This is an optimization exercise on Yosys and OpenROAD, whose aim is small area and a short achievable clock period, not a production implementation. Where RTL was checked, it was by simulation tests only, not by an equivalence proof against the original. The series may have gaps, and a smaller design here may also do less where the tests do not look. Function not checked in runs 10, 12 and 13: the RTL went through the layout flow alone. Power figures rest on the tool's default switching activity, not on a simulated workload.

==> flow/design.v, too long to show whole: its modules and the start of the top module <==
// module Decoder: 6 lines
// module DIV_UNIT: 1276 lines
// module MUL_UNIT: 1123 lines
// module LOGIC_UNIT: 8 lines
// module SHIFT_UNIT: 9 lines
// module CMP_UNIT: 10 lines
// module ALU_TOP: 62 lines
module ALU_TOP (
input  wire [15:0] A ,
input  wire [15:0] B ,
input  wire [3:0]  ALU_FUNC ,
input  wire        CLK ,
output reg  [31:0] Arith_OUT ,
output wire        Carry_OUT ,
output reg         Arith_Flag ,
output reg  [15:0] Logic_OUT ,
output reg         Logic_Flag ,
output reg  [15:0] Shift_OUT ,
output reg         Shift_Flag ,
output reg  [2:0]  CMP_OUT ,
output reg         CMP_Flag
);
  // ...
==> flow/flow/run.sh <==
#!/bin/bash
# Layout flow: the standard synthesis, then the combinational logic is
# re-mapped (full-adder polarity chosen to save inverters, other cells
# re-mapped by ABC; flip-flops untouched), proven equivalent to the standard
# netlist, and laid out by the standard flow with small port buffers.
set -euo pipefail
F=$PWD/flow
source $F/params.sh
R=$PWD/orfs/results/sky130hd/ALU_TOP/base
export LIB=$FLOW_HOME/platforms/sky130hd/lib/sky130_fd_sc_hd__tt_025C_1v80.lib
export YOSYS=$(command -v yosys || echo /OpenROAD-flow-scripts/tools/install/yosys/bin/yosys)
export YOSYS_ABC=$(command -v yosys-abc || echo $(dirname $YOSYS)/yosys-abc)

bash standard.sh synth > synth.log 2>&1
cp $R/1_2_yosys.v std_synth.v
python3 $F/fixinv.py std_synth.v fixinv1.v $SOFTEN > fixinv1.log 2>&1
RS_IN=$PWD/fixinv1.v RS_OUT=$PWD/resynth.v RS_LIB=$LIB RS_SCRIPT=$F/$ABC_SCRIPT \
  RS_DONT_USE="$(cat $F/dont_use.txt)" RS_CONSTR=$F/abc.constr \
  $YOSYS -c $F/resynth.tcl > resynth.log 2>&1
python3 $F/fixinv.py resynth.v fixinv2.v > fixinv2.log 2>&1
if bash $F/equiv.sh std_synth.v fixinv2.v $PWD/equiv > equiv.log 2>&1; then
  echo "re-mapped netlist proven equivalent" >> equiv.log
  cp fixinv2.v $R/1_2_yosys.v
  rm -f $R/1_synth.odb $R/1_synth.sdc
else
  echo "equivalence not proven: keeping the standard netlist" >> equiv.log
fi
bash standard.sh "${EXTRA[@]}" finish > layout.log 2>&1
==> flow/flow/abc.constr <==
set_driving_cell sky130_fd_sc_hd__buf_1
set_load 5
==> flow/flow/cutff.py <==
#!/usr/bin/env python3
"""cutff.py IN.v OUT.v: turn every dfxtp flip-flop into a pair of ports
(Q as input ffq_N, D as output ffd_N, N from the sorted instance names)."""
import re, sys
src = open(sys.argv[1]).read()
inst_re = re.compile(r"^\s*(sky130_fd_sc_hd__dfxtp_\w+)\s+(\\\S+\s|\S+)\s*\((.*?)\);", re.S | re.M)
ffs = []
def repl(m):
    pins = dict((p, n.strip()) for p, n in re.findall(r"\.(\w+)\(\s*(.*?)\s*\)\s*(?:,|$)", m.group(3), re.S))
    ffs.append((m.group(2).strip(), pins))
    return ""
body = inst_re.sub(repl, src)
ffs.sort()
esc = lambda s: s + " " if s.startswith("\\") else s
hdr_end = body.index(");") 
ports = ", ".join(f"ffq_{i}, ffd_{i}" for i in range(len(ffs)))
body = body[:hdr_end] + ", " + ports + body[hdr_end:]
decl = "".join(f"  input ffq_{i};\n  output ffd_{i};\n  assign {esc(p['Q'])} = ffq_{i};\n  assign ffd_{i} = {esc(p['D'])};\n" for i, (n, p) in enumerate(ffs))
k = body.rindex("endmodule")
body = body[:k] + decl + body[k:]
open(sys.argv[2], "w").write(body)
sys.stderr.write(f"cutff: {len(ffs)} flip-flops\n")
==> flow/flow/dont_use.txt <==
sky130_fd_sc_hd__probe_p_8 sky130_fd_sc_hd__probec_p_8 sky130_fd_sc_hd__lpflow_bleeder_1 sky130_fd_sc_hd__lpflow_clkbufkapwr_1 sky130_fd_sc_hd__lpflow_clkbufkapwr_16 sky130_fd_sc_hd__lpflow_clkbufkapwr_2 sky130_fd_sc_hd__lpflow_clkbufkapwr_4 sky130_fd_sc_hd__lpflow_clkbufkapwr_8 sky130_fd_sc_hd__lpflow_clkinvkapwr_1 sky130_fd_sc_hd__lpflow_clkinvkapwr_16 sky130_fd_sc_hd__lpflow_clkinvkapwr_2 sky130_fd_sc_hd__lpflow_clkinvkapwr_4 sky130_fd_sc_hd__lpflow_clkinvkapwr_8 sky130_fd_sc_hd__lpflow_decapkapwr_12 sky130_fd_sc_hd__lpflow_decapkapwr_3 sky130_fd_sc_hd__lpflow_decapkapwr_4 sky130_fd_sc_hd__lpflow_decapkapwr_6 sky130_fd_sc_hd__lpflow_decapkapwr_8 sky130_fd_sc_hd__lpflow_inputiso0n_1 sky130_fd_sc_hd__lpflow_inputiso0p_1 sky130_fd_sc_hd__lpflow_inputiso1n_1 sky130_fd_sc_hd__lpflow_inputiso1p_1 sky130_fd_sc_hd__lpflow_inputisolatch_1 sky130_fd_sc_hd__lpflow_isobufsrc_1 sky130_fd_sc_hd__lpflow_isobufsrc_16 sky130_fd_sc_hd__lpflow_isobufsrc_2 sky130_fd_sc_hd__lpflow_isobufsrc_4 sky130_fd_sc_hd__lpflow_isobufsrc_8 sky130_fd_sc_hd__lpflow_isobufsrckapwr_16 sky130_fd_sc_hd__lpflow_lsbuf_lh_hl_isowell_tap_1 sky130_fd_sc_hd__lpflow_lsbuf_lh_hl_isowell_tap_2 sky130_fd_sc_hd__lpflow_lsbuf_lh_hl_isowell_tap_4 sky130_fd_sc_hd__lpflow_lsbuf_lh_isowell_4 sky130_fd_sc_hd__lpflow_lsbuf_lh_isowell_tap_1 sky130_fd_sc_hd__lpflow_lsbuf_lh_isowell_tap_2 sky130_fd_sc_hd__lpflow_lsbuf_lh_isowell_tap_4
==> flow/flow/equiv.sh <==
#!/bin/bash
# equiv.sh GOLD.v GATE.v DIR: prove two sky130 netlists with the same flip-flops equivalent
set -u
T=$3; mkdir -p $T
F=$(dirname "$0")
python3 $F/cutff.py $1 $T/gold.v && python3 $F/cutff.py $2 $T/gate.v || exit 1
cat > $T/eq.ys <<EOT
read_liberty -ignore_miss_func $LIB
read_verilog -noblackbox $T/gold.v
rename ALU_TOP gold
read_verilog -noblackbox $T/gate.v
rename ALU_TOP gate
flatten gold gate
miter -equiv -flatten gold gate miter
hierarchy -top miter
flatten
techmap
aigmap
opt_clean
write_aiger -zinit $T/miter.aig
EOT
$YOSYS $T/eq.ys > $T/eq_yosys.log 2>&1 || exit 1
$YOSYS_ABC -c "read $T/miter.aig; strash; print_stats; iprove" > $T/eq_abc.log 2>&1
grep -q "^UNSATISFIABLE" $T/eq_abc.log
==> flow/flow/fixinv.py <==
#!/usr/bin/env python3
"""Re-choose the polarity of sky130 full adders in a Yosys netlist to need
fewer inverters.

A full adder is self-dual: FA(~a,~b,~c) = (~sum, ~cout).  Each fa cell may be
used in either polarity; a local search picks the polarities that need the
fewest inverters, then every inv_1 (except ones driving ports) is rebuilt:
at most one inverter per signal.  The logic function is unchanged and
flip-flops are not touched.
Usage: fixinv.py IN.v OUT.v
"""
import re, sys, random

OUTPINS = {"X", "Y", "Q", "Q_N", "SUM", "COUT", "HI", "LO"}
INV = "sky130_fd_sc_hd__inv_1"
FA = "sky130_fd_sc_hd__fa_1"

src = open(sys.argv[1]).read()
m = re.search(r"^\s*sky130_fd_sc_hd__\w+\s", src, re.M)
head = src[:m.start()]
body = src[m.start():src.rindex("endmodule")]
if re.search(r"^\s*assign\s", body, re.M):
    sys.exit("fixinv: assign statements in the cell list are not handled")
inst_re = re.compile(r"(sky130_fd_sc_hd__\w+)\s+(\\\S+\s|\S+)\s*\((.*?)\);", re.S)
pin_re = re.compile(r"\.(\w+)\(\s*(.*?)\s*\)\s*(?:,|$)", re.S)
insts = {}
for t, n, pins in inst_re.findall(body):
    insts[n.strip()] = [t, {p: net.strip() for p, net in pin_re.findall(pins)}]
ports = set()
for d, rng, names in re.findall(r"^\s*(input|output|inout)\s+(\[[^\]]+\]\s+)?([^;]+);", head, re.M):
    for nm in names.split(","):
        nm = nm.strip()
        ports.add(nm)
        if rng:
            hi, lo = map(int, re.findall(r"-?\d+", rng))
            for i in range(min(hi, lo), max(hi, lo) + 1):
                ports.add(f"{nm}[{i}]")

drv = {}
for n, (t, pins) in insts.items():
    for p, net in pins.items():
        if p in OUTPINS:
            drv[net] = (n, p)
# inverters that may be rebuilt: inv_1 not driving a port
free_inv = {n for n, (t, pins) in insts.items() if t == INV and pins["Y"] not in ports}
def base_of(net):
    par = 0
    seen = 0
    while net in drv and drv[net][0] in free_inv and seen < 100:
        net = insts[drv[net][0]][1]["A"]
        par ^= 1
        seen += 1
    return net, par
fas = [n for n, (t, _) in insts.items() if t == FA]
fa_idx = {n: i for i, n in enumerate(fas)}
# source variable of each base signal
src_var = {}
for n in fas:
    for p in ("SUM", "COUT"):
        src_var[insts[n][1][p]] = fa_idx[n]
# fas whose outputs reach ports keep their polarity
fixed = set()
# consumers: list of (base, parity, fa index or None, inst, pin)
cons = {}
for n, (t, pins) in insts.items():
    if n in free_inv:
        continue
    for p, net in pins.items():
        if p in OUTPINS:
            continue
        b, par = base_of(net)
        v = fa_idx[n] if t == FA else None
        cons.setdefault(b, []).append((par, v, n, p))
for net in ports:
    if net in drv or net in src_var:
        b, par = base_of(net)
        if b in src_var:
            fixed.add(src_var[b])
x = [0] * len(fas)
def sig_cost(b):
    sp = x[src_var[b]] if b in src_var else 0
    for par, v, _, _ in cons.get(b, ()):
        w = par ^ (x[v] if v is not None else 0)
        if w != sp:
            return 1
    return 0
# signals touched by each fa
touch = [set() for _ in fas]
for b, cl in cons.items():
    for _, v, _, _ in cl:
        if v is not None:
            touch[v].add(b)
for b, v in src_var.items():
    touch[v].add(b)
def total():
    return sum(sig_cost(b) for b in cons)
start = total()
best_x, best = list(x), start
cur = start
rng = random.Random(1)
T = 1.0
for step in range(200000 if fas else 0):
    i = rng.randrange(len(fas))
    if i in fixed:
        continue
    before = sum(sig_cost(b) for b in touch[i])
    x[i] ^= 1
    d = sum(sig_cost(b) for b in touch[i]) - before
    if d <= 0 or rng.random() < pow(2.718, -d / T):
        cur += d
        if cur < best:
            best, best_x = cur, list(x)
    else:
        x[i] ^= 1
    T = max(0.05, T * 0.99997)
x = best_x
sys.stderr.write(f"fixinv: signals needing an inverter {start} -> {total()} "
                 f"({sum(x)} of {len(fas)} full adders flipped; {len(free_inv)} inverters before)\n")
# rebuild
for n in free_inv:
    del insts[n]
cnt = [0]
inv_net = {}
new_wires = []
for b, cl in cons.items():
    sp = x[src_var[b]] if b in src_var else 0
    for par, v, n, p in cl:
        w = par ^ (x[v] if v is not None else 0)
        if w == sp:
            insts[n][1][p] = b
        else:
            if b not in inv_net:
                cnt[0] += 1
                y = f"_fixinv_n{cnt[0]}_"
                new_wires.append(y)
                insts[f"_fixinv_i{cnt[0]}_"] = [INV, {"A": b, "Y": y}]
                inv_net[b] = y
            insts[n][1][p] = inv_net[b]
sys.stderr.write(f"fixinv: inverters now {sum(1 for t, _ in insts.values() if t == INV)}\n")
SOFT = "--soften" in sys.argv
soft_def = ""
if SOFT:
    # full adders whose carry feeds logic other than full adders are handed
    # back to ABC (as plain logic) so it can restructure those paths
    drv2, loads2 = {}, {}
    for n, (t, pins) in insts.items():
        for p, net in pins.items():
            if p in OUTPINS: drv2[net] = n
            else: loads2.setdefault(net, []).append(n)
    def fa_only(net):
        for ln in loads2.get(net, []):
            t = insts[ln][0]
            if t == FA: continue
            if t == INV and all(insts[l2][0] == FA for l2 in loads2.get(insts[ln][1]["Y"], [])): continue
            return False
        return True
    nsoft = 0
    for n, (t, pins) in list(insts.items()):
        if t == FA and ("--soften-all" in sys.argv or not fa_only(pins["COUT"])):
            insts[n][0] = "fa_soft"; nsoft += 1
    sys.stderr.write(f"fixinv: {nsoft} full adders handed back as logic\n")
    soft_def = """
module fa_soft (A, B, CIN, SUM, COUT);
  input A, B, CIN;
  output SUM, COUT;
  assign SUM = A ^ B ^ CIN;
  assign COUT = (A & B) | (A & CIN) | (B & CIN);
endmodule
"""
out = [head.rstrip("\n") + "\n"]
for w in new_wires:
    out.append(f"  wire {w};\n")
for n, (t, pins) in insts.items():
    esc = lambda s: s + " " if s.startswith("\\") else s
    pl = ",\n".join(f"    .{p}({esc(net)})" for p, net in pins.items())
    out.append(f"  {t} {esc(n)} (\n{pl}\n  );\n")
out.append("endmodule\n")
out.append(soft_def)
open(sys.argv[2], "w").write("".join(out))
==> flow/flow/params.sh <==
ABC_SCRIPT=resynth.abc
SOFTEN="--soften"
EXTRA=("BUFFER_PORTS_ARGS=-buffer_cell sky130_fd_sc_hd__buf_1")
==> flow/flow/resynth.abc <==
strash
dc2
dch
map -B 0.9
topo
stime -c
upsize -c
dnsize -c
==> flow/flow/resynth.tcl <==
# Re-map the combinational logic of a synthesized sky130 netlist with ABC.
# Full adders, flip-flops and tie cells stay as they are; every other cell is
# dissolved into its logic function and mapped again.
# env: RS_IN, RS_OUT, RS_LIB, RS_SCRIPT, RS_DONT_USE, RS_CONSTR
yosys -import
set lib $::env(RS_LIB)
read_liberty -ignore_miss_func $lib
read_verilog -noblackbox $::env(RS_IN)
hierarchy -top ALU_TOP
set keep {sky130_fd_sc_hd__fa_1 sky130_fd_sc_hd__dfxtp_1 sky130_fd_sc_hd__conb_1}
foreach c $keep { catch { setattr -mod -set keep_hierarchy 1 $c } }
flatten
foreach c $keep { catch { blackbox $c } }
techmap
opt -fast
opt_clean -purge
set dont {}
foreach c $::env(RS_DONT_USE) { lappend dont -dont_use $c }
abc -liberty $lib {*}$dont -script $::env(RS_SCRIPT) -constr $::env(RS_CONSTR)
opt_clean -purge
hilomap -singleton -hicell sky130_fd_sc_hd__conb_1 HI -locell sky130_fd_sc_hd__conb_1 LO
splitnets
opt_clean -purge
insbuf -buf sky130_fd_sc_hd__buf_2 A X
opt_clean -purge
stat -liberty $lib
write_verilog -noattr -noexpr -nohex -nodec -selected $::env(RS_OUT)
==> flow/standard.sh <==
#!/bin/bash
# synth_recipe.tcl (not shown) runs the flow's synth.tcl, then flattens the netlist and writes it again
# the make line also repeats each setting of config.mk as NAME=value (left out here)
make -C /OpenROAD-flow-scripts/flow DESIGN_CONFIG=/design/flow/config.mk WORK_HOME=/design/flow/orfs CLKGATE_MAP_FILE= SYNTH_SCRIPT=/design/flow/synth_recipe.tcl "${@:-finish}"
==> flow/config.mk <==
export PLATFORM = sky130hd
export DESIGN_NAME = ALU_TOP
export DESIGN_NICKNAME = ALU_TOP
export VERILOG_FILES = /design/flow/design.v
export SDC_FILE = /design/flow/constraint.sdc
export NUM_CORES = 4
export LEC_CHECK = 0
export ABC_AREA = 1
export CAP_MARGIN = 20
export CORE_MARGIN = 2
export CORE_UTILIZATION = 40
export CTS_BUF_LIST = sky130_fd_sc_hd__clkbuf_4 sky130_fd_sc_hd__clkbuf_8
export SLEW_MARGIN = 20
==> flow/constraint.sdc <==
create_clock -name core_clock -period 105.0 [get_ports {CLK}]
set_input_delay 21.0000 -clock core_clock [delete_from_list [all_inputs] [get_ports {CLK}]]
set_output_delay 21.0000 -clock core_clock [all_outputs]
set_load 0.01 [all_outputs]
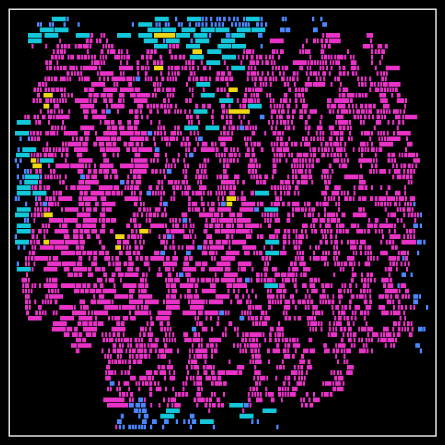
Fig. 1. Placed cells, one colour a class (run 1).
Scale: 2 px per um.
[other buffers and delay cells] blue | cells: 161
[clock drivers and dummy loads] yellow | cells: 16
[flip-flops] cyan | cells: 70
[all other logic] magenta | cells: 2689

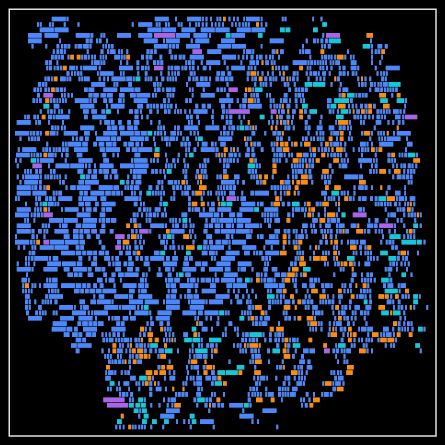
Fig. 2. Drive-strength map (run 1).
Scale: 2 px per um.
[drive 1 or less] blue | cells: 2527 | share: 86% | most used: nand2_1
[drive 6 and up] purple | cells: 21 | share: 0.72% | most used: clkbuf_8
[drive 3 to 4] cyan | cells: 107 | share: 3.6% | most used: buf_4
[drive 2] orange | cells: 281 | share: 9.6% | most used: nand2_2
Area Overhead vs Synth: 10.2%
buffer count excluding the clock tree in the final layout: 161
final std cell area, no fill: 19200 sq um

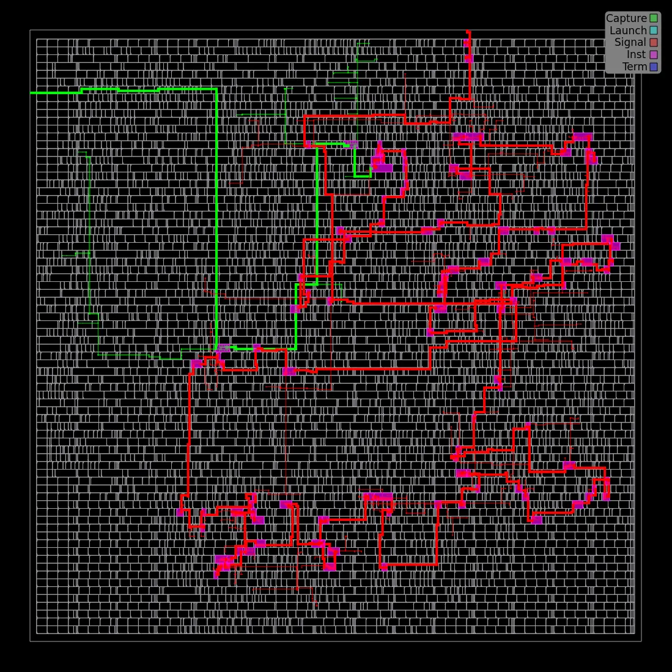
Fig. 3. Critical path on the layout (run 1).
Worst Slack Setup Final: 72.50 ns
post-layout minimum cycle time: 32.50 ns
final cell utilization of the core: 0.446
final total negative setup slack: 0 ns

==> run_results.csv, run 1 <==
group,metric,value,unit
die,floorplan.initialDensity,0.405,
worst_setup_path,critical_path.n_buffers_inverters,15,
finish,number_of_filler_cells_placed_in_the_layout,4648,
power,power_per_cell_area,16.9,nW/um^2
sta,worst_slew_pin_slew,1.00,ns
route,antenna_violating_nets_post_route,0,
finish,antenna-diode-count,0,
sta,finalMaxSlewViolations,0,
power,net-switching-power,0.184,mW
die,ios,109,
global_route,number_of_antenna_violations_at_the_first_check_in_global_routing,0,
power,internal_power,0.141,mW
die,floorplan.die.width,213,um
worst_setup_path,critical_path.startpoint_type,"input pin",
sta,hold_viol,0,
global_route,global_route.usage.met1,0.404,
power,sequentialPower,0.0315,mW
global_route,first_global_vias,19118,
synth,syn-mean-instance-area,6.30,sq um
sta,report.final.setup_viol,0,
clock_tree,cts_repair_resize_count,0,
power,power.share.switching,0.566,
worst_setup_path,crit_slowest_cell,"sky130_fd_sc_hd__nor2_2",
global_route,global_route.usage.total,0.317,
die,fp.coreArea,43000,sq um
sta,setup_repair_after_global_routing_missed_its_margin,"no",
min_path,holdPathStages,3,
place,place_hpwl,53600,um
power,power_combinational,0.265,mW
power,clock_net_power,0.0274,mW
die,fp.dieH,213,um
route,drt_pass1_iterations,7,
clock_tree,cts_post_setup_buffers_inserted,0,
worst_setup_path,end_kind,"flip-flop",
global_route,grt_remaining_overflow,0,
place,io_buffers,107,
worst_setup_path,criticalPathCategory,"input pin to flip-flop",
clock_tree,clock_sink_count,70,
power,dominant_power_group,"combinational logic",
power,ir_worst_vdd,0.0000269,V
run_status,outcome,"timing/DRC/antenna clean",
sta,min_period_over_period,0.310,
finish,largest_register_ffs,32,
finish,layout.cells.most_common,"sky130_fd_sc_hd__nand2_1",
global_route,grtUsageMet2,0.506,
worst_setup_path,slowest_delay,0.40,ns
finish,num-nets-final,3098,
worst_setup_path,crit_path_frequent_cell,"sky130_fd_sc_hd__nand2_1",
worst_setup_path,critical_path.top_delay_family,"simple AND/OR/NAND/NOR gates",
synth,postSynthCellCount,2761,
power,leakagePower,8.48,nW
worst_setup_path,crit_path_max_fanout,12,
clock_tree,clock_tree.htree_level_count,3,
clock_tree,clock_tree_from_tritoncts,"built",
[run 1: metrics by stage]
| step | instances | util | worst slack, ns | total power, mW | hold WS (ns) |
|---|---|---|---|---|---|
| 4_1_cts | 3521 | 0.446 | 72.70 | 0.324 | 20.99 |
| 5_1_grt | 3521 | 0.446 | 71.32 | 0.362 | 21.03 |
| 6_report | 3521 | 0.446 | 72.50 | 0.324 | 21.03 |
| 2_1_floorplan | 2761 | - | 74.86 | 0.229 | 21.09 |
| 3_5_place_dp | 3505 | 0.441 | 72.29 | 0.295 | 21.39 |
| 3_3_place_gp | 3505 | 0.441 | 72.42 | 0.291 | 21.39 |
[run 1: cell type report]
type                    count  area [sq um]  share of cell area
well taps                 585           732              0.0382
multi-input cells        2280         14400               0.750
clock buffers               9           124             0.00646
clock inverters             7           104             0.00542
repair buffers            161           812              0.0423
inverters                 409          1630              0.0850
flip-flops and latches     70          1400              0.0731
[run 1: routing by layer]
layer,vias to the layer above,share of wire
li1,9411,-
met5,-,0
met3,259,0.087
met2,970,0.44
met1,9181,0.41
met4,0,0.064
Fig. 4: run 1, supply voltage drop heat map
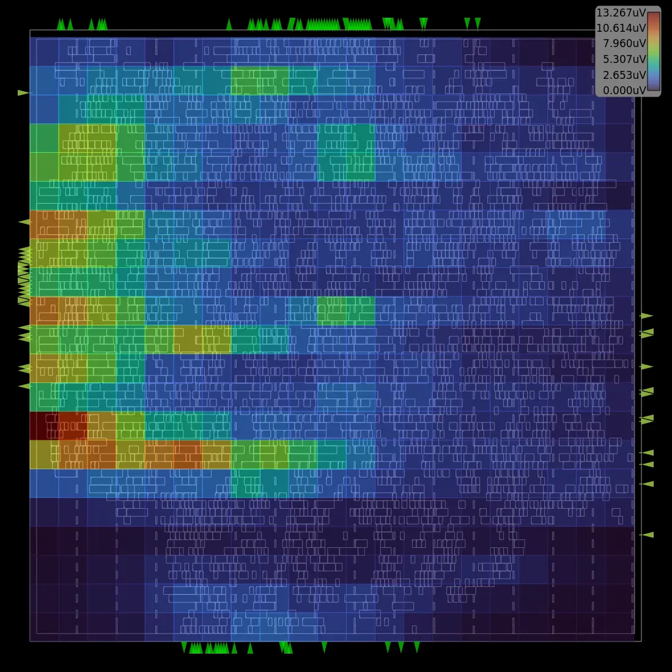

==> run 2: changes to the inputs <==
--- a/flow/config.mk
+++ b/flow/config.mk
@@ -8,6 +8,6 @@
 export ABC_AREA = 1
 export CAP_MARGIN = 20
 export CORE_MARGIN = 2
-export CORE_UTILIZATION = 40
+export CORE_UTILIZATION = 55
 export CTS_BUF_LIST = sky130_fd_sc_hd__clkbuf_4 sky130_fd_sc_hd__clkbuf_8
 export SLEW_MARGIN = 20
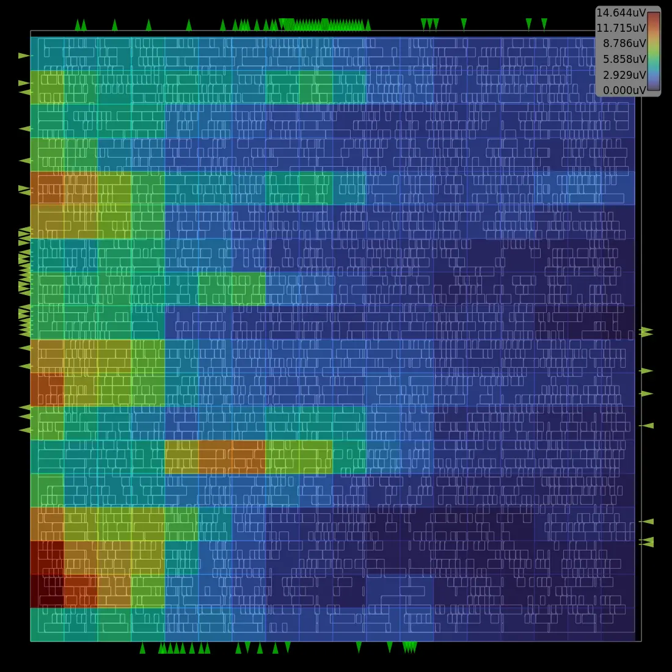
Fig. 5. Supply voltage drop heat map (run 2).
Pint: 0.139 mW
power consumption: 0.324 mW

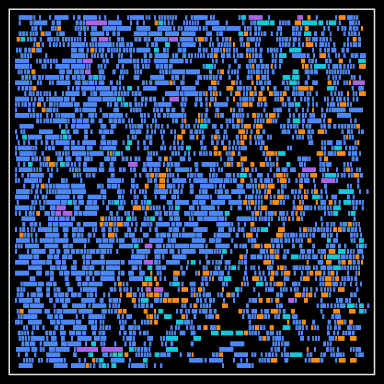
Fig. 6. Drive-strength map (run 2).
Scale: 2 px per um.
[drive 1 or less] blue | cells: 2527 | share: 86% | most used: nand2_1
[drive 3 to 4] cyan | cells: 100 | share: 3.4% | most used: buf_4
[drive 6 and up] purple | cells: 22 | share: 0.75% | most used: clkbuf_8
[drive 2] orange | cells: 282 | share: 9.6% | most used: nand2_2

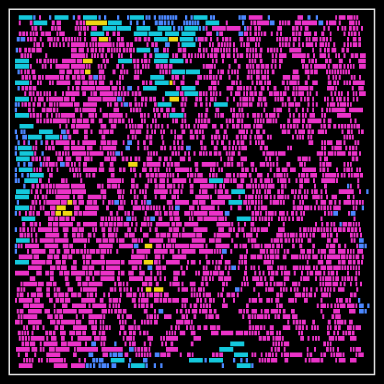
Fig. 7. Placed cells, one colour a class (run 2).
Scale: 2 px per um.
[other buffers and delay cells] blue | cells: 156
[all other logic] magenta | cells: 2689
[clock drivers and dummy loads] yellow | cells: 16
[flip-flops] cyan | cells: 70
final std cell area, no fill: 18900 sq um
sequential share of cell area: 0.0742
# rows: 65

==> run_results.csv, run 2 <==
group,metric,value,unit
clock_tree,cts_repair_resize_count,0,
place,place_hpwl,52200,um
finish,layout.cells.most_common,"sky130_fd_sc_hd__nand2_1",
finish,comb.multi_input.count,2280,
sta,hold_viol,0,
global_route,number_of_antenna_violations_at_the_first_check_in_global_routing,0,
finish,clock_buffer_count,9,
finish,non_clock_buffer_count,156,
finish,flow.area_growth_from_synthesis,8.48,%
power,power.share.switching,0.570,
worst_setup_path,slowest_delay,0.40,ns
worst_setup_path,critical_path.startpoint_type,"input pin",
finish,num-nets-final,3093,
worst_setup_path,crit_slowest_cell,"sky130_fd_sc_hd__nor2_2",
global_route,grt_remaining_overflow,0,
min_path,holdPathStages,3,
finish,number_of_filler_cells_placed_in_the_layout,3104,
clock_tree,clock_sink_count,70,
worst_setup_path,crit_path_frequent_cell,"sky130_fd_sc_hd__nand2_1",
finish,final-clk-cell-share,0.0108,
finish,flops_and_latches,70,
finish,non_clock_inverter_count,409,
power,power_per_cell_area,17.1,nW/um^2
global_route,first_global_vias,19265,
power,sequentialPower,0.0315,mW
global_route,global_route.usage.total,0.419,
sta,worst_slew_pin_slew,1.07,ns
place,number_of_cells_after_detailed_placement,3317,
place,io_buffers,107,
power,leakagePower,8.45,nW
finish,non_clock_buffer_area_share,0.0411,
sta,setup_repair_after_global_routing_missed_its_margin,"no",
die,floorplan.initialDensity,0.554,
worst_setup_path,end_kind,"flip-flop",
clock_tree,clock_tree_from_tritoncts,"built",
worst_setup_path,crit_path_max_fanout,17,
sta,setup-tns-final,0,ns
sta,period_minus_slack,32.68,ns
run_status,outcome,"timing/DRC/antenna clean",
[run 2: cell count changes in the layout (fill, tap and decap cells not counted)]
| cell | delta |
|---|---|
| sky130_fd_sc_hd__a21oi_2 | -1 |
| sky130_fd_sc_hd__clkinv_4 | -3 |
| sky130_fd_sc_hd__buf_1 | -1 |
| sky130_fd_sc_hd__buf_4 | -5 |
| sky130_fd_sc_hd__buf_2 | +1 |
| sky130_fd_sc_hd__bufinv_16 | -1 |
| sky130_fd_sc_hd__inv_6 | +1 |
| sky130_fd_sc_hd__a21oi_1 | +1 |
| sky130_fd_sc_hd__clkinvlp_4 | +1 |
| sky130_fd_sc_hd__inv_8 | +1 |
| sky130_fd_sc_hd__clkinv_2 | +1 |
[run 2: per-stage QoR]
stage,hold WS (ns),utilization
finish,20.94,0.602
floorplan,21.09,-
CTS,20.92,0.602
global placement,21.34,0.595
global route,20.97,0.602
detailed placement,21.33,0.595
[run 2: worst max-delay path, delay by kind of cell]
kind	cells	cell delay (ns)
buffers and inverters	15	1.80
and+or+nand+nor	80	8.95
AOI/OAI and AO/OA	8	1.19
[run 2: per-layer routing]
layer	track usage	vias up
met4	0.249	0
met5	0	-
li1	-	9389
met2	0.672	1196
met1	0.534	9253
met3	0.0680	311
Fig. 8: run 2, wires at chosen ports, followed through buffers
Scale: 4 px per um.
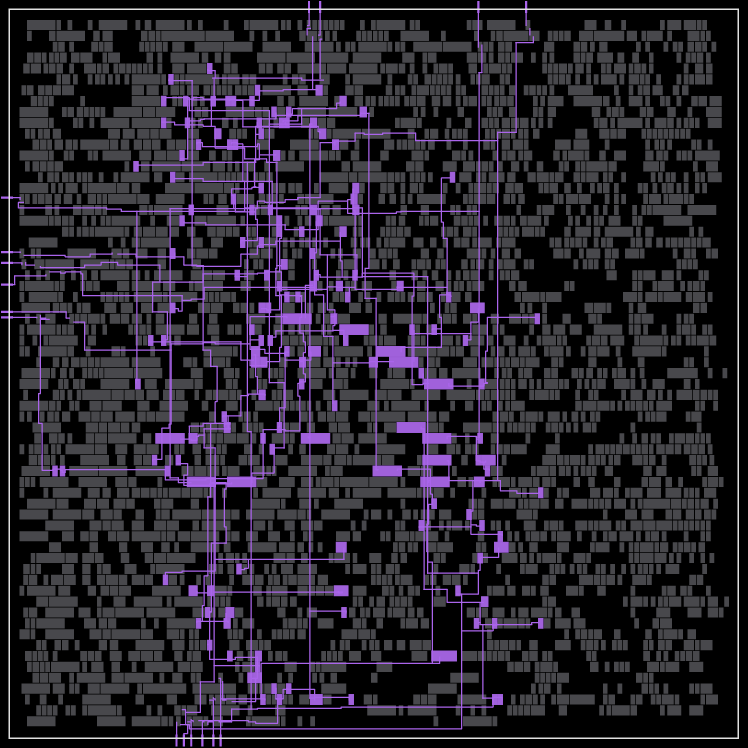

==> run 3: changes to the inputs <==
--- a/flow/flow/fixinv.py
+++ b/flow/flow/fixinv.py
@@ -156,7 +156,8 @@
         return True
     nsoft = 0
     for n, (t, pins) in list(insts.items()):
-        if t == FA and ("--soften-all" in sys.argv or not fa_only(pins["COUT"])):
+        if t == FA and ("--soften-all" in sys.argv or not fa_only(pins["COUT"])
+                        or ("--soften-sum" in sys.argv and not fa_only(pins["SUM"]))):
             insts[n][0] = "fa_soft"; nsoft += 1
     sys.stderr.write(f"fixinv: {nsoft} full adders handed back as logic\n")
     soft_def = """
--- a/flow/config.mk
+++ b/flow/config.mk
@@ -8,6 +8,5 @@
 export ABC_AREA = 1
 export CAP_MARGIN = 20
 export CORE_MARGIN = 2
-export CORE_UTILIZATION = 55
-export CTS_BUF_LIST = sky130_fd_sc_hd__clkbuf_4 sky130_fd_sc_hd__clkbuf_8
+export CORE_UTILIZATION = 40
 export SLEW_MARGIN = 20
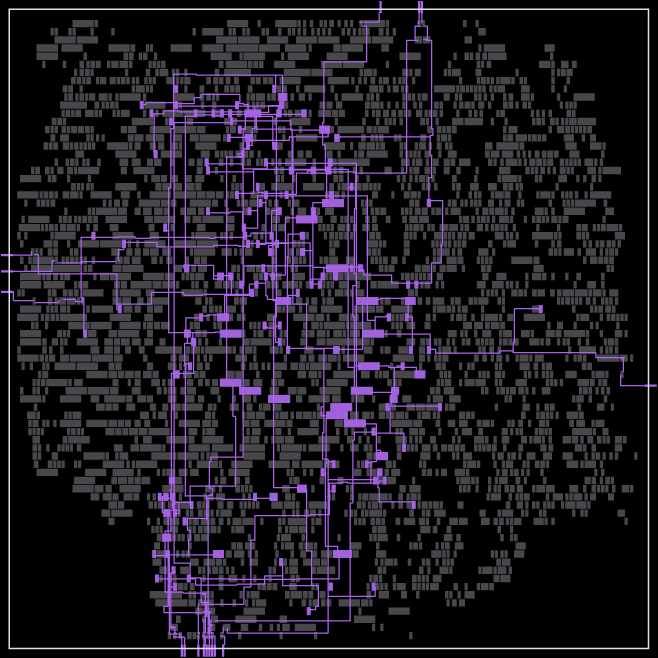
Fig. 9. Wires at chosen ports, followed through buffers (run 3).
Scale: 3 px per um.
[A] purple | bits: 16 | direction: input | end cells: 161 | buffers: 29 | wire: 4340 um
count of port buffers added during placement: 107
# IOs: 109

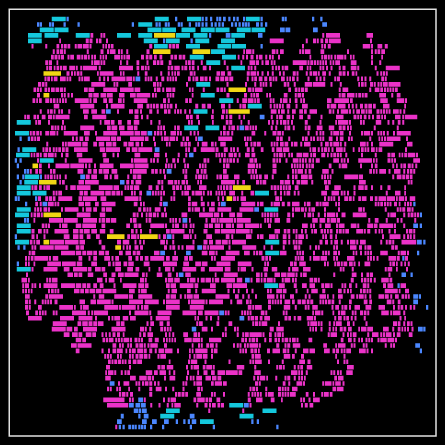
Fig. 10. Placed cells, one colour a class (run 3).
Scale: 2 px per um.
[all other logic] magenta | cells: 2689
[flip-flops] cyan | cells: 70
[other buffers and delay cells] blue | cells: 161
[clock drivers and dummy loads] yellow | cells: 16

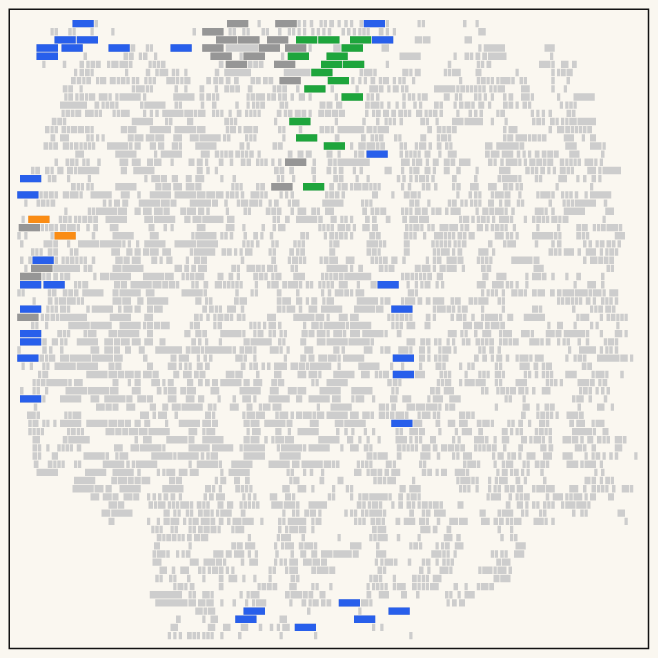
Fig. 11. Register map, names as in the netlist (run 3).
Scale: 3 px per um.
[Arith_OUT] blue | placed flops: 32
[CMP_OUT] orange | placed flops: 2
[Shift_OUT] green | placed flops: 16 | where: top centre
not coloured: 20

==> run_results.csv, run 3 <==
group,metric,value,unit
route,antenna_violating_nets_post_route,0,
clock_tree,cts_repair_resize_count,0,
worst_setup_path,critical_path.top_delay_family,"simple AND/OR/NAND/NOR gates",
synth,postSynthCellCount,2761,
finish,num-nets-final,3098,
finish,layout.cells.most_common,"sky130_fd_sc_hd__nand2_1",
power,power_per_cell_area,17.3,nW/um^2
finish,number_of_filler_cells_placed_in_the_layout,4644,
die,fp.dieH,213,um
clock_tree,clock_tree.htree_level_count,3,
sta,period_minus_slack,32.58,ns
sta,report.final.setup_viol,0,
route,met3_wirelength,5970,um
global_route,first_global_vias,19119,
global_route,global_route.usage.met1,0.407,
clock_tree,cts_post_setup_buffers_inserted,0,
worst_setup_path,slowest_delay,0.41,ns
sta,setup_repair_after_global_routing_missed_its_margin,"no",
clock_tree,clock_tree_from_tritoncts,"built",
sta,finalMaxSlewViolations,0,
global_route,global_route.usage.met3,0.0465,
clock_tree,clock_sink_count,70,
finish,largest_register_ffs,32,
sta,worst_slew_pin_slew,1.02,ns
finish,flow.area_growth_from_synthesis,10.7,%
sta,setup-tns-final,0,ns
global_route,global_route.usage.total,0.317,
worst_setup_path,criticalPathCategory,"input pin to flip-flop",
synth,syn-mean-instance-area,6.30,sq um
die,core.rowCount,76,
route,met1_length,29000,um
worst_setup_path,end_kind,"flip-flop",
finish,layoutNonFillerInstCount,3521,
route,drt_pass1_iterations,5,
run_status,outcome,"timing/DRC/antenna clean",
worst_setup_path,critical_path_cell_count,105,
route,highest_layer,"met4",
sta,min_period_over_period,0.310,
sta,hold_viol,0,
global_route,grt_remaining_overflow,0,
worst_setup_path,crit_path_frequent_cell,"sky130_fd_sc_hd__nand2_1",
worst_setup_path,crit_path_max_fanout,12,
die,fp.coreArea,43000,sq um
worst_setup_path,critical_path.n_buffers_inverters,13,
place,place_hpwl,53600,um
worst_setup_path,critical_path.startpoint_type,"input pin",
die,floorplan.initialDensity,0.405,
power,ir_worst_vdd,0.0000269,V
finish,antenna-diode-count,0,
power,leakagePower,8.53,nW
global_route,grtUsageMet2,0.508,
-- run 3: final cells by class --
| type | instances | area [sq um] | area share |
|---|---|---|---|
| clock buffer | 9 | 225 | 0.0117 |
| timing repair buffer | 161 | 812 | 0.0421 |
| inverter | 409 | 1630 | 0.0845 |
| multi-input combinational | 2280 | 14400 | 0.746 |
| tap | 585 | 732 | 0.0380 |
| clock inverter | 7 | 104 | 0.00539 |
| sequential | 70 | 1400 | 0.0727 |
-- run 3: where the power goes --
part	switching, mW	internal [mW]	leakage (nW)
clock	0.0148	0.0211	0.161
combinational	0.169	0.0970	7.79
sequential	0.00126	0.0303	0.574
total	0.185	0.148	8.53
-- run 3: metrics by stage --
step | cell area, sq um | hold slack (ns) | power (mW) | worst slack, ns | util
after detailed placement | 18900 | 21.39 | 0.295 | 72.29 | 0.441
after global placement | 18900 | 21.39 | 0.291 | 72.42 | 0.441
after global routing | 19300 | 21.07 | 0.371 | 71.29 | 0.449
after CTS | 19300 | 21.03 | 0.333 | 72.64 | 0.449
after floorplan | 17400 | 21.09 | 0.229 | 74.86 | -
final | 19300 | 21.06 | 0.333 | 72.42 | 0.449
Fig. 12: run 3, supply voltage drop heat map
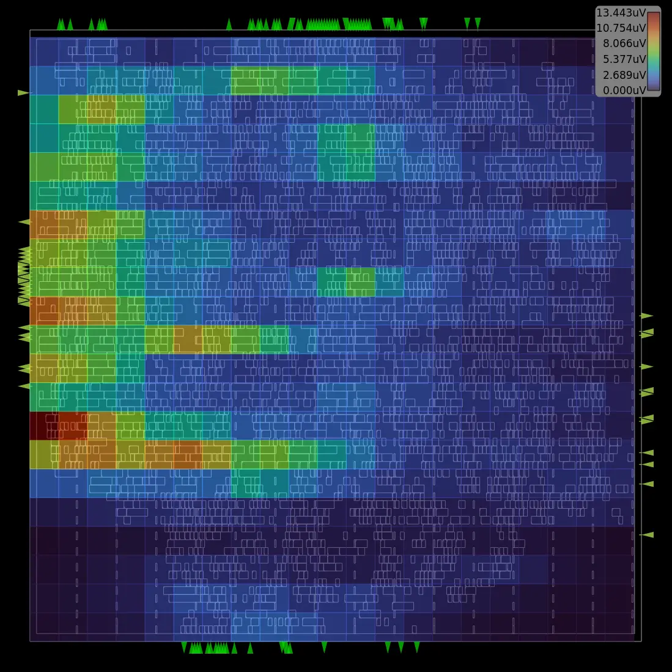

==> run 4: changes to the inputs <==
--- a/flow/design.v
+++ b/flow/design.v
@@ -2461,7 +2461,7 @@
 endgenerate
 assign s[16] = c[16];
 wire        lt  = ~s[16];
-wire        eq  = (A == B);
+wire        eq  = ~|s[15:0];    
 wire [31:0] prod;
 wire [15:0] quot;
 MUL_UNIT U_MUL (.A(A), .B(B), .P(prod));
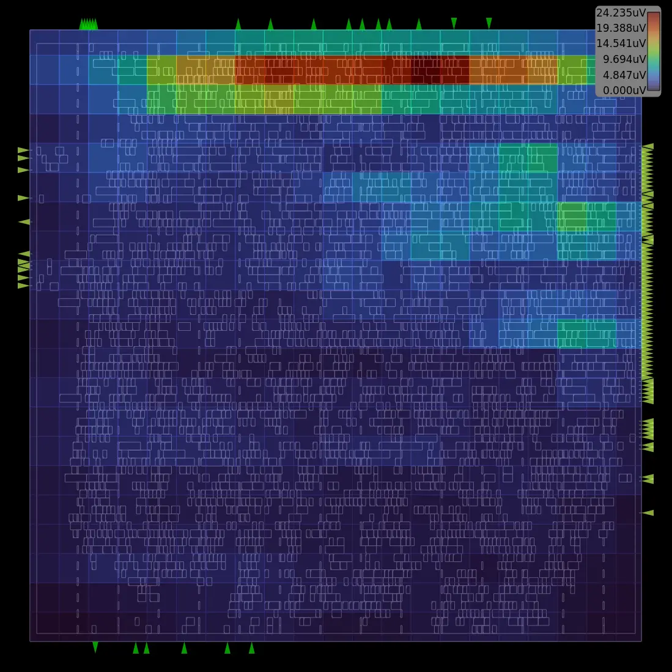
Fig. 13. Supply voltage drop heat map (run 4).
Pint: 0.154 mW
total power divided by cell area: 18.6 nW/um^2
switching power summed over all nets: 0.191 mW
power consumption: 0.345 mW

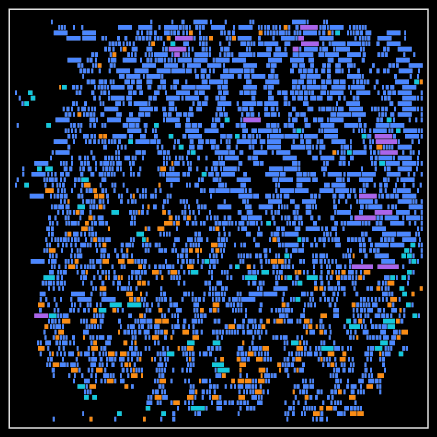
Fig. 14. Drive-strength map (run 4).
Scale: 2 px per um.
[drive 6 and up] purple | cells: 17 | share: 0.60% | most used: clkbuf_16
[drive 1 or less] blue | cells: 2523 | share: 89% | most used: nand2_1
[drive 3 to 4] cyan | cells: 80 | share: 2.8% | most used: buf_4
[drive 2] orange | cells: 211 | share: 7.5% | most used: nand3_2

==> run_results.csv, run 4 <==
group,metric,value,unit
finish,layout.area.seq,1400,sq um
finish,seq-cell-share,0.0757,
worst_setup_path,critical_path.startpoint_type,"input pin",
power,power.share.clock,0.102,
finish,num-nets-final,2993,
global_route,number_of_antenna_violations_at_the_first_check_in_global_routing,1,
finish,multi_input_logic_area,14000,sq um
finish,design_area,18500,sq um
clock_tree,cts_repair_resize_count,0,
die,taps,532,
finish,layoutNonFillerInstCount,3363,
sta,report.final.setup_viol,0,
run_status,outcome,"timing/DRC/antenna clean",
die,core.rowCount,74,
clock_tree,cts_post_setup_buffers_inserted,0,
die,ios,109,
synth,postSynthCellCount,2662,
min_path,holdPathStages,3,
sta,worst_slew_pin_slew,1.09,ns
die,fp.coreArea,41100,sq um
finish,largest_cell_class,"multi-input gates",
worst_setup_path,crit_path_max_fanout,21,
sta,min_period_over_period,0.321,
finish,layout.cells.most_common,"sky130_fd_sc_hd__nand2_1",
power,power.share.switching,0.554,
finish,non_clock_buffer_count,155,
finish,comb.multi_input.count,2240,
clock_tree,clock_tree.htree_level_count,3,
sta,setup-tns-final,0,ns
die,floorplan.die.width,209,um
route,antenna_violating_nets_post_route,0,
finish,final-clk-cell-share,0.0177,
place,dpl_cell_area,18200,sq um
finish,multi_input_combinational_area_share,0.755,
power,seq_power_share,0.092,
finish,final_util,0.450,
route,drt_pass1_iterations,5,
worst_setup_path,critical_path.top_delay_family,"simple AND/OR/NAND/NOR gates",
sta,finalMaxSlewViolations,0,
sta,finalHoldWorstSlack,20.97,ns
place,dp_slack,71.23,ns
place,place_hpwl,53800,um
worst_setup_path,crit_slowest_cell,"sky130_fd_sc_hd__inv_2",
global_route,first_global_vias,18554,
finish,number_of_filler_cells_placed_in_the_layout,4443,
sta,layout_setup_ws,71.25,ns
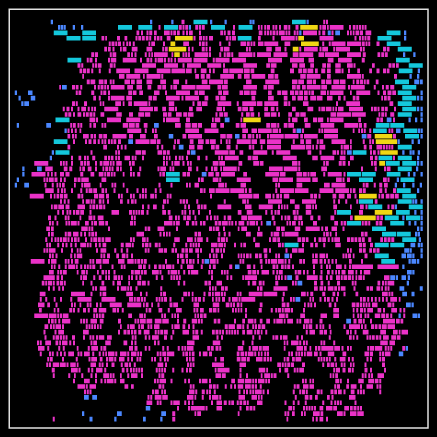
Fig. 15. Placed cells, one colour a class (run 4).
Scale: 2 px per um.
[clock drivers and dummy loads] yellow | cells: 16
[all other logic] magenta | cells: 2590
[other buffers and delay cells] blue | cells: 155
[flip-flops] cyan | cells: 70

## run 4: changes by cell type in the layout (fill, tap and decap cells not counted), sizes merged, moves of 5 or more
cell	change
a21oi	+28
inv	-33
xnor2	+16
nand4	-5
nand2	-52
or2	-8
nand3	-8
o21bai	-7
clkinv	-25
buf	-8
## run 4: power by group through the flow
| stage | clock [mW] | sequential (mW) | combinational [mW] |
|---|---|---|---|
| global placement | 0 | 0.0322 | 0.270 |
| detailed placement | 0 | 0.0322 | 0.274 |
| floorplan | 0 | 0.0339 | 0.206 |
| finish | 0.0351 | 0.0317 | 0.278 |
| CTS | 0.0355 | 0.0317 | 0.277 |
| global route | 0.0367 | 0.0320 | 0.315 |
## run 4: metal layers
layer	vias up	share of wire	wire [um]	GRT usage
met1	9173	0.43	30700	0.445
met4	2	0.053	3830	0.154
met2	1046	0.42	30200	0.494
met5	-	0.00011	8	0
li1	9134	-	-	-
met3	215	0.10	7150	0.0633
## run 4: worst min-delay path: cells and delay by family
kind | cells | cell delay (ns)
AND/OR/NAND/NOR | 2 | 0.15
buffers and inverters | 1 | 0.12
==> run 5: changes to the inputs <==
--- a/flow/config.mk
+++ b/flow/config.mk
@@ -6,7 +6,7 @@
 export NUM_CORES = 4
 export LEC_CHECK = 0
 export ABC_AREA = 1
-export CAP_MARGIN = 20
+export CAP_MARGIN = 5
 export CORE_MARGIN = 2
 export CORE_UTILIZATION = 40
-export SLEW_MARGIN = 20
+export SLEW_MARGIN = 5
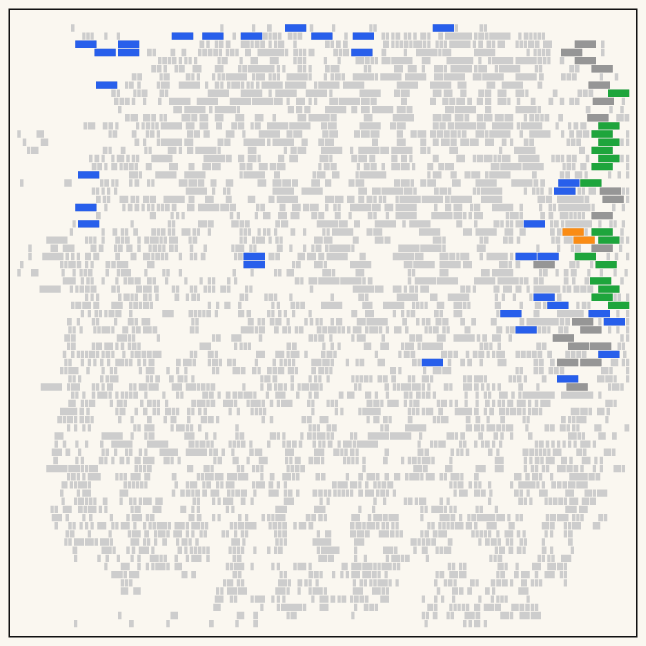
Fig. 16. Register map, names as in the netlist (run 5).
Scale: 3 px per um.
[Arith_OUT] blue | placed flops: 32
[CMP_OUT] orange | placed flops: 2
[Shift_OUT] green | placed flops: 16
not coloured: 20
final cell utilization of the core: 0.450
power drawn by the sequential cells: 0.0317 mW
sequential share of cell area: 0.0757
Register Area: 1400 sq um

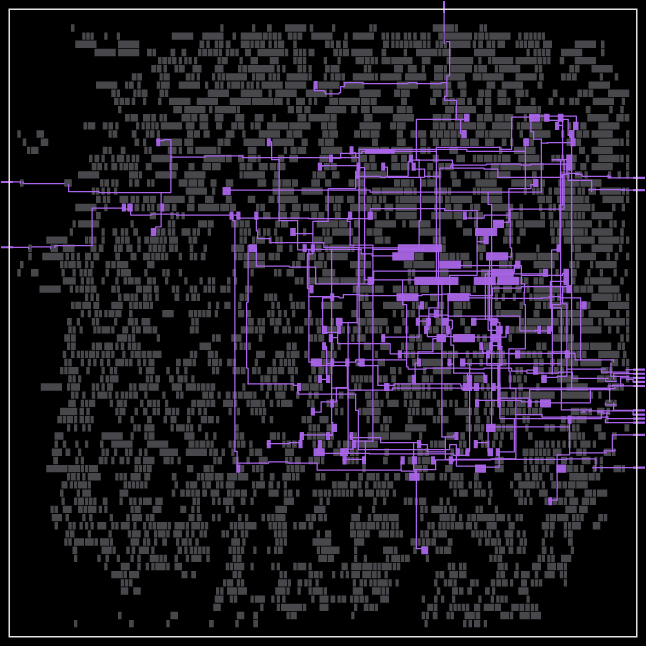
Fig. 17. Wires at chosen ports, followed through buffers (run 5).
Scale: 3 px per um.
[A] purple | bits: 16 | direction: input | end cells: 154 | buffers: 28 | wire: 4710 um

==> run_results.csv, run 5 <==
group,metric,value,unit
worst_setup_path,critical_path.top_delay_family,"simple AND/OR/NAND/NOR gates",
sta,report.final.setup_viol,0,
power,leakagePower,8.08,nW
global_route,grt_pass1_wl,109000,um
finish,largest_register_ffs,32,
global_route,global_route.usage.total,0.326,
min_path,holdPathStages,3,
sta,setup_repair_after_global_routing_missed_its_margin,"no",
worst_setup_path,slowest_delay,0.44,ns
die,core.rowCount,74,
run_status,outcome,"timing/DRC/antenna clean",
route,antenna_violating_nets_post_route,0,
route,detail_route.drc_violations,0,
global_route,global_route.usage.met3,0.0633,
worst_setup_path,critical_path_cell_count,109,
clock_tree,cts_repair_resize_count,0,
synth,postSynthCellCount,2662,
finish,antenna-diode-count,0,
worst_setup_path,end_kind,"flip-flop",
clock_tree,cts_post_setup_buffers_inserted,0,
global_route,global_route.peak_usage_layer,"met2",
finish,flow.area_growth_from_synthesis,10.5,%
global_route,number_of_antenna_violations_at_the_first_check_in_global_routing,1,
clock_tree,clock_tree.htree_level_count,3,
global_route,grt_remaining_overflow,0,
finish,layout.cells.most_common,"sky130_fd_sc_hd__nand2_1",
sta,finalMaxSlewViolations,0,
clock_tree,clock_sink_count,70,
sta,hold_viol,0,
sta,setup-tns-final,0,ns
global_route,global_route.usage.met1,0.445,
die,ios,109,
worst_setup_path,crit_path_frequent_cell,"sky130_fd_sc_hd__nand2_1",
die,floorplan.initialDensity,0.407,
worst_setup_path,crit_path_max_fanout,21,
place,place_hpwl,53800,um
power,power_per_cell_area,18.6,nW/um^2
clock_tree,clk_transition_reported_paths,0.07,ns
worst_setup_path,critical_path.n_buffers_inverters,10,
clock_tree,clock_tree_from_tritoncts,"built",
global_route,first_global_vias,18554,
clock_tree,cts-root-to-sink-buffers,2,
finish,multi_input_logic_area,14000,sq um
die,floorplan.die.width,209,um
die,fp.dieH,209,um
global_route,grtUsageMet2,0.494,
route,drt_pass1_iterations,5,
power,ir_worst_vdd,0.0000168,V
worst_setup_path,criticalPathCategory,"input pin to flip-flop",
die,fp.coreArea,41100,sq um
worst_setup_path,critical_path.startpoint_type,"input pin",
place,dp_slack,71.23,ns
sta,min_period_over_period,0.321,
worst_setup_path,crit_slowest_cell,"sky130_fd_sc_hd__inv_2",
finish,num-nets-final,2993,
place,io_buffers,107,
synth,syn-mean-instance-area,6.29,sq um
sta,worst_slew_pin_slew,1.09,ns
flow_run,drv_cap,0,
finish,number_of_filler_cells_placed_in_the_layout,4443,
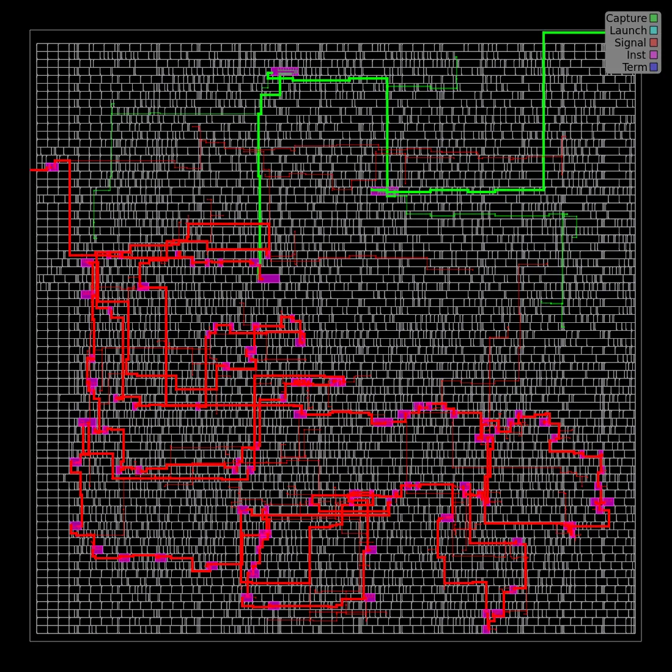
Fig. 18. Critical path on the layout (run 5).
post-layout minimum cycle time: 33.75 ns
Non-Filler Instances: 3363
Worst Slack Setup Final: 71.25 ns

[run 5: final cells by class]
class                           instances  area share
Clock buffer                            9      0.0122
Clock inverter                          7     0.00554
Inverter                              350      0.0741
Multi-Input combinational cell       2240       0.755
Sequential cell                        70      0.0757
Tap cell                              532      0.0360
Timing Repair Buffer                  155      0.0416
[run 5: power by group]
| part | switching (mW) | leakage (nW) | internal [mW] |
|---|---|---|---|
| Clock | 0.0140 | 0.157 | 0.0211 |
| Combinational | 0.176 | 7.35 | 0.102 |
| Sequential | 0.00130 | 0.574 | 0.0304 |
| Total | 0.191 | 8.08 | 0.154 |
[run 5: stage by stage]
| stage | power (mW) | std cells | hold WS, ns | area (sq um) |
|---|---|---|---|---|
| after floorplan | 0.240 | 2662 | 21.09 | 16700 |
| after global placement | 0.302 | 3347 | 21.32 | 18200 |
| after detailed placement | 0.307 | 3347 | 21.31 | 18200 |
| after CTS | 0.344 | 3363 | 20.96 | 18500 |
| after global routing | 0.384 | 3363 | 20.97 | 18500 |
| final | 0.345 | 3363 | 20.97 | 18500 |
[run 5: layer usage]
layer  vias to the layer above  part of all wire
met5                         -           0.00011
met4                         2             0.053
met3                       215              0.10
met2                      1046              0.42
met1                      9173              0.43
li1                       9134                 -
==> run 6: changes to the inputs <==
--- a/flow/config.mk
+++ b/flow/config.mk
@@ -6,7 +6,9 @@
 export NUM_CORES = 4
 export LEC_CHECK = 0
 export ABC_AREA = 1
-export CAP_MARGIN = 5
+export CAP_MARGIN = 20
 export CORE_MARGIN = 2
 export CORE_UTILIZATION = 40
-export SLEW_MARGIN = 5
+export CTS_CLUSTER_DIAMETER = 300
+export CTS_CLUSTER_SIZE = 40
+export SLEW_MARGIN = 20
==> run_results.csv, run 6 <==
group,metric,value,unit
finish,num-nets-final,2993,
sta,min_period_over_period,0.321,
synth,postSynthCellCount,2662,
power,leakagePower,8.08,nW
route,drt_pass1_iterations,5,
sta,worst_slew_pin_slew,1.09,ns
sta,finalHoldWorstSlack,20.97,ns
global_route,global_route.usage.total,0.326,
finish,final_util,0.450,
finish,layoutNonFillerInstCount,3363,
sta,setup-tns-final,0,ns
sta,report.final.setup_viol,0,
power,total_power,0.345,mW
clock_tree,clk_transition_reported_paths,0.07,ns
finish,antenna-diode-count,0,
global_route,grt_remaining_overflow,0,
worst_setup_path,crit_slowest_cell,"sky130_fd_sc_hd__inv_2",
flow_run,drv_cap,0,
finish,flow.area_growth_from_synthesis,10.5,%
min_path,holdPathStages,3,
place,io_buffers,107,
route,antenna_violating_nets_post_route,0,
power,power_per_cell_area,18.6,nW/um^2
global_route,number_of_antenna_violations_at_the_first_check_in_global_routing,1,
run_status,outcome,"timing/DRC/antenna clean",
place,dpl_cell_area,18200,sq um
die,fp.coreArea,41100,sq um
sta,hold_viol,0,
clock_tree,cts_repair_resize_count,0,
route,highest_layer,"met5",
die,floorplan.initialDensity,0.407,
worst_setup_path,crit_path_max_fanout,21,
power,ir_worst_vdd,0.0000168,V
worst_setup_path,end_kind,"flip-flop",
clock_tree,clock_sink_count,70,
route,detail_route.drc_violations,0,
clock_tree,clock_tree_from_tritoncts,"built",
die,ios,109,
synth,syn-mean-instance-area,6.29,sq um
global_route,grt_pass1_wl,109000,um
run 6: cell counts in the layout (fill, tap and decap cells not counted):
No cell type changed its count.
run 6: cell type report:
type	instances	area, sq um	area share
sequential	70	1400	0.0757
clock buffer	9	225	0.0122
tap	532	666	0.0360
inverter	350	1370	0.0741
clock inverter	7	103	0.00554
multi-input combinational	2240	14000	0.755
timing repair buffer	155	769	0.0416
run 6: where the power goes:
group          switching (mW)  internal, mW  total (mW)
registers             0.00130        0.0304      0.0317
logic                   0.176         0.102       0.278
clock network          0.0140        0.0211      0.0351
run 6: worst max-delay path, delay by kind of cell:
kind | cells | cell delay [ns]
AO/OA/AOI/OAI | 7 | 1.10
buffers and inverters | 10 | 1.47
AND/OR/NAND/NOR | 92 | 10.36
run 6: routing by layer:
metal,track usage,vias to the layer above
met5,0,-
met4,0.154,2
met3,0.0633,215
met2,0.494,1046
met1,0.445,9173
li1,-,9134
==> run 7: changes to the inputs <==
--- a/flow/config.mk
+++ b/flow/config.mk
@@ -9,6 +9,6 @@
 export CAP_MARGIN = 20
 export CORE_MARGIN = 2
 export CORE_UTILIZATION = 40
-export CTS_CLUSTER_DIAMETER = 300
-export CTS_CLUSTER_SIZE = 40
+export CTS_CLUSTER_DIAMETER = 500
+export CTS_CLUSTER_SIZE = 100
 export SLEW_MARGIN = 20
==> run_results.csv, run 7 <==
group,metric,value,unit
run_status,outcome,"timing/DRC/antenna clean",
worst_setup_path,crit_path_max_fanout,21,
finish,layout.cells.most_common,"sky130_fd_sc_hd__nand2_1",
clock_tree,clk_transition_reported_paths,0.07,ns
die,floorplan.die.width,209,um
min_path,holdPathStages,3,
sta,report.final.setup_viol,0,
route,met3_wirelength,7150,um
die,core.rowCount,74,
die,ios,109,
flow_run,drv_cap,0,
synth,postSynthCellCount,2662,
clock_tree,clock_tree.htree_level_count,3,
route,detail_route.drc_violations,0,
power,leakagePower,8.08,nW
global_route,grt_pass1_wl,109000,um
global_route,global_route.usage.met3,0.0633,
finish,num-nets-final,2993,
worst_setup_path,critical_path.startpoint_type,"input pin",
finish,antenna-diode-count,0,
global_route,first_global_vias,18554,
route,drt_pass1_iterations,5,
place,place_hpwl,53800,um
sta,setup-tns-final,0,ns
place,dpl_cell_area,18200,sq um
clock_tree,cts_post_setup_buffers_inserted,0,
power,power_per_cell_area,18.6,nW/um^2
global_route,grt_remaining_overflow,0,
place,io_buffers,107,
die,fp.coreArea,41100,sq um
route,highest_layer,"met5",
worst_setup_path,crit_path_frequent_cell,"sky130_fd_sc_hd__nand2_1",
finish,layoutNonFillerInstCount,3363,
die,floorplan.initialDensity,0.407,
power,total_power,0.345,mW
clock_tree,clock_tree_from_tritoncts,"built",
clock_tree,cts-root-to-sink-buffers,2,
finish,largest_register_ffs,32,
synth,syn-mean-instance-area,6.29,sq um
global_route,global_route.usage.met1,0.445,
sta,layout_setup_ws,71.25,ns
route,antenna_violating_nets_post_route,0,
route,met1_length,30700,um
run 7: metrics by stage:
| stage | util | hold WS, ns |
|---|---|---|
| 2_1_floorplan | - | 21.09 |
| 3_3_place_gp | 0.442 | 21.32 |
| 3_5_place_dp | 0.442 | 21.31 |
| 4_1_cts | 0.450 | 20.96 |
| 5_1_grt | 0.450 | 20.97 |
| 6_report | 0.450 | 20.97 |
run 7: cell type report:
cell class / count / area (sq um)
Clock inverter: 7 / 103
Inverter: 350 / 1370
Timing Repair Buffer: 155 / 769
Multi-Input combinational cell: 2240 / 14000
Tap cell: 532 / 666
Fill cell: 4443 / 22600
Sequential cell: 70 / 1400
Clock buffer: 9 / 225
run 7: where the power goes:
part	leakage [nW]	switching (mW)	internal, mW	total (mW)
registers	0.574	0.00130	0.0304	0.0317
clock network	0.157	0.0140	0.0211	0.0351
logic	7.35	0.176	0.102	0.278
run 7: worst min-delay path, stage by stage:
cell	delay [ns]
sky130_fd_sc_hd__buf_1	0.12
sky130_fd_sc_hd__nand2_1	0.10
sky130_fd_sc_hd__nor2_1	0.05
==> run 8: changes to the inputs <==
==> flow/flow/params.sh (replaced) <==
ABC_SCRIPT=resynth.abc
SOFTEN="--soften"
EXTRA=("BUFFER_PORTS_ARGS=-buffer_cell sky130_fd_sc_hd__buf_1" "SETUP_SLACK_MARGIN=72.5" "TNS_END_PERCENT=10")
--- a/flow/config.mk
+++ b/flow/config.mk
@@ -9,6 +9,4 @@
 export CAP_MARGIN = 20
 export CORE_MARGIN = 2
 export CORE_UTILIZATION = 40
-export CTS_CLUSTER_DIAMETER = 500
-export CTS_CLUSTER_SIZE = 100
 export SLEW_MARGIN = 20
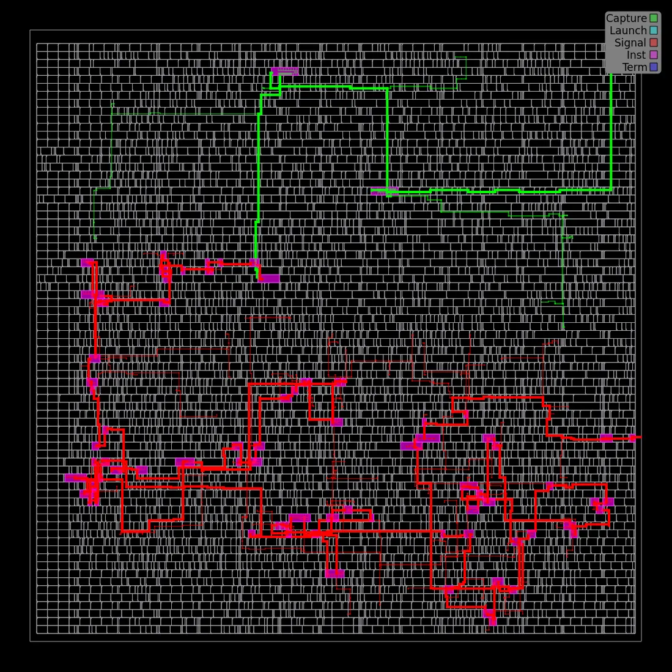
Fig. 19. Critical path on the layout (run 8).
post-layout minimum cycle time: 31.93 ns
Non-Filler Instances: 3482
Worst Slack Setup Final: 73.07 ns
final cell utilization of the core: 0.499

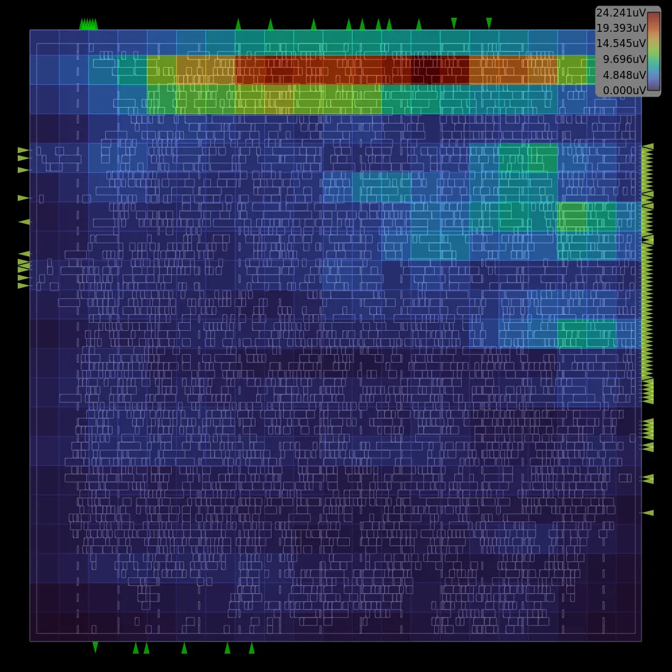
Fig. 20. Supply voltage drop heat map (run 8).
total power divided by cell area: 17.3 nW/um^2
Pint: 0.159 mW
power consumption: 0.356 mW
switching power summed over all nets: 0.197 mW

==> run_results.csv, run 8 <==
group,metric,value,unit
route,highest_layer,"met5",
sta,report.final.setup_viol,0,
die,core.rowCount,74,
worst_setup_path,crit_slowest_cell,"sky130_fd_sc_hd__fa_1",
finish,flow.area_growth_from_synthesis,22.4,%
route,antenna_violating_nets_post_route,0,
finish,antenna-diode-count,0,
power,leakagePower,8.90,nW
global_route,grtUsageMet2,0.496,
worst_setup_path,crit_path_frequent_cell,"sky130_fd_sc_hd__nand2_1",
run_status,outcome,"timing/DRC/antenna clean",
global_route,number_of_antenna_violations_at_the_first_check_in_global_routing,1,
sta,min_period_over_period,0.304,
die,fp.coreArea,41100,sq um
global_route,first_global_vias,18578,
clock_tree,clk_transition_reported_paths,0.07,ns
route,detailroute.wirelength.met2,31600,um
sta,setup-tns-final,0,ns
die,ios,109,
sta,finalMaxSlewViolations,0,
finish,largest_register_ffs,32,
flow_run,drv_cap,0,
finish,number_of_filler_cells_placed_in_the_layout,4332,
finish,layout.area.seq,1400,sq um
die,fp.dieH,209,um
worst_setup_path,critical_path.n_buffers_inverters,12,
worst_setup_path,critical_path_cell_count,81,
route,met1_length,30800,um
worst_setup_path,end_kind,"flip-flop",
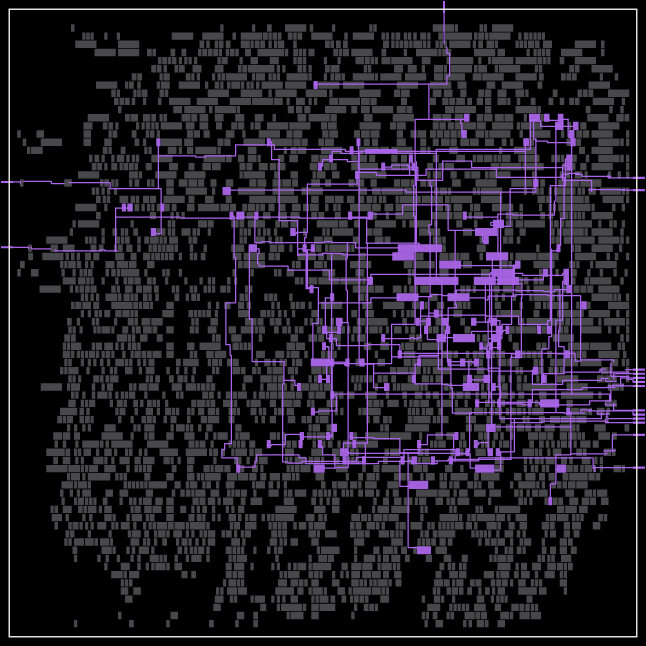
Fig. 21. Wires at chosen ports, followed through buffers (run 8).
Scale: 3 px per um.
[A] purple | bits: 16 | direction: input | end cells: 154 | buffers: 28 | wire: 4770 um

-- run 8: metrics by stage --
stage	area [sq um]	cells	hold WS [ns]	total power [mW]	setup slack, ns
2_1_floorplan	16700	2662	21.09	0.240	74.73
3_3_place_gp	18200	3347	21.32	0.302	71.11
3_5_place_dp	18200	3347	21.31	0.307	71.23
4_1_cts	18600	3371	20.96	0.344	72.50
5_1_grt	20500	3482	20.97	0.395	72.30
6_report	20500	3482	20.97	0.356	73.07
-- run 8: repair_timing --
action / in CTS / in global routing
setup endpoints to repair: 2 / 3
pin swaps: 5 / 111
resized for setup: 16 / 278
buffers inserted: 8 / 106
cloned: 0 / 5
hold endpoints to repair: 0 / 0
-- run 8: where the power goes --
part | internal [mW] | switching, mW | total, mW | leakage (nW)
clock | 0.0211 | 0.0140 | 0.0352 | 0.157
sequential | 0.0304 | 0.00131 | 0.0317 | 0.574
combinational | 0.108 | 0.181 | 0.289 | 8.17
-- run 8: cell type report --
type | count | area share
clock inverter | 7 | 0.00500
tap | 532 | 0.0325
sequential | 70 | 0.0683
inverter | 350 | 0.0720
clock buffer | 9 | 0.0110
timing repair buffer | 272 | 0.0863
multi-input combinational | 2242 | 0.725
Fig. 22: run 8, drive-strength map
Scale: 2 px per um.
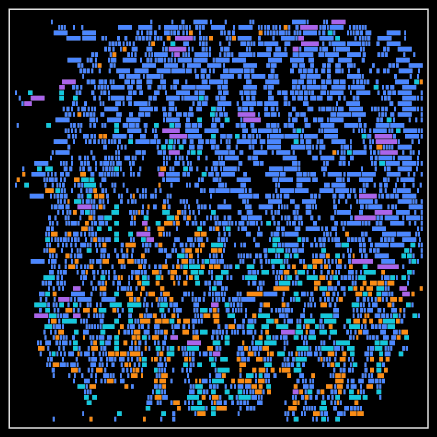

==> run 9: changes to the inputs <==
==> flow/flow/params.sh (replaced) <==
ABC_SCRIPT=resynth.abc
SOFTEN="--soften"
EXTRA=("BUFFER_PORTS_ARGS=-buffer_cell sky130_fd_sc_hd__buf_1" "SETUP_SLACK_MARGIN=74" "TNS_END_PERCENT=10")
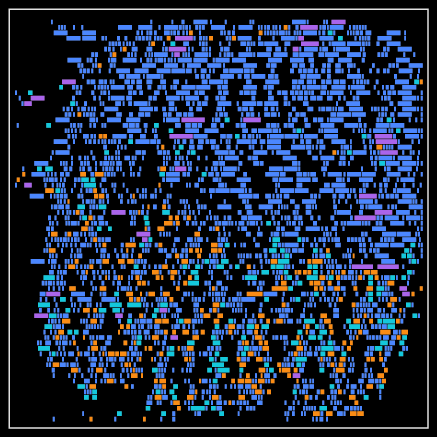
Fig. 23. Drive-strength map (run 9).
Scale: 2 px per um.
[drive 1 or less] blue | cells: 2413 | share: 83% | most used: nand2_1
[drive 6 and up] purple | cells: 35 | share: 1.2% | most used: clkbuf_16
[drive 2] orange | cells: 284 | share: 9.7% | most used: nand2_2
[drive 3 to 4] cyan | cells: 184 | share: 6.3% | most used: buf_4
Worst Slack Setup Final: 73.24 ns
Area Overhead vs Synth: 18.2%
final std cell area, no fill: 19800 sq um
buffer count excluding the clock tree in the final layout: 240

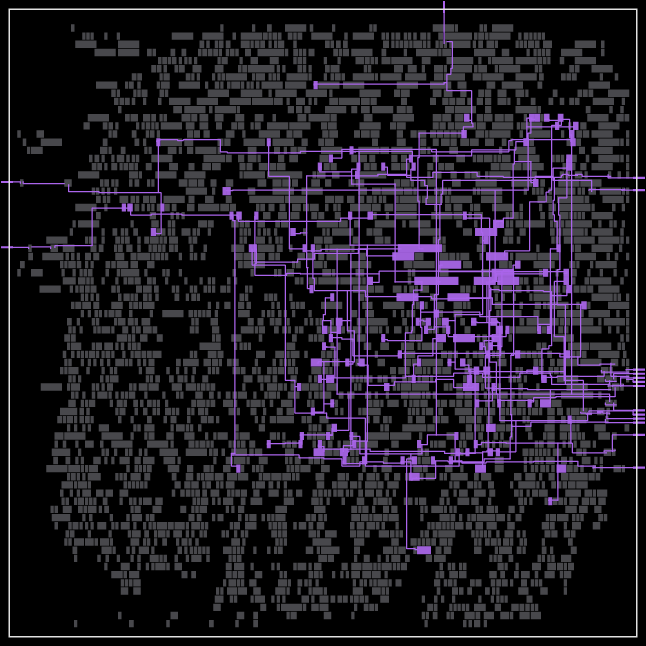
Fig. 24. Wires at chosen ports, followed through buffers (run 9).
Scale: 3 px per um.
[A] purple | bits: 16 | direction: input | end cells: 154 | buffers: 28 | wire: 4740 um

==> run_results.csv, run 9 <==
group,metric,value,unit
run_status,outcome,"timing/DRC/antenna clean",
power,clock_net_power,0.0352,mW
place,io_buffers,107,
power,power.share.clock,0.100,
die,core.rowCount,74,
power,seq_power_share,0.090,
sta,finalMaxSlewViolations,0,
sta,hold_viol,0,
finish,num-nets-final,3078,
worst_setup_path,crit_slowest_cell,"sky130_fd_sc_hd__nor3_4",
sta,setup_repair_after_global_routing_missed_its_margin,"yes",
finish,layout.area.seq,1400,sq um
die,floorplan.die.width,209,um
power,power.share.switching,0.553,
global_route,grt_pass1_wl,113000,um
finish,multi_input_logic_area,14400,sq um
clock_tree,clock_tree_from_tritoncts,"built",
global_route,first_global_vias,19100,
power,total_power,0.352,mW
clock_tree,cts-root-to-sink-buffers,2,
worst_setup_path,crit_path_frequent_cell,"sky130_fd_sc_hd__nand2_1",
worst_setup_path,criticalPathCategory,"input pin to flip-flop",
flow_run,drv_cap,0,
finish,number_of_filler_cells_placed_in_the_layout,4360,
die,floorplan.initialDensity,0.407,
synth,syn-mean-instance-area,6.29,sq um
route,detail_route.drc_violations,0,
global_route,global_route.usage.total,0.335,
clock_tree,cts_repair_resize_count,136,
power,leakagePower,8.66,nW
power,sequentialPower,0.0317,mW
synth,postSynthCellCount,2662,
power,combPwrFrac,0.810,
finish,largest_register_ffs,32,
worst_setup_path,slowest_delay,0.23,ns
power,dominant_power_group,"combinational logic",
sta,report.final.setup_viol,0,
sta,worst_slew_pin_slew,1.08,ns
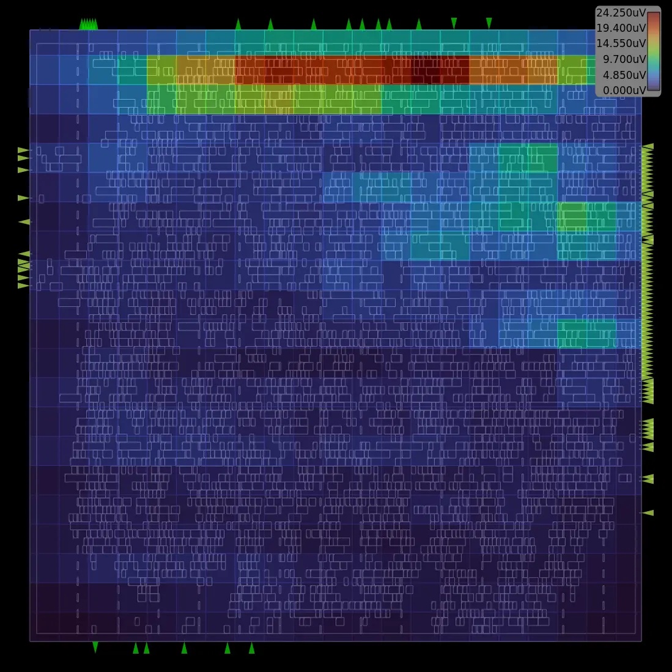
Fig. 25. Supply voltage drop heat map (run 9).
switching power summed over all nets: 0.195 mW
total power divided by cell area: 17.8 nW/um^2
Pint: 0.157 mW

[run 9: worst max-delay path, delay by kind of cell]
kind	cells	cell delay, ns
AND/OR/NAND/NOR	74	6.88
buffers and inverters	23	2.78
AO/OA/AOI/OAI	10	1.31
[run 9: cell type report]
type	count	share of cell area
well taps	532	0.0336
clock inverters	7	0.00518
repair buffers	240	0.0777
multi-input cells	2240	0.729
clock buffers	9	0.0114
flip-flops and latches	70	0.0708
inverters	350	0.0725
[run 9: routing by layer]
layer  global-route usage  wire length, um  up-vias  share of wire
li1                     -                -     9311              -
met1                0.461            31200     9450           0.42
met2                0.513            31600     1096           0.43
met3               0.0579             7450      198           0.10
met4                0.149             3540        0          0.048
met5                    0                0        -              0
[run 9: metrics by stage]
step | cells | area [sq um] | setup slack (ns) | utilization | hold WS [ns]
after CTS | 3440 | 19600 | 73.63 | 0.477 | 20.96
after global placement | 3347 | 18200 | 71.11 | 0.442 | 21.32
final | 3448 | 19800 | 73.24 | 0.482 | 20.97
after global routing | 3448 | 19800 | 72.38 | 0.482 | 20.97
after floorplan | 2662 | 16700 | 74.73 | - | 21.09
after detailed placement | 3347 | 18200 | 71.23 | 0.442 | 21.31
Fig. 26: run 9, critical path on the layout
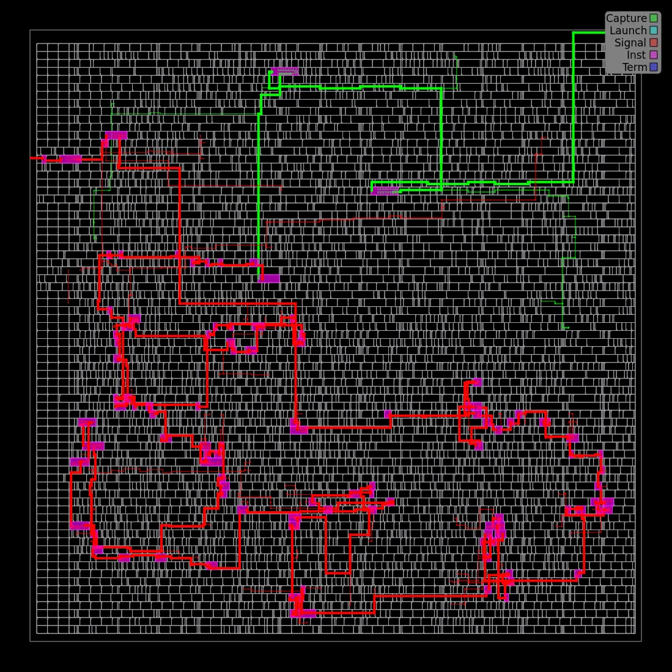

## Run 10: large edit since run 9, in outline
flow/design.v: 2494 -> 2527 lines; modules unchanged: 6
  DIV_UNIT: edited, 1276 -> 1309 lines
==> flow/flow/params.sh (replaced) <==
ABC_SCRIPT=resynth.abc
SOFTEN="--soften"
EXTRA=("BUFFER_PORTS_ARGS=-buffer_cell sky130_fd_sc_hd__buf_1")
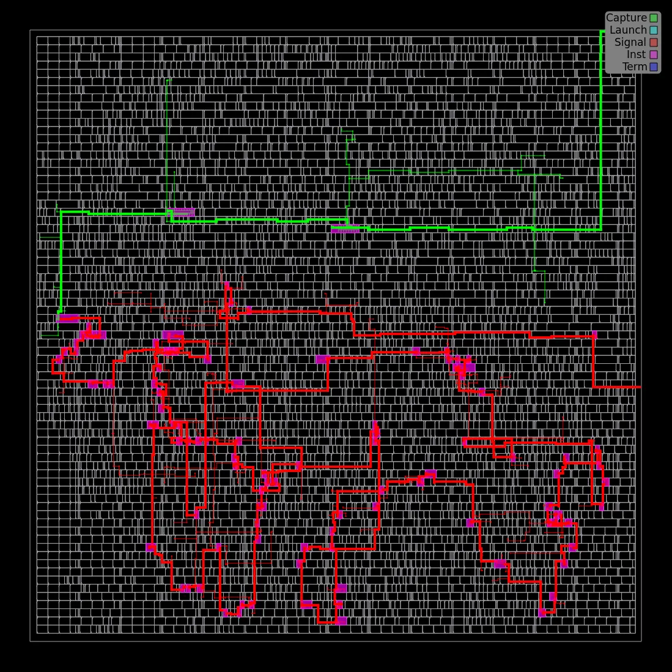
Fig. 27. Critical path on the layout (run 10).
Worst Slack Setup Final: 70.08 ns
final cell utilization of the core: 0.447
Non-Filler Instances: 3276
post-layout minimum cycle time: 34.92 ns

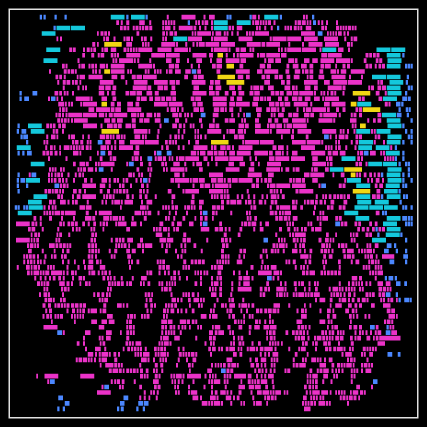
Fig. 28. Placed cells, one colour a class (run 10).
Scale: 2 px per um.
[all other logic] magenta | cells: 2502
[flip-flops] cyan | cells: 70
[clock drivers and dummy loads] yellow | cells: 16
[other buffers and delay cells] blue | cells: 163
# rows: 73
standard cell core area: 39500 sq um

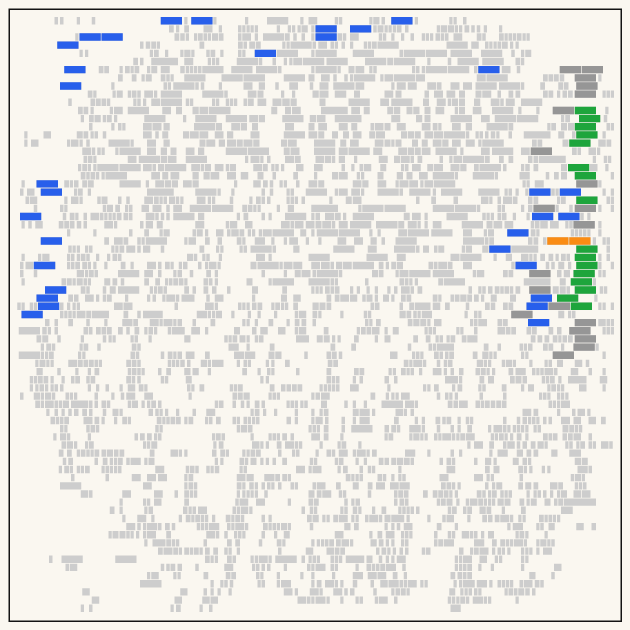
Fig. 29. Register map, names as in the netlist (run 10).
Scale: 3 px per um.
[Arith_OUT] blue | placed flops: 32
[Shift_OUT] green | placed flops: 16
[CMP_OUT] orange | placed flops: 2
sequential share of cell area: 0.0792
power drawn by the sequential cells: 0.0316 mW

==> run_results.csv, run 10 <==
group,metric,value,unit
finish,layout.cells.most_common,"sky130_fd_sc_hd__nand2_1",
clock_tree,clock_tree_from_tritoncts,"built",
power,power_combinational,0.265,mW
global_route,grt_remaining_overflow,0,
route,met1_length,30300,um
sta,finalMaxSlewViolations,0,
global_route,global_route.usage.met1,0.466,
power,seq_power_share,0.096,
sta,setup_repair_after_global_routing_missed_its_margin,"no",
synth,syn-mean-instance-area,6.18,sq um
worst_setup_path,crit_path_max_fanout,13,
flow_run,drv_cap,0,
global_route,global_route.usage.met3,0.0609,
worst_setup_path,end_kind,"flip-flop",
power,net-switching-power,0.184,mW
route,antenna_violating_nets_post_route,0,
die,floorplan.initialDensity,0.402,
clock_tree,cts_repair_resize_count,0,
worst_setup_path,critical_path.startpoint_type,"input pin",
worst_setup_path,crit_path_frequent_cell,"sky130_fd_sc_hd__nand2_1",
global_route,grt_pass1_wl,105000,um
finish,num-nets-final,2912,
worst_setup_path,critical_path_cell_count,104,
sta,hold_viol,0,
worst_setup_path,critical_path.top_delay_family,"simple AND/OR/NAND/NOR gates",
clock_tree,cts_post_setup_buffers_inserted,0,
route,drt_pass1_iterations,8,
power,total_power,0.328,mW
worst_setup_path,critical_path.n_buffers_inverters,9,
route,detail_route.drc_violations,0,
power,power.share.clock,0.095,
place,dp_slack,70.24,ns
clock_tree,clock_tree.htree_level_count,3,
run_status,outcome,"timing/DRC/antenna clean",
place,io_buffers,107,
place,place_hpwl,52600,um
clock_tree,clock_sink_count,70,
sta,report.final.setup_viol,0,
die,ios,109,
synth,postSynthCellCount,2574,
clock_tree,clk_transition_reported_paths,0.07,ns
sta,worst_slew_pin_slew,1.05,ns
global_route,grtUsageMet2,0.504,
finish,antenna-diode-count,0,
die,fp.dieH,203,um
die,floorplan.die.width,203,um
worst_setup_path,criticalPathCategory,"input pin to flip-flop",
global_route,global_route.peak_usage_layer,"met2",
worst_setup_path,crit_slowest_cell,"sky130_fd_sc_hd__o21ai_0",
global_route,global_route.usage.total,0.334,
power,clock_net_power,0.0311,mW
route,highest_layer,"met4",
[run 10: cell types whose count changed in the layout (fill, tap and decap cells not counted), moves of 12 or more]
cell	previous run	this run
sky130_fd_sc_hd__buf_4	120	56
sky130_fd_sc_hd__clkinv_1	279	296
sky130_fd_sc_hd__nand2_1	741	775
sky130_fd_sc_hd__nand2_2	101	39
sky130_fd_sc_hd__nand2_4	23	3
sky130_fd_sc_hd__nand3_1	129	228
sky130_fd_sc_hd__nand3_2	76	29
sky130_fd_sc_hd__o22ai_1	149	135
sky130_fd_sc_hd__xnor2_1	50	30
sky130_fd_sc_hd__xor2_1	183	195
[run 10: layout make-up]
class	instances	area [sq um]
inverter	343	1340
tap	525	657
clock buffer	9	225
fill	4270	21900
sequential	70	1400
clock inverter	7	62.6
multi-input combinational	2159	13200
timing repair buffer	163	828
[run 10: through the flow]
stage,instance area (sq um),utilization,cells
after floorplan,15900,-,2574
after global placement,17400,0.440,3260
after detailed placement,17400,0.440,3260
after CTS,17700,0.447,3276
after global routing,17700,0.447,3276
final,17700,0.447,3276
Fig. 30: run 10, supply voltage drop heat map
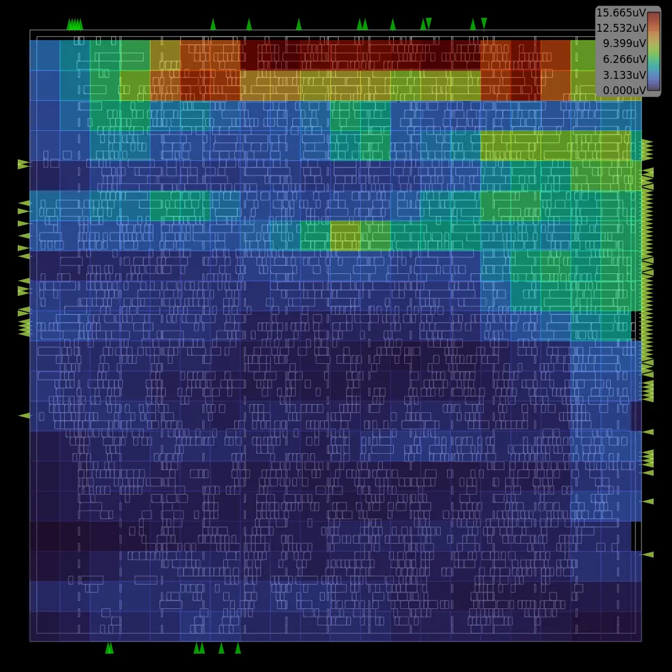

==> run 11: changes to the inputs <==
--- a/flow/design.v
+++ b/flow/design.v
@@ -540,7 +540,10 @@
 wire ge3_3 = fit3_3 & ~s3_3_g3_9;
 assign Q[7] = ge3_2;
 assign Q[6] = ge3_3 | (ge3_1 & ~ge3_2);
-wire [15:0] r3 = {ge3_3 ? d3_3 : ge3_2 ? d3_2 : ge3_1 ? d3_1 : p3, r4[5:0]};
+wire sel3_3 = ge3_3;
+wire sel3_2 = ge3_2 & ~ge3_3;
+wire sel3_1 = ge3_1 & ~ge3_2;
+wire [15:0] r3 = {p3[9] ^ ((sel3_1 & (b1[9] ^ c3_1[9])) | (sel3_2 & (b2[9] ^ c3_2[9])) | (sel3_3 & (b3[9] ^ c3_3[9]))), p3[8] ^ ((sel3_1 & (b1[8] ^ c3_1[8])) | (sel3_2 & (b2[8] ^ c3_2[8])) | (sel3_3 & (b3[8] ^ c3_3[8]))), p3[7] ^ ((sel3_1 & (b1[7] ^ c3_1[7])) | (sel3_2 & (b2[7] ^ c3_2[7])) | (sel3_3 & (b3[7] ^ c3_3[7]))), p3[6] ^ ((sel3_1 & (b1[6] ^ c3_1[6])) | (sel3_2 & (b2[6] ^ c3_2[6])) | (sel3_3 & (b3[6] ^ c3_3[6]))), p3[5] ^ ((sel3_1 & (b1[5] ^ c3_1[5])) | (sel3_2 & (b2[5] ^ c3_2[5])) | (sel3_3 & (b3[5] ^ c3_3[5]))), p3[4] ^ ((sel3_1 & (b1[4] ^ c3_1[4])) | (sel3_2 & (b2[4] ^ c3_2[4])) | (sel3_3 & (b3[4] ^ c3_3[4]))), p3[3] ^ ((sel3_1 & (b1[3] ^ c3_1[3])) | (sel3_2 & (b2[3] ^ c3_2[3])) | (sel3_3 & (b3[3] ^ c3_3[3]))), p3[2] ^ ((sel3_1 & (b1[2] ^ c3_1[2])) | (sel3_2 & (b2[2] ^ c3_2[2])) | (sel3_3 & (b3[2] ^ c3_3[2]))), p3[1] ^ ((sel3_1 & (b1[1] ^ c3_1[1])) | (sel3_2 & (b2[1] ^ c3_2[1])) | (sel3_3 & (b3[1] ^ c3_3[1]))), p3[0] ^ ((sel3_1 & (b1[0] ^ c3_1[0])) | (sel3_2 & (b2[0] ^ c3_2[0])) | (sel3_3 & (b3[0] ^ c3_3[0]))), r4[5:0]};
 wire [11:0] p2 = r3[15:4];
 wire fit2_1 = (B <= 16'd4095);
 wire fit2_2 = (B <= 16'd2047);
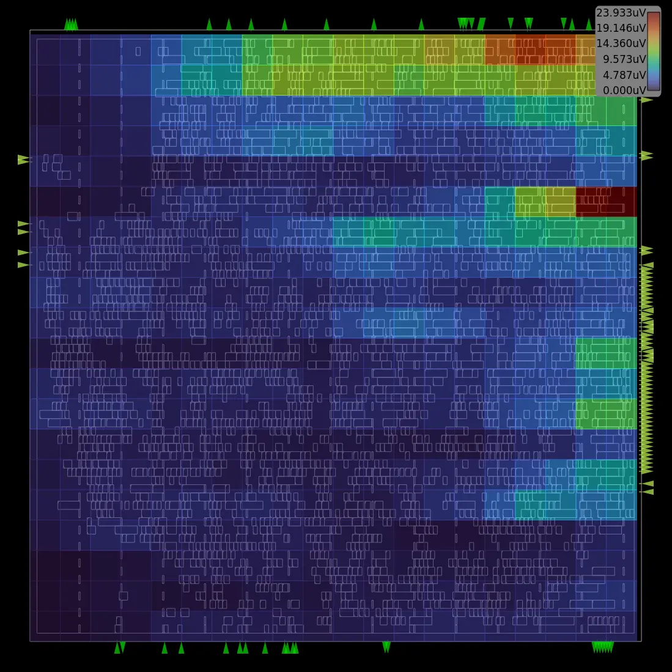
Fig. 31. Supply voltage drop heat map (run 11).
Pint: 0.147 mW
total power divided by cell area: 19.1 nW/um^2
switching power summed over all nets: 0.184 mW

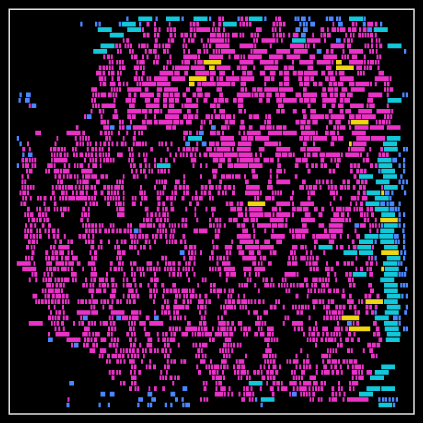
Fig. 32. Placed cells, one colour a class (run 11).
Scale: 2 px per um.
[clock drivers and dummy loads] yellow | cells: 16
[flip-flops] cyan | cells: 70
[other buffers and delay cells] blue | cells: 154
[all other logic] magenta | cells: 2430
# rows: 72
standard cell core area: 38600 sq um

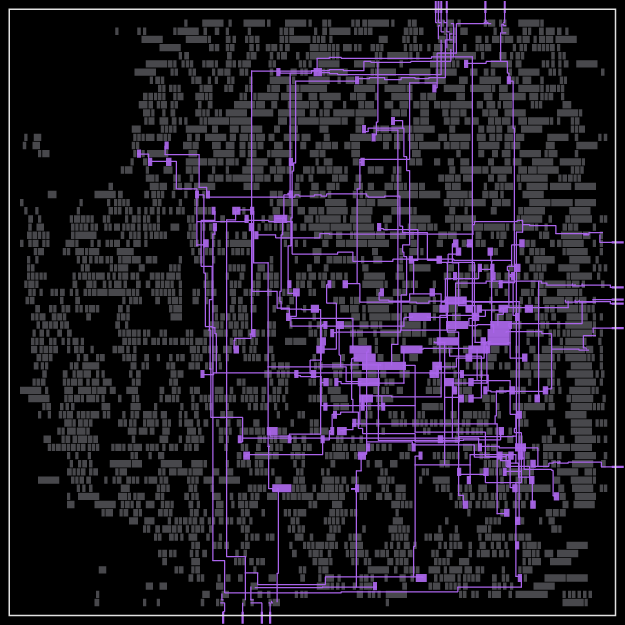
Fig. 33. Wires at chosen ports, followed through buffers (run 11).
Scale: 3 px per um.
[A] purple | bits: 16 | direction: input | end cells: 149 | buffers: 30 | wire: 5130 um

==> run_results.csv, run 11 <==
group,metric,value,unit
worst_setup_path,critical_path_cell_count,116,
finish,num-nets-final,2831,
worst_setup_path,criticalPathCategory,"input pin to flip-flop",
synth,syn-mean-instance-area,6.24,sq um
finish,largest_register_ffs,32,
worst_setup_path,crit_path_frequent_cell,"sky130_fd_sc_hd__nand2_1",
finish,number_of_filler_cells_placed_in_the_layout,4189,
sta,setup_repair_after_global_routing_missed_its_margin,"no",
finish,layoutNonFillerInstCount,3188,
worst_setup_path,critical_path.n_buffers_inverters,14,
clock_tree,clk_transition_reported_paths,0.07,ns
global_route,grt_pass1_wl,104000,um
die,floorplan.initialDensity,0.405,
sta,min_period_over_period,0.338,
clock_tree,cts-root-to-sink-buffers,2,
sta,hold_viol,0,
route,drt_pass1_iterations,5,
global_route,grtUsageMet2,0.517,
die,floorplan.die.width,202,um
run_status,outcome,"timing/DRC/antenna clean",
worst_setup_path,crit_path_max_fanout,28,
min_path,holdPathStages,2,
clock_tree,clock_tree_from_tritoncts,"built",
place,number_of_cells_after_detailed_placement,3172,
global_route,global_route.peak_usage_layer,"met2",
clock_tree,clock_tree.htree_level_count,3,
place,place_hpwl,50500,um
worst_setup_path,critical_path.startpoint_type,"input pin",
sta,setup-tns-final,0,ns
finish,antenna-diode-count,0,
power,ir_worst_vdd,0.0000163,V
flow_run,drv_cap,0,
worst_setup_path,crit_slowest_cell,"sky130_fd_sc_hd__xor2_1",
finish,design_area,17300,sq um
route,detail_route.drc_violations,0,
sta,report.final.setup_viol,0,
global_route,number_of_antenna_violations_at_the_first_check_in_global_routing,1,
die,fp.dieH,202,um
route,antenna_violating_nets_post_route,0,
synth,postSynthCellCount,2502,
worst_setup_path,critical_path.top_delay_family,"simple AND/OR/NAND/NOR gates",
place,io_buffers,107,
finish,layout.cells.most_common,"sky130_fd_sc_hd__nand2_1",
die,ios,109,
clock_tree,cts_post_setup_buffers_inserted,0,
global_route,global_route.usage.met3,0.0452,
clock_tree,clock_sink_count,70,
sta,period_minus_slack,35.54,ns
[run 11: final cells by class]
type                       count  area (sq um)  area share
clock buffer                   9           225      0.0130
clock inverter                 7          71.3     0.00412
inverter                     320          1230      0.0713
multi-input combinational   2110         13000       0.749
sequential                    70          1400      0.0809
tap                          518           648      0.0374
timing repair buffer         154           759      0.0439
[run 11: power breakdown]
group	leakage (nW)	internal (mW)	switching (mW)	total, mW
clock network	0.150	0.0185	0.0138	0.0322
logic	6.81	0.0981	0.169	0.267
registers	0.574	0.0303	0.00105	0.0314
[run 11: through the flow]
stage	setup slack (ns)	utilization	power, mW	hold WS, ns
after floorplan	73.18	-	0.231	21.09
after global placement	69.63	0.441	0.294	21.30
after detailed placement	69.63	0.441	0.297	21.28
after CTS	69.98	0.449	0.331	20.91
after global routing	68.14	0.449	0.369	20.93
final	69.46	0.449	0.331	20.93
[run 11: per-layer routing]
layer,wire length (um),share of wire
met1,28700,0.42
met2,29300,0.43
met3,6620,0.098
met4,3130,0.046
met5,0,0
Fig. 34: run 11, drive-strength map
Scale: 2 px per um.
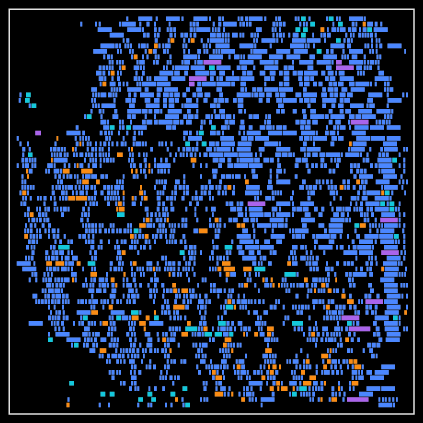

==> run 12: changes to the inputs <==
--- a/flow/design.v
+++ b/flow/design.v
@@ -374,7 +374,10 @@
 wire ge4_3 = fit4_3 & ~s4_3_g2_7;
 assign Q[9] = ge4_2;
 assign Q[8] = ge4_3 | (ge4_1 & ~ge4_2);
-wire [15:0] r4 = {ge4_3 ? d4_3 : ge4_2 ? d4_2 : ge4_1 ? d4_1 : p4, r5[7:0]};
+wire sel4_3 = ge4_3;
+wire sel4_2 = ge4_2 & ~ge4_3;
+wire sel4_1 = ge4_1 & ~ge4_2;
+wire [15:0] r4 = {p4[7] ^ ((sel4_1 & (b1[7] ^ c4_1[7])) | (sel4_2 & (b2[7] ^ c4_2[7])) | (sel4_3 & (b3[7] ^ c4_3[7]))), p4[6] ^ ((sel4_1 & (b1[6] ^ c4_1[6])) | (sel4_2 & (b2[6] ^ c4_2[6])) | (sel4_3 & (b3[6] ^ c4_3[6]))), p4[5] ^ ((sel4_1 & (b1[5] ^ c4_1[5])) | (sel4_2 & (b2[5] ^ c4_2[5])) | (sel4_3 & (b3[5] ^ c4_3[5]))), p4[4] ^ ((sel4_1 & (b1[4] ^ c4_1[4])) | (sel4_2 & (b2[4] ^ c4_2[4])) | (sel4_3 & (b3[4] ^ c4_3[4]))), p4[3] ^ ((sel4_1 & (b1[3] ^ c4_1[3])) | (sel4_2 & (b2[3] ^ c4_2[3])) | (sel4_3 & (b3[3] ^ c4_3[3]))), p4[2] ^ ((sel4_1 & (b1[2] ^ c4_1[2])) | (sel4_2 & (b2[2] ^ c4_2[2])) | (sel4_3 & (b3[2] ^ c4_3[2]))), p4[1] ^ ((sel4_1 & (b1[1] ^ c4_1[1])) | (sel4_2 & (b2[1] ^ c4_2[1])) | (sel4_3 & (b3[1] ^ c4_3[1]))), p4[0] ^ ((sel4_1 & (b1[0] ^ c4_1[0])) | (sel4_2 & (b2[0] ^ c4_2[0])) | (sel4_3 & (b3[0] ^ c4_3[0]))), r5[7:0]};
 wire [9:0] p3 = r4[15:6];
 wire fit3_1 = (B <= 16'd1023);
 wire fit3_2 = (B <= 16'd511);
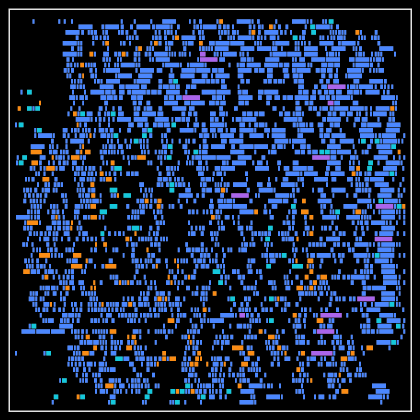
Fig. 35. Drive-strength map (run 12).
Scale: 2 px per um.
[drive 3 to 4] cyan | cells: 73 | share: 2.8% | most used: buf_4
[drive 1 or less] blue | cells: 2421 | share: 91% | most used: nand2_1
[drive 2] orange | cells: 142 | share: 5.4% | most used: inv_2
[drive 6 and up] purple | cells: 14 | share: 0.53% | most used: clkbuf_16

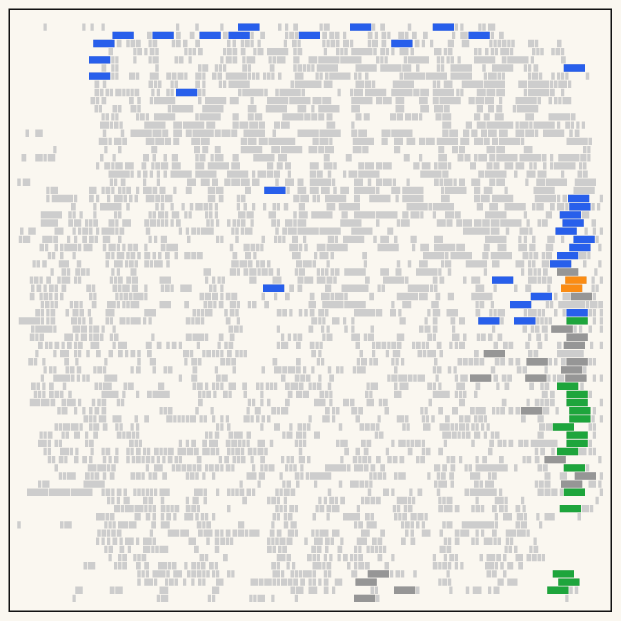
Fig. 36. Register map, names as in the netlist (run 12).
Scale: 3 px per um.
[CMP_OUT] orange | placed flops: 2
[Arith_OUT] blue | placed flops: 32
[Shift_OUT] green | placed flops: 16

==> run_results.csv, run 12 <==
group,metric,value,unit
synth,syn-mean-instance-area,6.24,sq um
place,io_buffers,107,
die,fp.dieH,200,um
sta,layout_setup_ws,68.22,ns
die,floorplan.initialDensity,0.408,
worst_setup_path,critical_path.startpoint_type,"input pin",
clock_tree,clk_transition_reported_paths,0.07,ns
sta,report.final.setup_viol,0,
power,ir_worst_vdd,0.0000147,V
finish,largest_register_ffs,32,
global_route,grt_pass1_wl,105000,um
place,number_of_cells_after_detailed_placement,3145,
finish,layoutNonFillerInstCount,3161,
sta,setup-tns-final,0,ns
global_route,first_global_vias,17352,
clock_tree,clock_sink_count,70,
finish,flow.area_growth_from_synthesis,11.6,%
clock_tree,clock_tree.htree_level_count,3,
finish,num-nets-final,2809,
synth,postSynthCellCount,2469,
sta,min_period_over_period,0.350,
synth,yosysWarnings,1,
worst_setup_path,crit_path_frequent_cell,"sky130_fd_sc_hd__nand2_1",
die,core.rowCount,71,
clock_tree,cts-root-to-sink-buffers,2,
global_route,grt_remaining_overflow,0,
global_route,number_of_antenna_violations_at_the_first_check_in_global_routing,1,
die,fp.coreArea,37800,sq um
flow_run,drv_cap,0,
route,antenna_violating_nets_post_route,0,
finish,design_area,17200,sq um
clock_tree,clock_tree_from_tritoncts,"built",
route,drt_pass1_iterations,6,
die,floorplan.die.width,200,um
sta,finalHoldWorstSlack,20.93,ns
worst_setup_path,crit_slowest_cell,"sky130_fd_sc_hd__inv_2",
sta,finalMaxSlewViolations,0,
finish,antenna-diode-count,0,
route,detail_route.drc_violations,0,
place,place_hpwl,51100,um
sta,worst_slew_pin_slew,1.09,ns
global_route,global_route.usage.total,0.339,
worst_setup_path,crit_path_max_fanout,27,
place,dpl_cell_area,16900,sq um
worst_setup_path,end_kind,"flip-flop",
worst_setup_path,criticalPathCategory,"input pin to flip-flop",
sta,period_minus_slack,36.78,ns
sta,hold_viol,0,
power,leakagePower,7.44,nW
worst_setup_path,slowest_delay,0.63,ns
run_status,outcome,"timing/DRC/antenna clean",
finish,layout.cells.most_common,"sky130_fd_sc_hd__nand2_1",
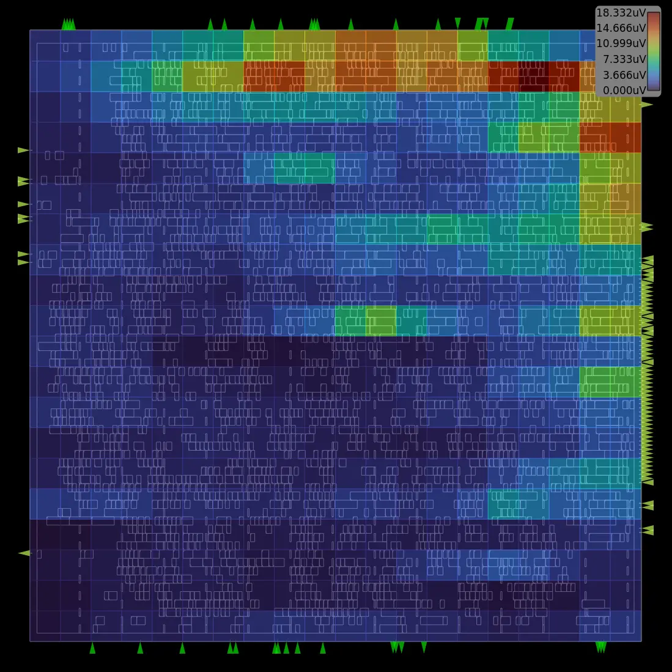
Fig. 37. Supply voltage drop heat map (run 12).
total power divided by cell area: 18.6 nW/um^2
switching power summed over all nets: 0.178 mW
power consumption: 0.319 mW
Pint: 0.142 mW

==> run 12: per-layer routing <==
| layer | track usage | part of all wire |
|---|---|---|
| met4 | 0.150 | 0.045 |
| met5 | 0 | 0.00019 |
| met1 | 0.466 | 0.43 |
| met3 | 0.0451 | 0.094 |
| met2 | 0.531 | 0.43 |
==> run 12: worst max-delay path: cells and delay by family <==
family          cells  cell delay, ns
compound gates      8            1.09
simple gates       98           12.16
buf+inv            11            2.05
xor+xnor            2            0.70
==> run 12: final cells by class <==
| type | instances | area (sq um) |
|---|---|---|
| inverter | 329 | 1270 |
| multi-input combinational | 2068 | 12700 |
| fill | 4146 | 20600 |
| tap | 511 | 639 |
| clock buffer | 10 | 229 |
| timing repair buffer | 167 | 858 |
| sequential | 70 | 1400 |
| clock inverter | 6 | 70.1 |
==> run 12: report_power, final <==
group	internal [mW]	switching, mW
clock	0.0186	0.0148
combinational	0.0927	0.162
sequential	0.0303	0.00105
Fig. 38: run 12, critical path on the layout
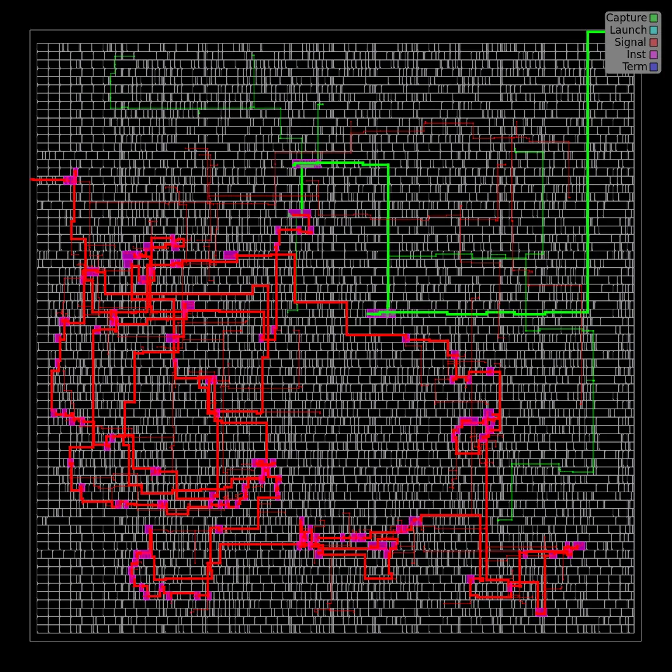

==> run 13: changes to the inputs <==
--- a/flow/design.v
+++ b/flow/design.v
@@ -80,7 +80,10 @@
 wire ge7_3 = fit7_3 & ~s7_3_g0_1;
 assign Q[15] = ge7_2;
 assign Q[14] = ge7_3 | (ge7_1 & ~ge7_2);
-wire [15:0] r7 = {ge7_3 ? d7_3 : ge7_2 ? d7_2 : ge7_1 ? d7_1 : p7, r8[13:0]};
+wire sel7_3 = ge7_3;
+wire sel7_2 = ge7_2 & ~ge7_3;
+wire sel7_1 = ge7_1 & ~ge7_2;
+wire [15:0] r7 = {p7[1] ^ ((sel7_1 & (b1[1] ^ c7_1[1])) | (sel7_2 & (b2[1] ^ c7_2[1])) | (sel7_3 & (b3[1] ^ c7_3[1]))), p7[0] ^ ((sel7_1 & (b1[0] ^ c7_1[0])) | (sel7_2 & (b2[0] ^ c7_2[0])) | (sel7_3 & (b3[0] ^ c7_3[0]))), r8[13:0]};
 wire [3:0] p6 = r7[15:12];
 wire fit6_1 = (B <= 16'd15);
 wire fit6_2 = (B <= 16'd7);
@@ -144,7 +147,10 @@
 wire ge6_3 = fit6_3 & ~s6_3_g1_3;
 assign Q[13] = ge6_2;
 assign Q[12] = ge6_3 | (ge6_1 & ~ge6_2);
-wire [15:0] r6 = {ge6_3 ? d6_3 : ge6_2 ? d6_2 : ge6_1 ? d6_1 : p6, r7[11:0]};
+wire sel6_3 = ge6_3;
+wire sel6_2 = ge6_2 & ~ge6_3;
+wire sel6_1 = ge6_1 & ~ge6_2;
+wire [15:0] r6 = {p6[3] ^ ((sel6_1 & (b1[3] ^ c6_1[3])) | (sel6_2 & (b2[3] ^ c6_2[3])) | (sel6_3 & (b3[3] ^ c6_3[3]))), p6[2] ^ ((sel6_1 & (b1[2] ^ c6_1[2])) | (sel6_2 & (b2[2] ^ c6_2[2])) | (sel6_3 & (b3[2] ^ c6_3[2]))), p6[1] ^ ((sel6_1 & (b1[1] ^ c6_1[1])) | (sel6_2 & (b2[1] ^ c6_2[1])) | (sel6_3 & (b3[1] ^ c6_3[1]))), p6[0] ^ ((sel6_1 & (b1[0] ^ c6_1[0])) | (sel6_2 & (b2[0] ^ c6_2[0])) | (sel6_3 & (b3[0] ^ c6_3[0]))), r7[11:0]};
 wire [5:0] p5 = r6[15:10];
 wire fit5_1 = (B <= 16'd63);
 wire fit5_2 = (B <= 16'd31);
@@ -238,7 +244,10 @@
 wire ge5_3 = fit5_3 & ~s5_3_g2_5;
 assign Q[11] = ge5_2;
 assign Q[10] = ge5_3 | (ge5_1 & ~ge5_2);
-wire [15:0] r5 = {ge5_3 ? d5_3 : ge5_2 ? d5_2 : ge5_1 ? d5_1 : p5, r6[9:0]};
+wire sel5_3 = ge5_3;
+wire sel5_2 = ge5_2 & ~ge5_3;
+wire sel5_1 = ge5_1 & ~ge5_2;
+wire [15:0] r5 = {p5[5] ^ ((sel5_1 & (b1[5] ^ c5_1[5])) | (sel5_2 & (b2[5] ^ c5_2[5])) | (sel5_3 & (b3[5] ^ c5_3[5]))), p5[4] ^ ((sel5_1 & (b1[4] ^ c5_1[4])) | (sel5_2 & (b2[4] ^ c5_2[4])) | (sel5_3 & (b3[4] ^ c5_3[4]))), p5[3] ^ ((sel5_1 & (b1[3] ^ c5_1[3])) | (sel5_2 & (b2[3] ^ c5_2[3])) | (sel5_3 & (b3[3] ^ c5_3[3]))), p5[2] ^ ((sel5_1 & (b1[2] ^ c5_1[2])) | (sel5_2 & (b2[2] ^ c5_2[2])) | (sel5_3 & (b3[2] ^ c5_3[2]))), p5[1] ^ ((sel5_1 & (b1[1] ^ c5_1[1])) | (sel5_2 & (b2[1] ^ c5_2[1])) | (sel5_3 & (b3[1] ^ c5_3[1]))), p5[0] ^ ((sel5_1 & (b1[0] ^ c5_1[0])) | (sel5_2 & (b2[0] ^ c5_2[0])) | (sel5_3 & (b3[0] ^ c5_3[0]))), r6[9:0]};
 wire [7:0] p4 = r5[15:8];
 wire fit4_1 = (B <= 16'd255);
 wire fit4_2 = (B <= 16'd127);
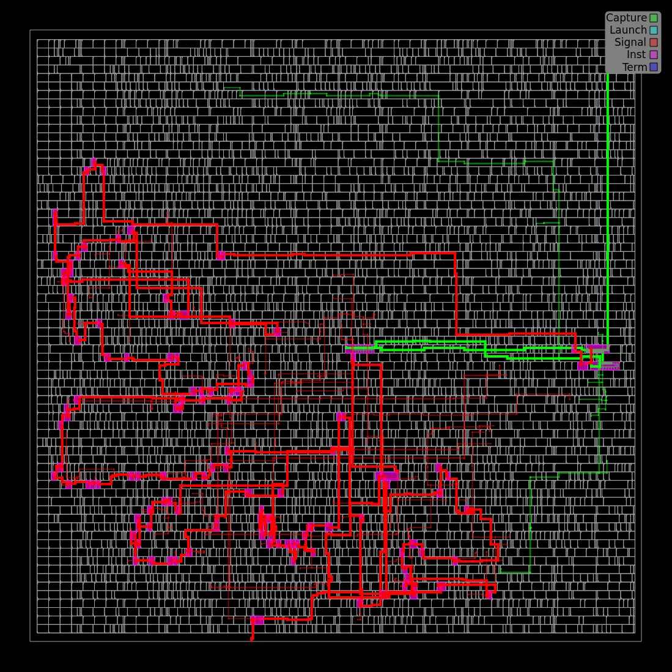
Fig. 39. Critical path on the layout (run 13).
Worst Slack Setup Final: 67.16 ns
final cell utilization of the core: 0.452
Non-Filler Instances: 3050
post-layout minimum cycle time: 37.84 ns

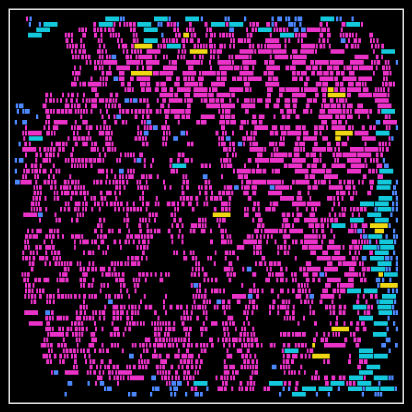
Fig. 40. Placed cells, one colour a class (run 13).
Scale: 2 px per um.
[clock drivers and dummy loads] yellow | cells: 16
[all other logic] magenta | cells: 2329
[flip-flops] cyan | cells: 70
[other buffers and delay cells] blue | cells: 167
sequential share of cell area: 0.0848
# rows: 70
final std cell area, no fill: 16500 sq um
standard cell core area: 36500 sq um

==> run_results.csv, run 13 <==
group,metric,value,unit
run_status,outcome,"timing/DRC/antenna clean",
power,ir_worst_vdd,0.0000135,V
worst_setup_path,crit_path_max_fanout,19,
finish,largest_register_ffs,32,
finish,antenna-diode-count,0,
sta,report.final.setup_viol,0,
worst_setup_path,critical_path_cell_count,124,
worst_setup_path,critical_path.n_buffers_inverters,10,
global_route,grt_pass1_wl,101000,um
worst_setup_path,criticalPathCategory,"input pin to flip-flop",
sta,hold_viol,0,
clock_tree,cts_repair_resize_count,0,
synth,yosysWarnings,1,
place,io_buffers,107,
die,fp.dieH,196,um
flow_run,drv_cap,0,
worst_setup_path,slowest_delay,1.00,ns
sta,finalHoldWorstSlack,20.96,ns
place,dpl_cell_area,16200,sq um
worst_setup_path,end_kind,"flip-flop",
clock_tree,clock_sink_count,70,
synth,postSynthCellCount,2401,
worst_setup_path,crit_slowest_cell,"sky130_fd_sc_hd__fa_1",
finish,num-nets-final,2742,
global_route,global_route.usage.total,0.348,
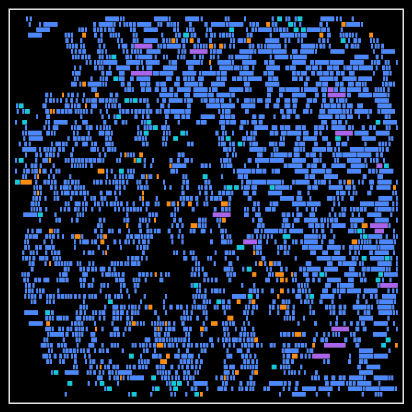
Fig. 41. Drive-strength map (run 13).
Scale: 2 px per um.
[drive 3 to 4] cyan | cells: 66 | share: 2.6% | most used: buf_4
[drive 1 or less] blue | cells: 2415 | share: 94% | most used: nand2_1
[drive 6 and up] purple | cells: 15 | share: 0.58% | most used: clkbuf_16
[drive 2] orange | cells: 86 | share: 3.3% | most used: inv_2
Area Overhead vs Synth: 11.8%
buffer count excluding the clock tree in the final layout: 167

run 13: report_power, final:
part | leakage [nW] | internal, mW | total, mW | switching, mW
registers | 0.574 | 0.0302 | 0.0311 | 0.000894
clock network | 0.149 | 0.0192 | 0.0335 | 0.0143
logic | 6.47 | 0.0897 | 0.248 | 0.158
run 13: tightest hold or removal path, cell delays in order:
cell	delay [ns]
sky130_fd_sc_hd__buf_1	0.13
sky130_fd_sc_hd__clkinv_1	0.06
sky130_fd_sc_hd__nor2_1	0.07
run 13: layout make-up:
type / count / share of cell area
clock buffers: 10 / 0.0145
clock inverters: 6 / 0.00417
inverters: 301 / 0.0703
multi-input cells: 2028 / 0.739
flip-flops and latches: 70 / 0.0848
well taps: 468 / 0.0354
repair buffers: 167 / 0.0518
run 13: layer usage:
layer	up-vias	GRT usage	part of all wire
met1	8356	0.448	0.41
met5	-	0	0
met3	185	0.0753	0.097
met4	0	0.153	0.046
li1	8386	-	-
met2	985	0.561	0.44

static timing again, ports no longer ideal:
The results above use ideal ports. As a check the final layouts listed here were re-extracted and re-timed, cells and wires unchanged. Step 1 assumes that a clkbuf_16 drives the clock port and a buf_2 every other input. Step 2 times the ports against the registers' clock, not the clock port: input delays grow and output delays shrink by t, the midpoint of the rising clock arrivals with the driver on. Three values: ideal ports, drivers, drivers and shift; two values: the first two.
| run | t, ns | slack for setup (ns) | worst setup path after step 2 | clock arrival spread, ns | worst data-port slew with drivers (ns) |
|---|---|---|---|---|---|
| run 1 | 0.455 | 72.500 / 72.526 / 72.071 | input to register | 0.039 / 0.039 | 0.04 |
| run 2 | 0.440 | 72.318 / 72.341 / 71.901 | input to register | 0.025 / 0.025 | 0.04 |
| run 3 | 0.421 | 72.423 / 72.453 / 72.032 | input to register | 0.024 / 0.024 | 0.04 |
| run 4 | 0.398 | 71.247 / 71.275 / 70.877 | input to register | 0.015 / 0.016 | 0.04 |
| run 5 | 0.398 | 71.247 / 71.275 / 70.877 | input to register | 0.015 / 0.016 | 0.04 |
| run 6 | 0.398 | 71.247 / 71.275 / 70.877 | input to register | 0.015 / 0.016 | 0.04 |
| run 7 | 0.398 | 71.247 / 71.275 / 70.877 | input to register | 0.015 / 0.016 | 0.04 |
| run 8 | 0.400 | 73.066 / 73.093 / 72.693 | input to register | 0.016 / 0.016 | 0.03 |
| run 9 | 0.399 | 73.244 / 73.272 / 72.873 | input to register | 0.015 / 0.015 | 0.04 |
| run 10 | 0.411 | 70.081 / 70.095 / 69.684 | input to register | 0.009 / 0.009 | 0.05 |
| run 11 | 0.415 | 69.461 / 69.492 / 69.076 | input to register | 0.015 / 0.015 | 0.04 |
| run 12 | 0.426 | 68.217 / 68.251 / 67.824 | input to register | 0.017 / 0.017 | 0.04 |
| run 13 | 0.434 | 67.157 / 67.192 / 66.758 | input to register | 0.016 / 0.016 | 0.04 |
After both steps every run listed still meets setup and hold. For run 1, which loses most, drivers alone change the setup slack by +0.026 ns; drivers and shift together by -0.429 ns.
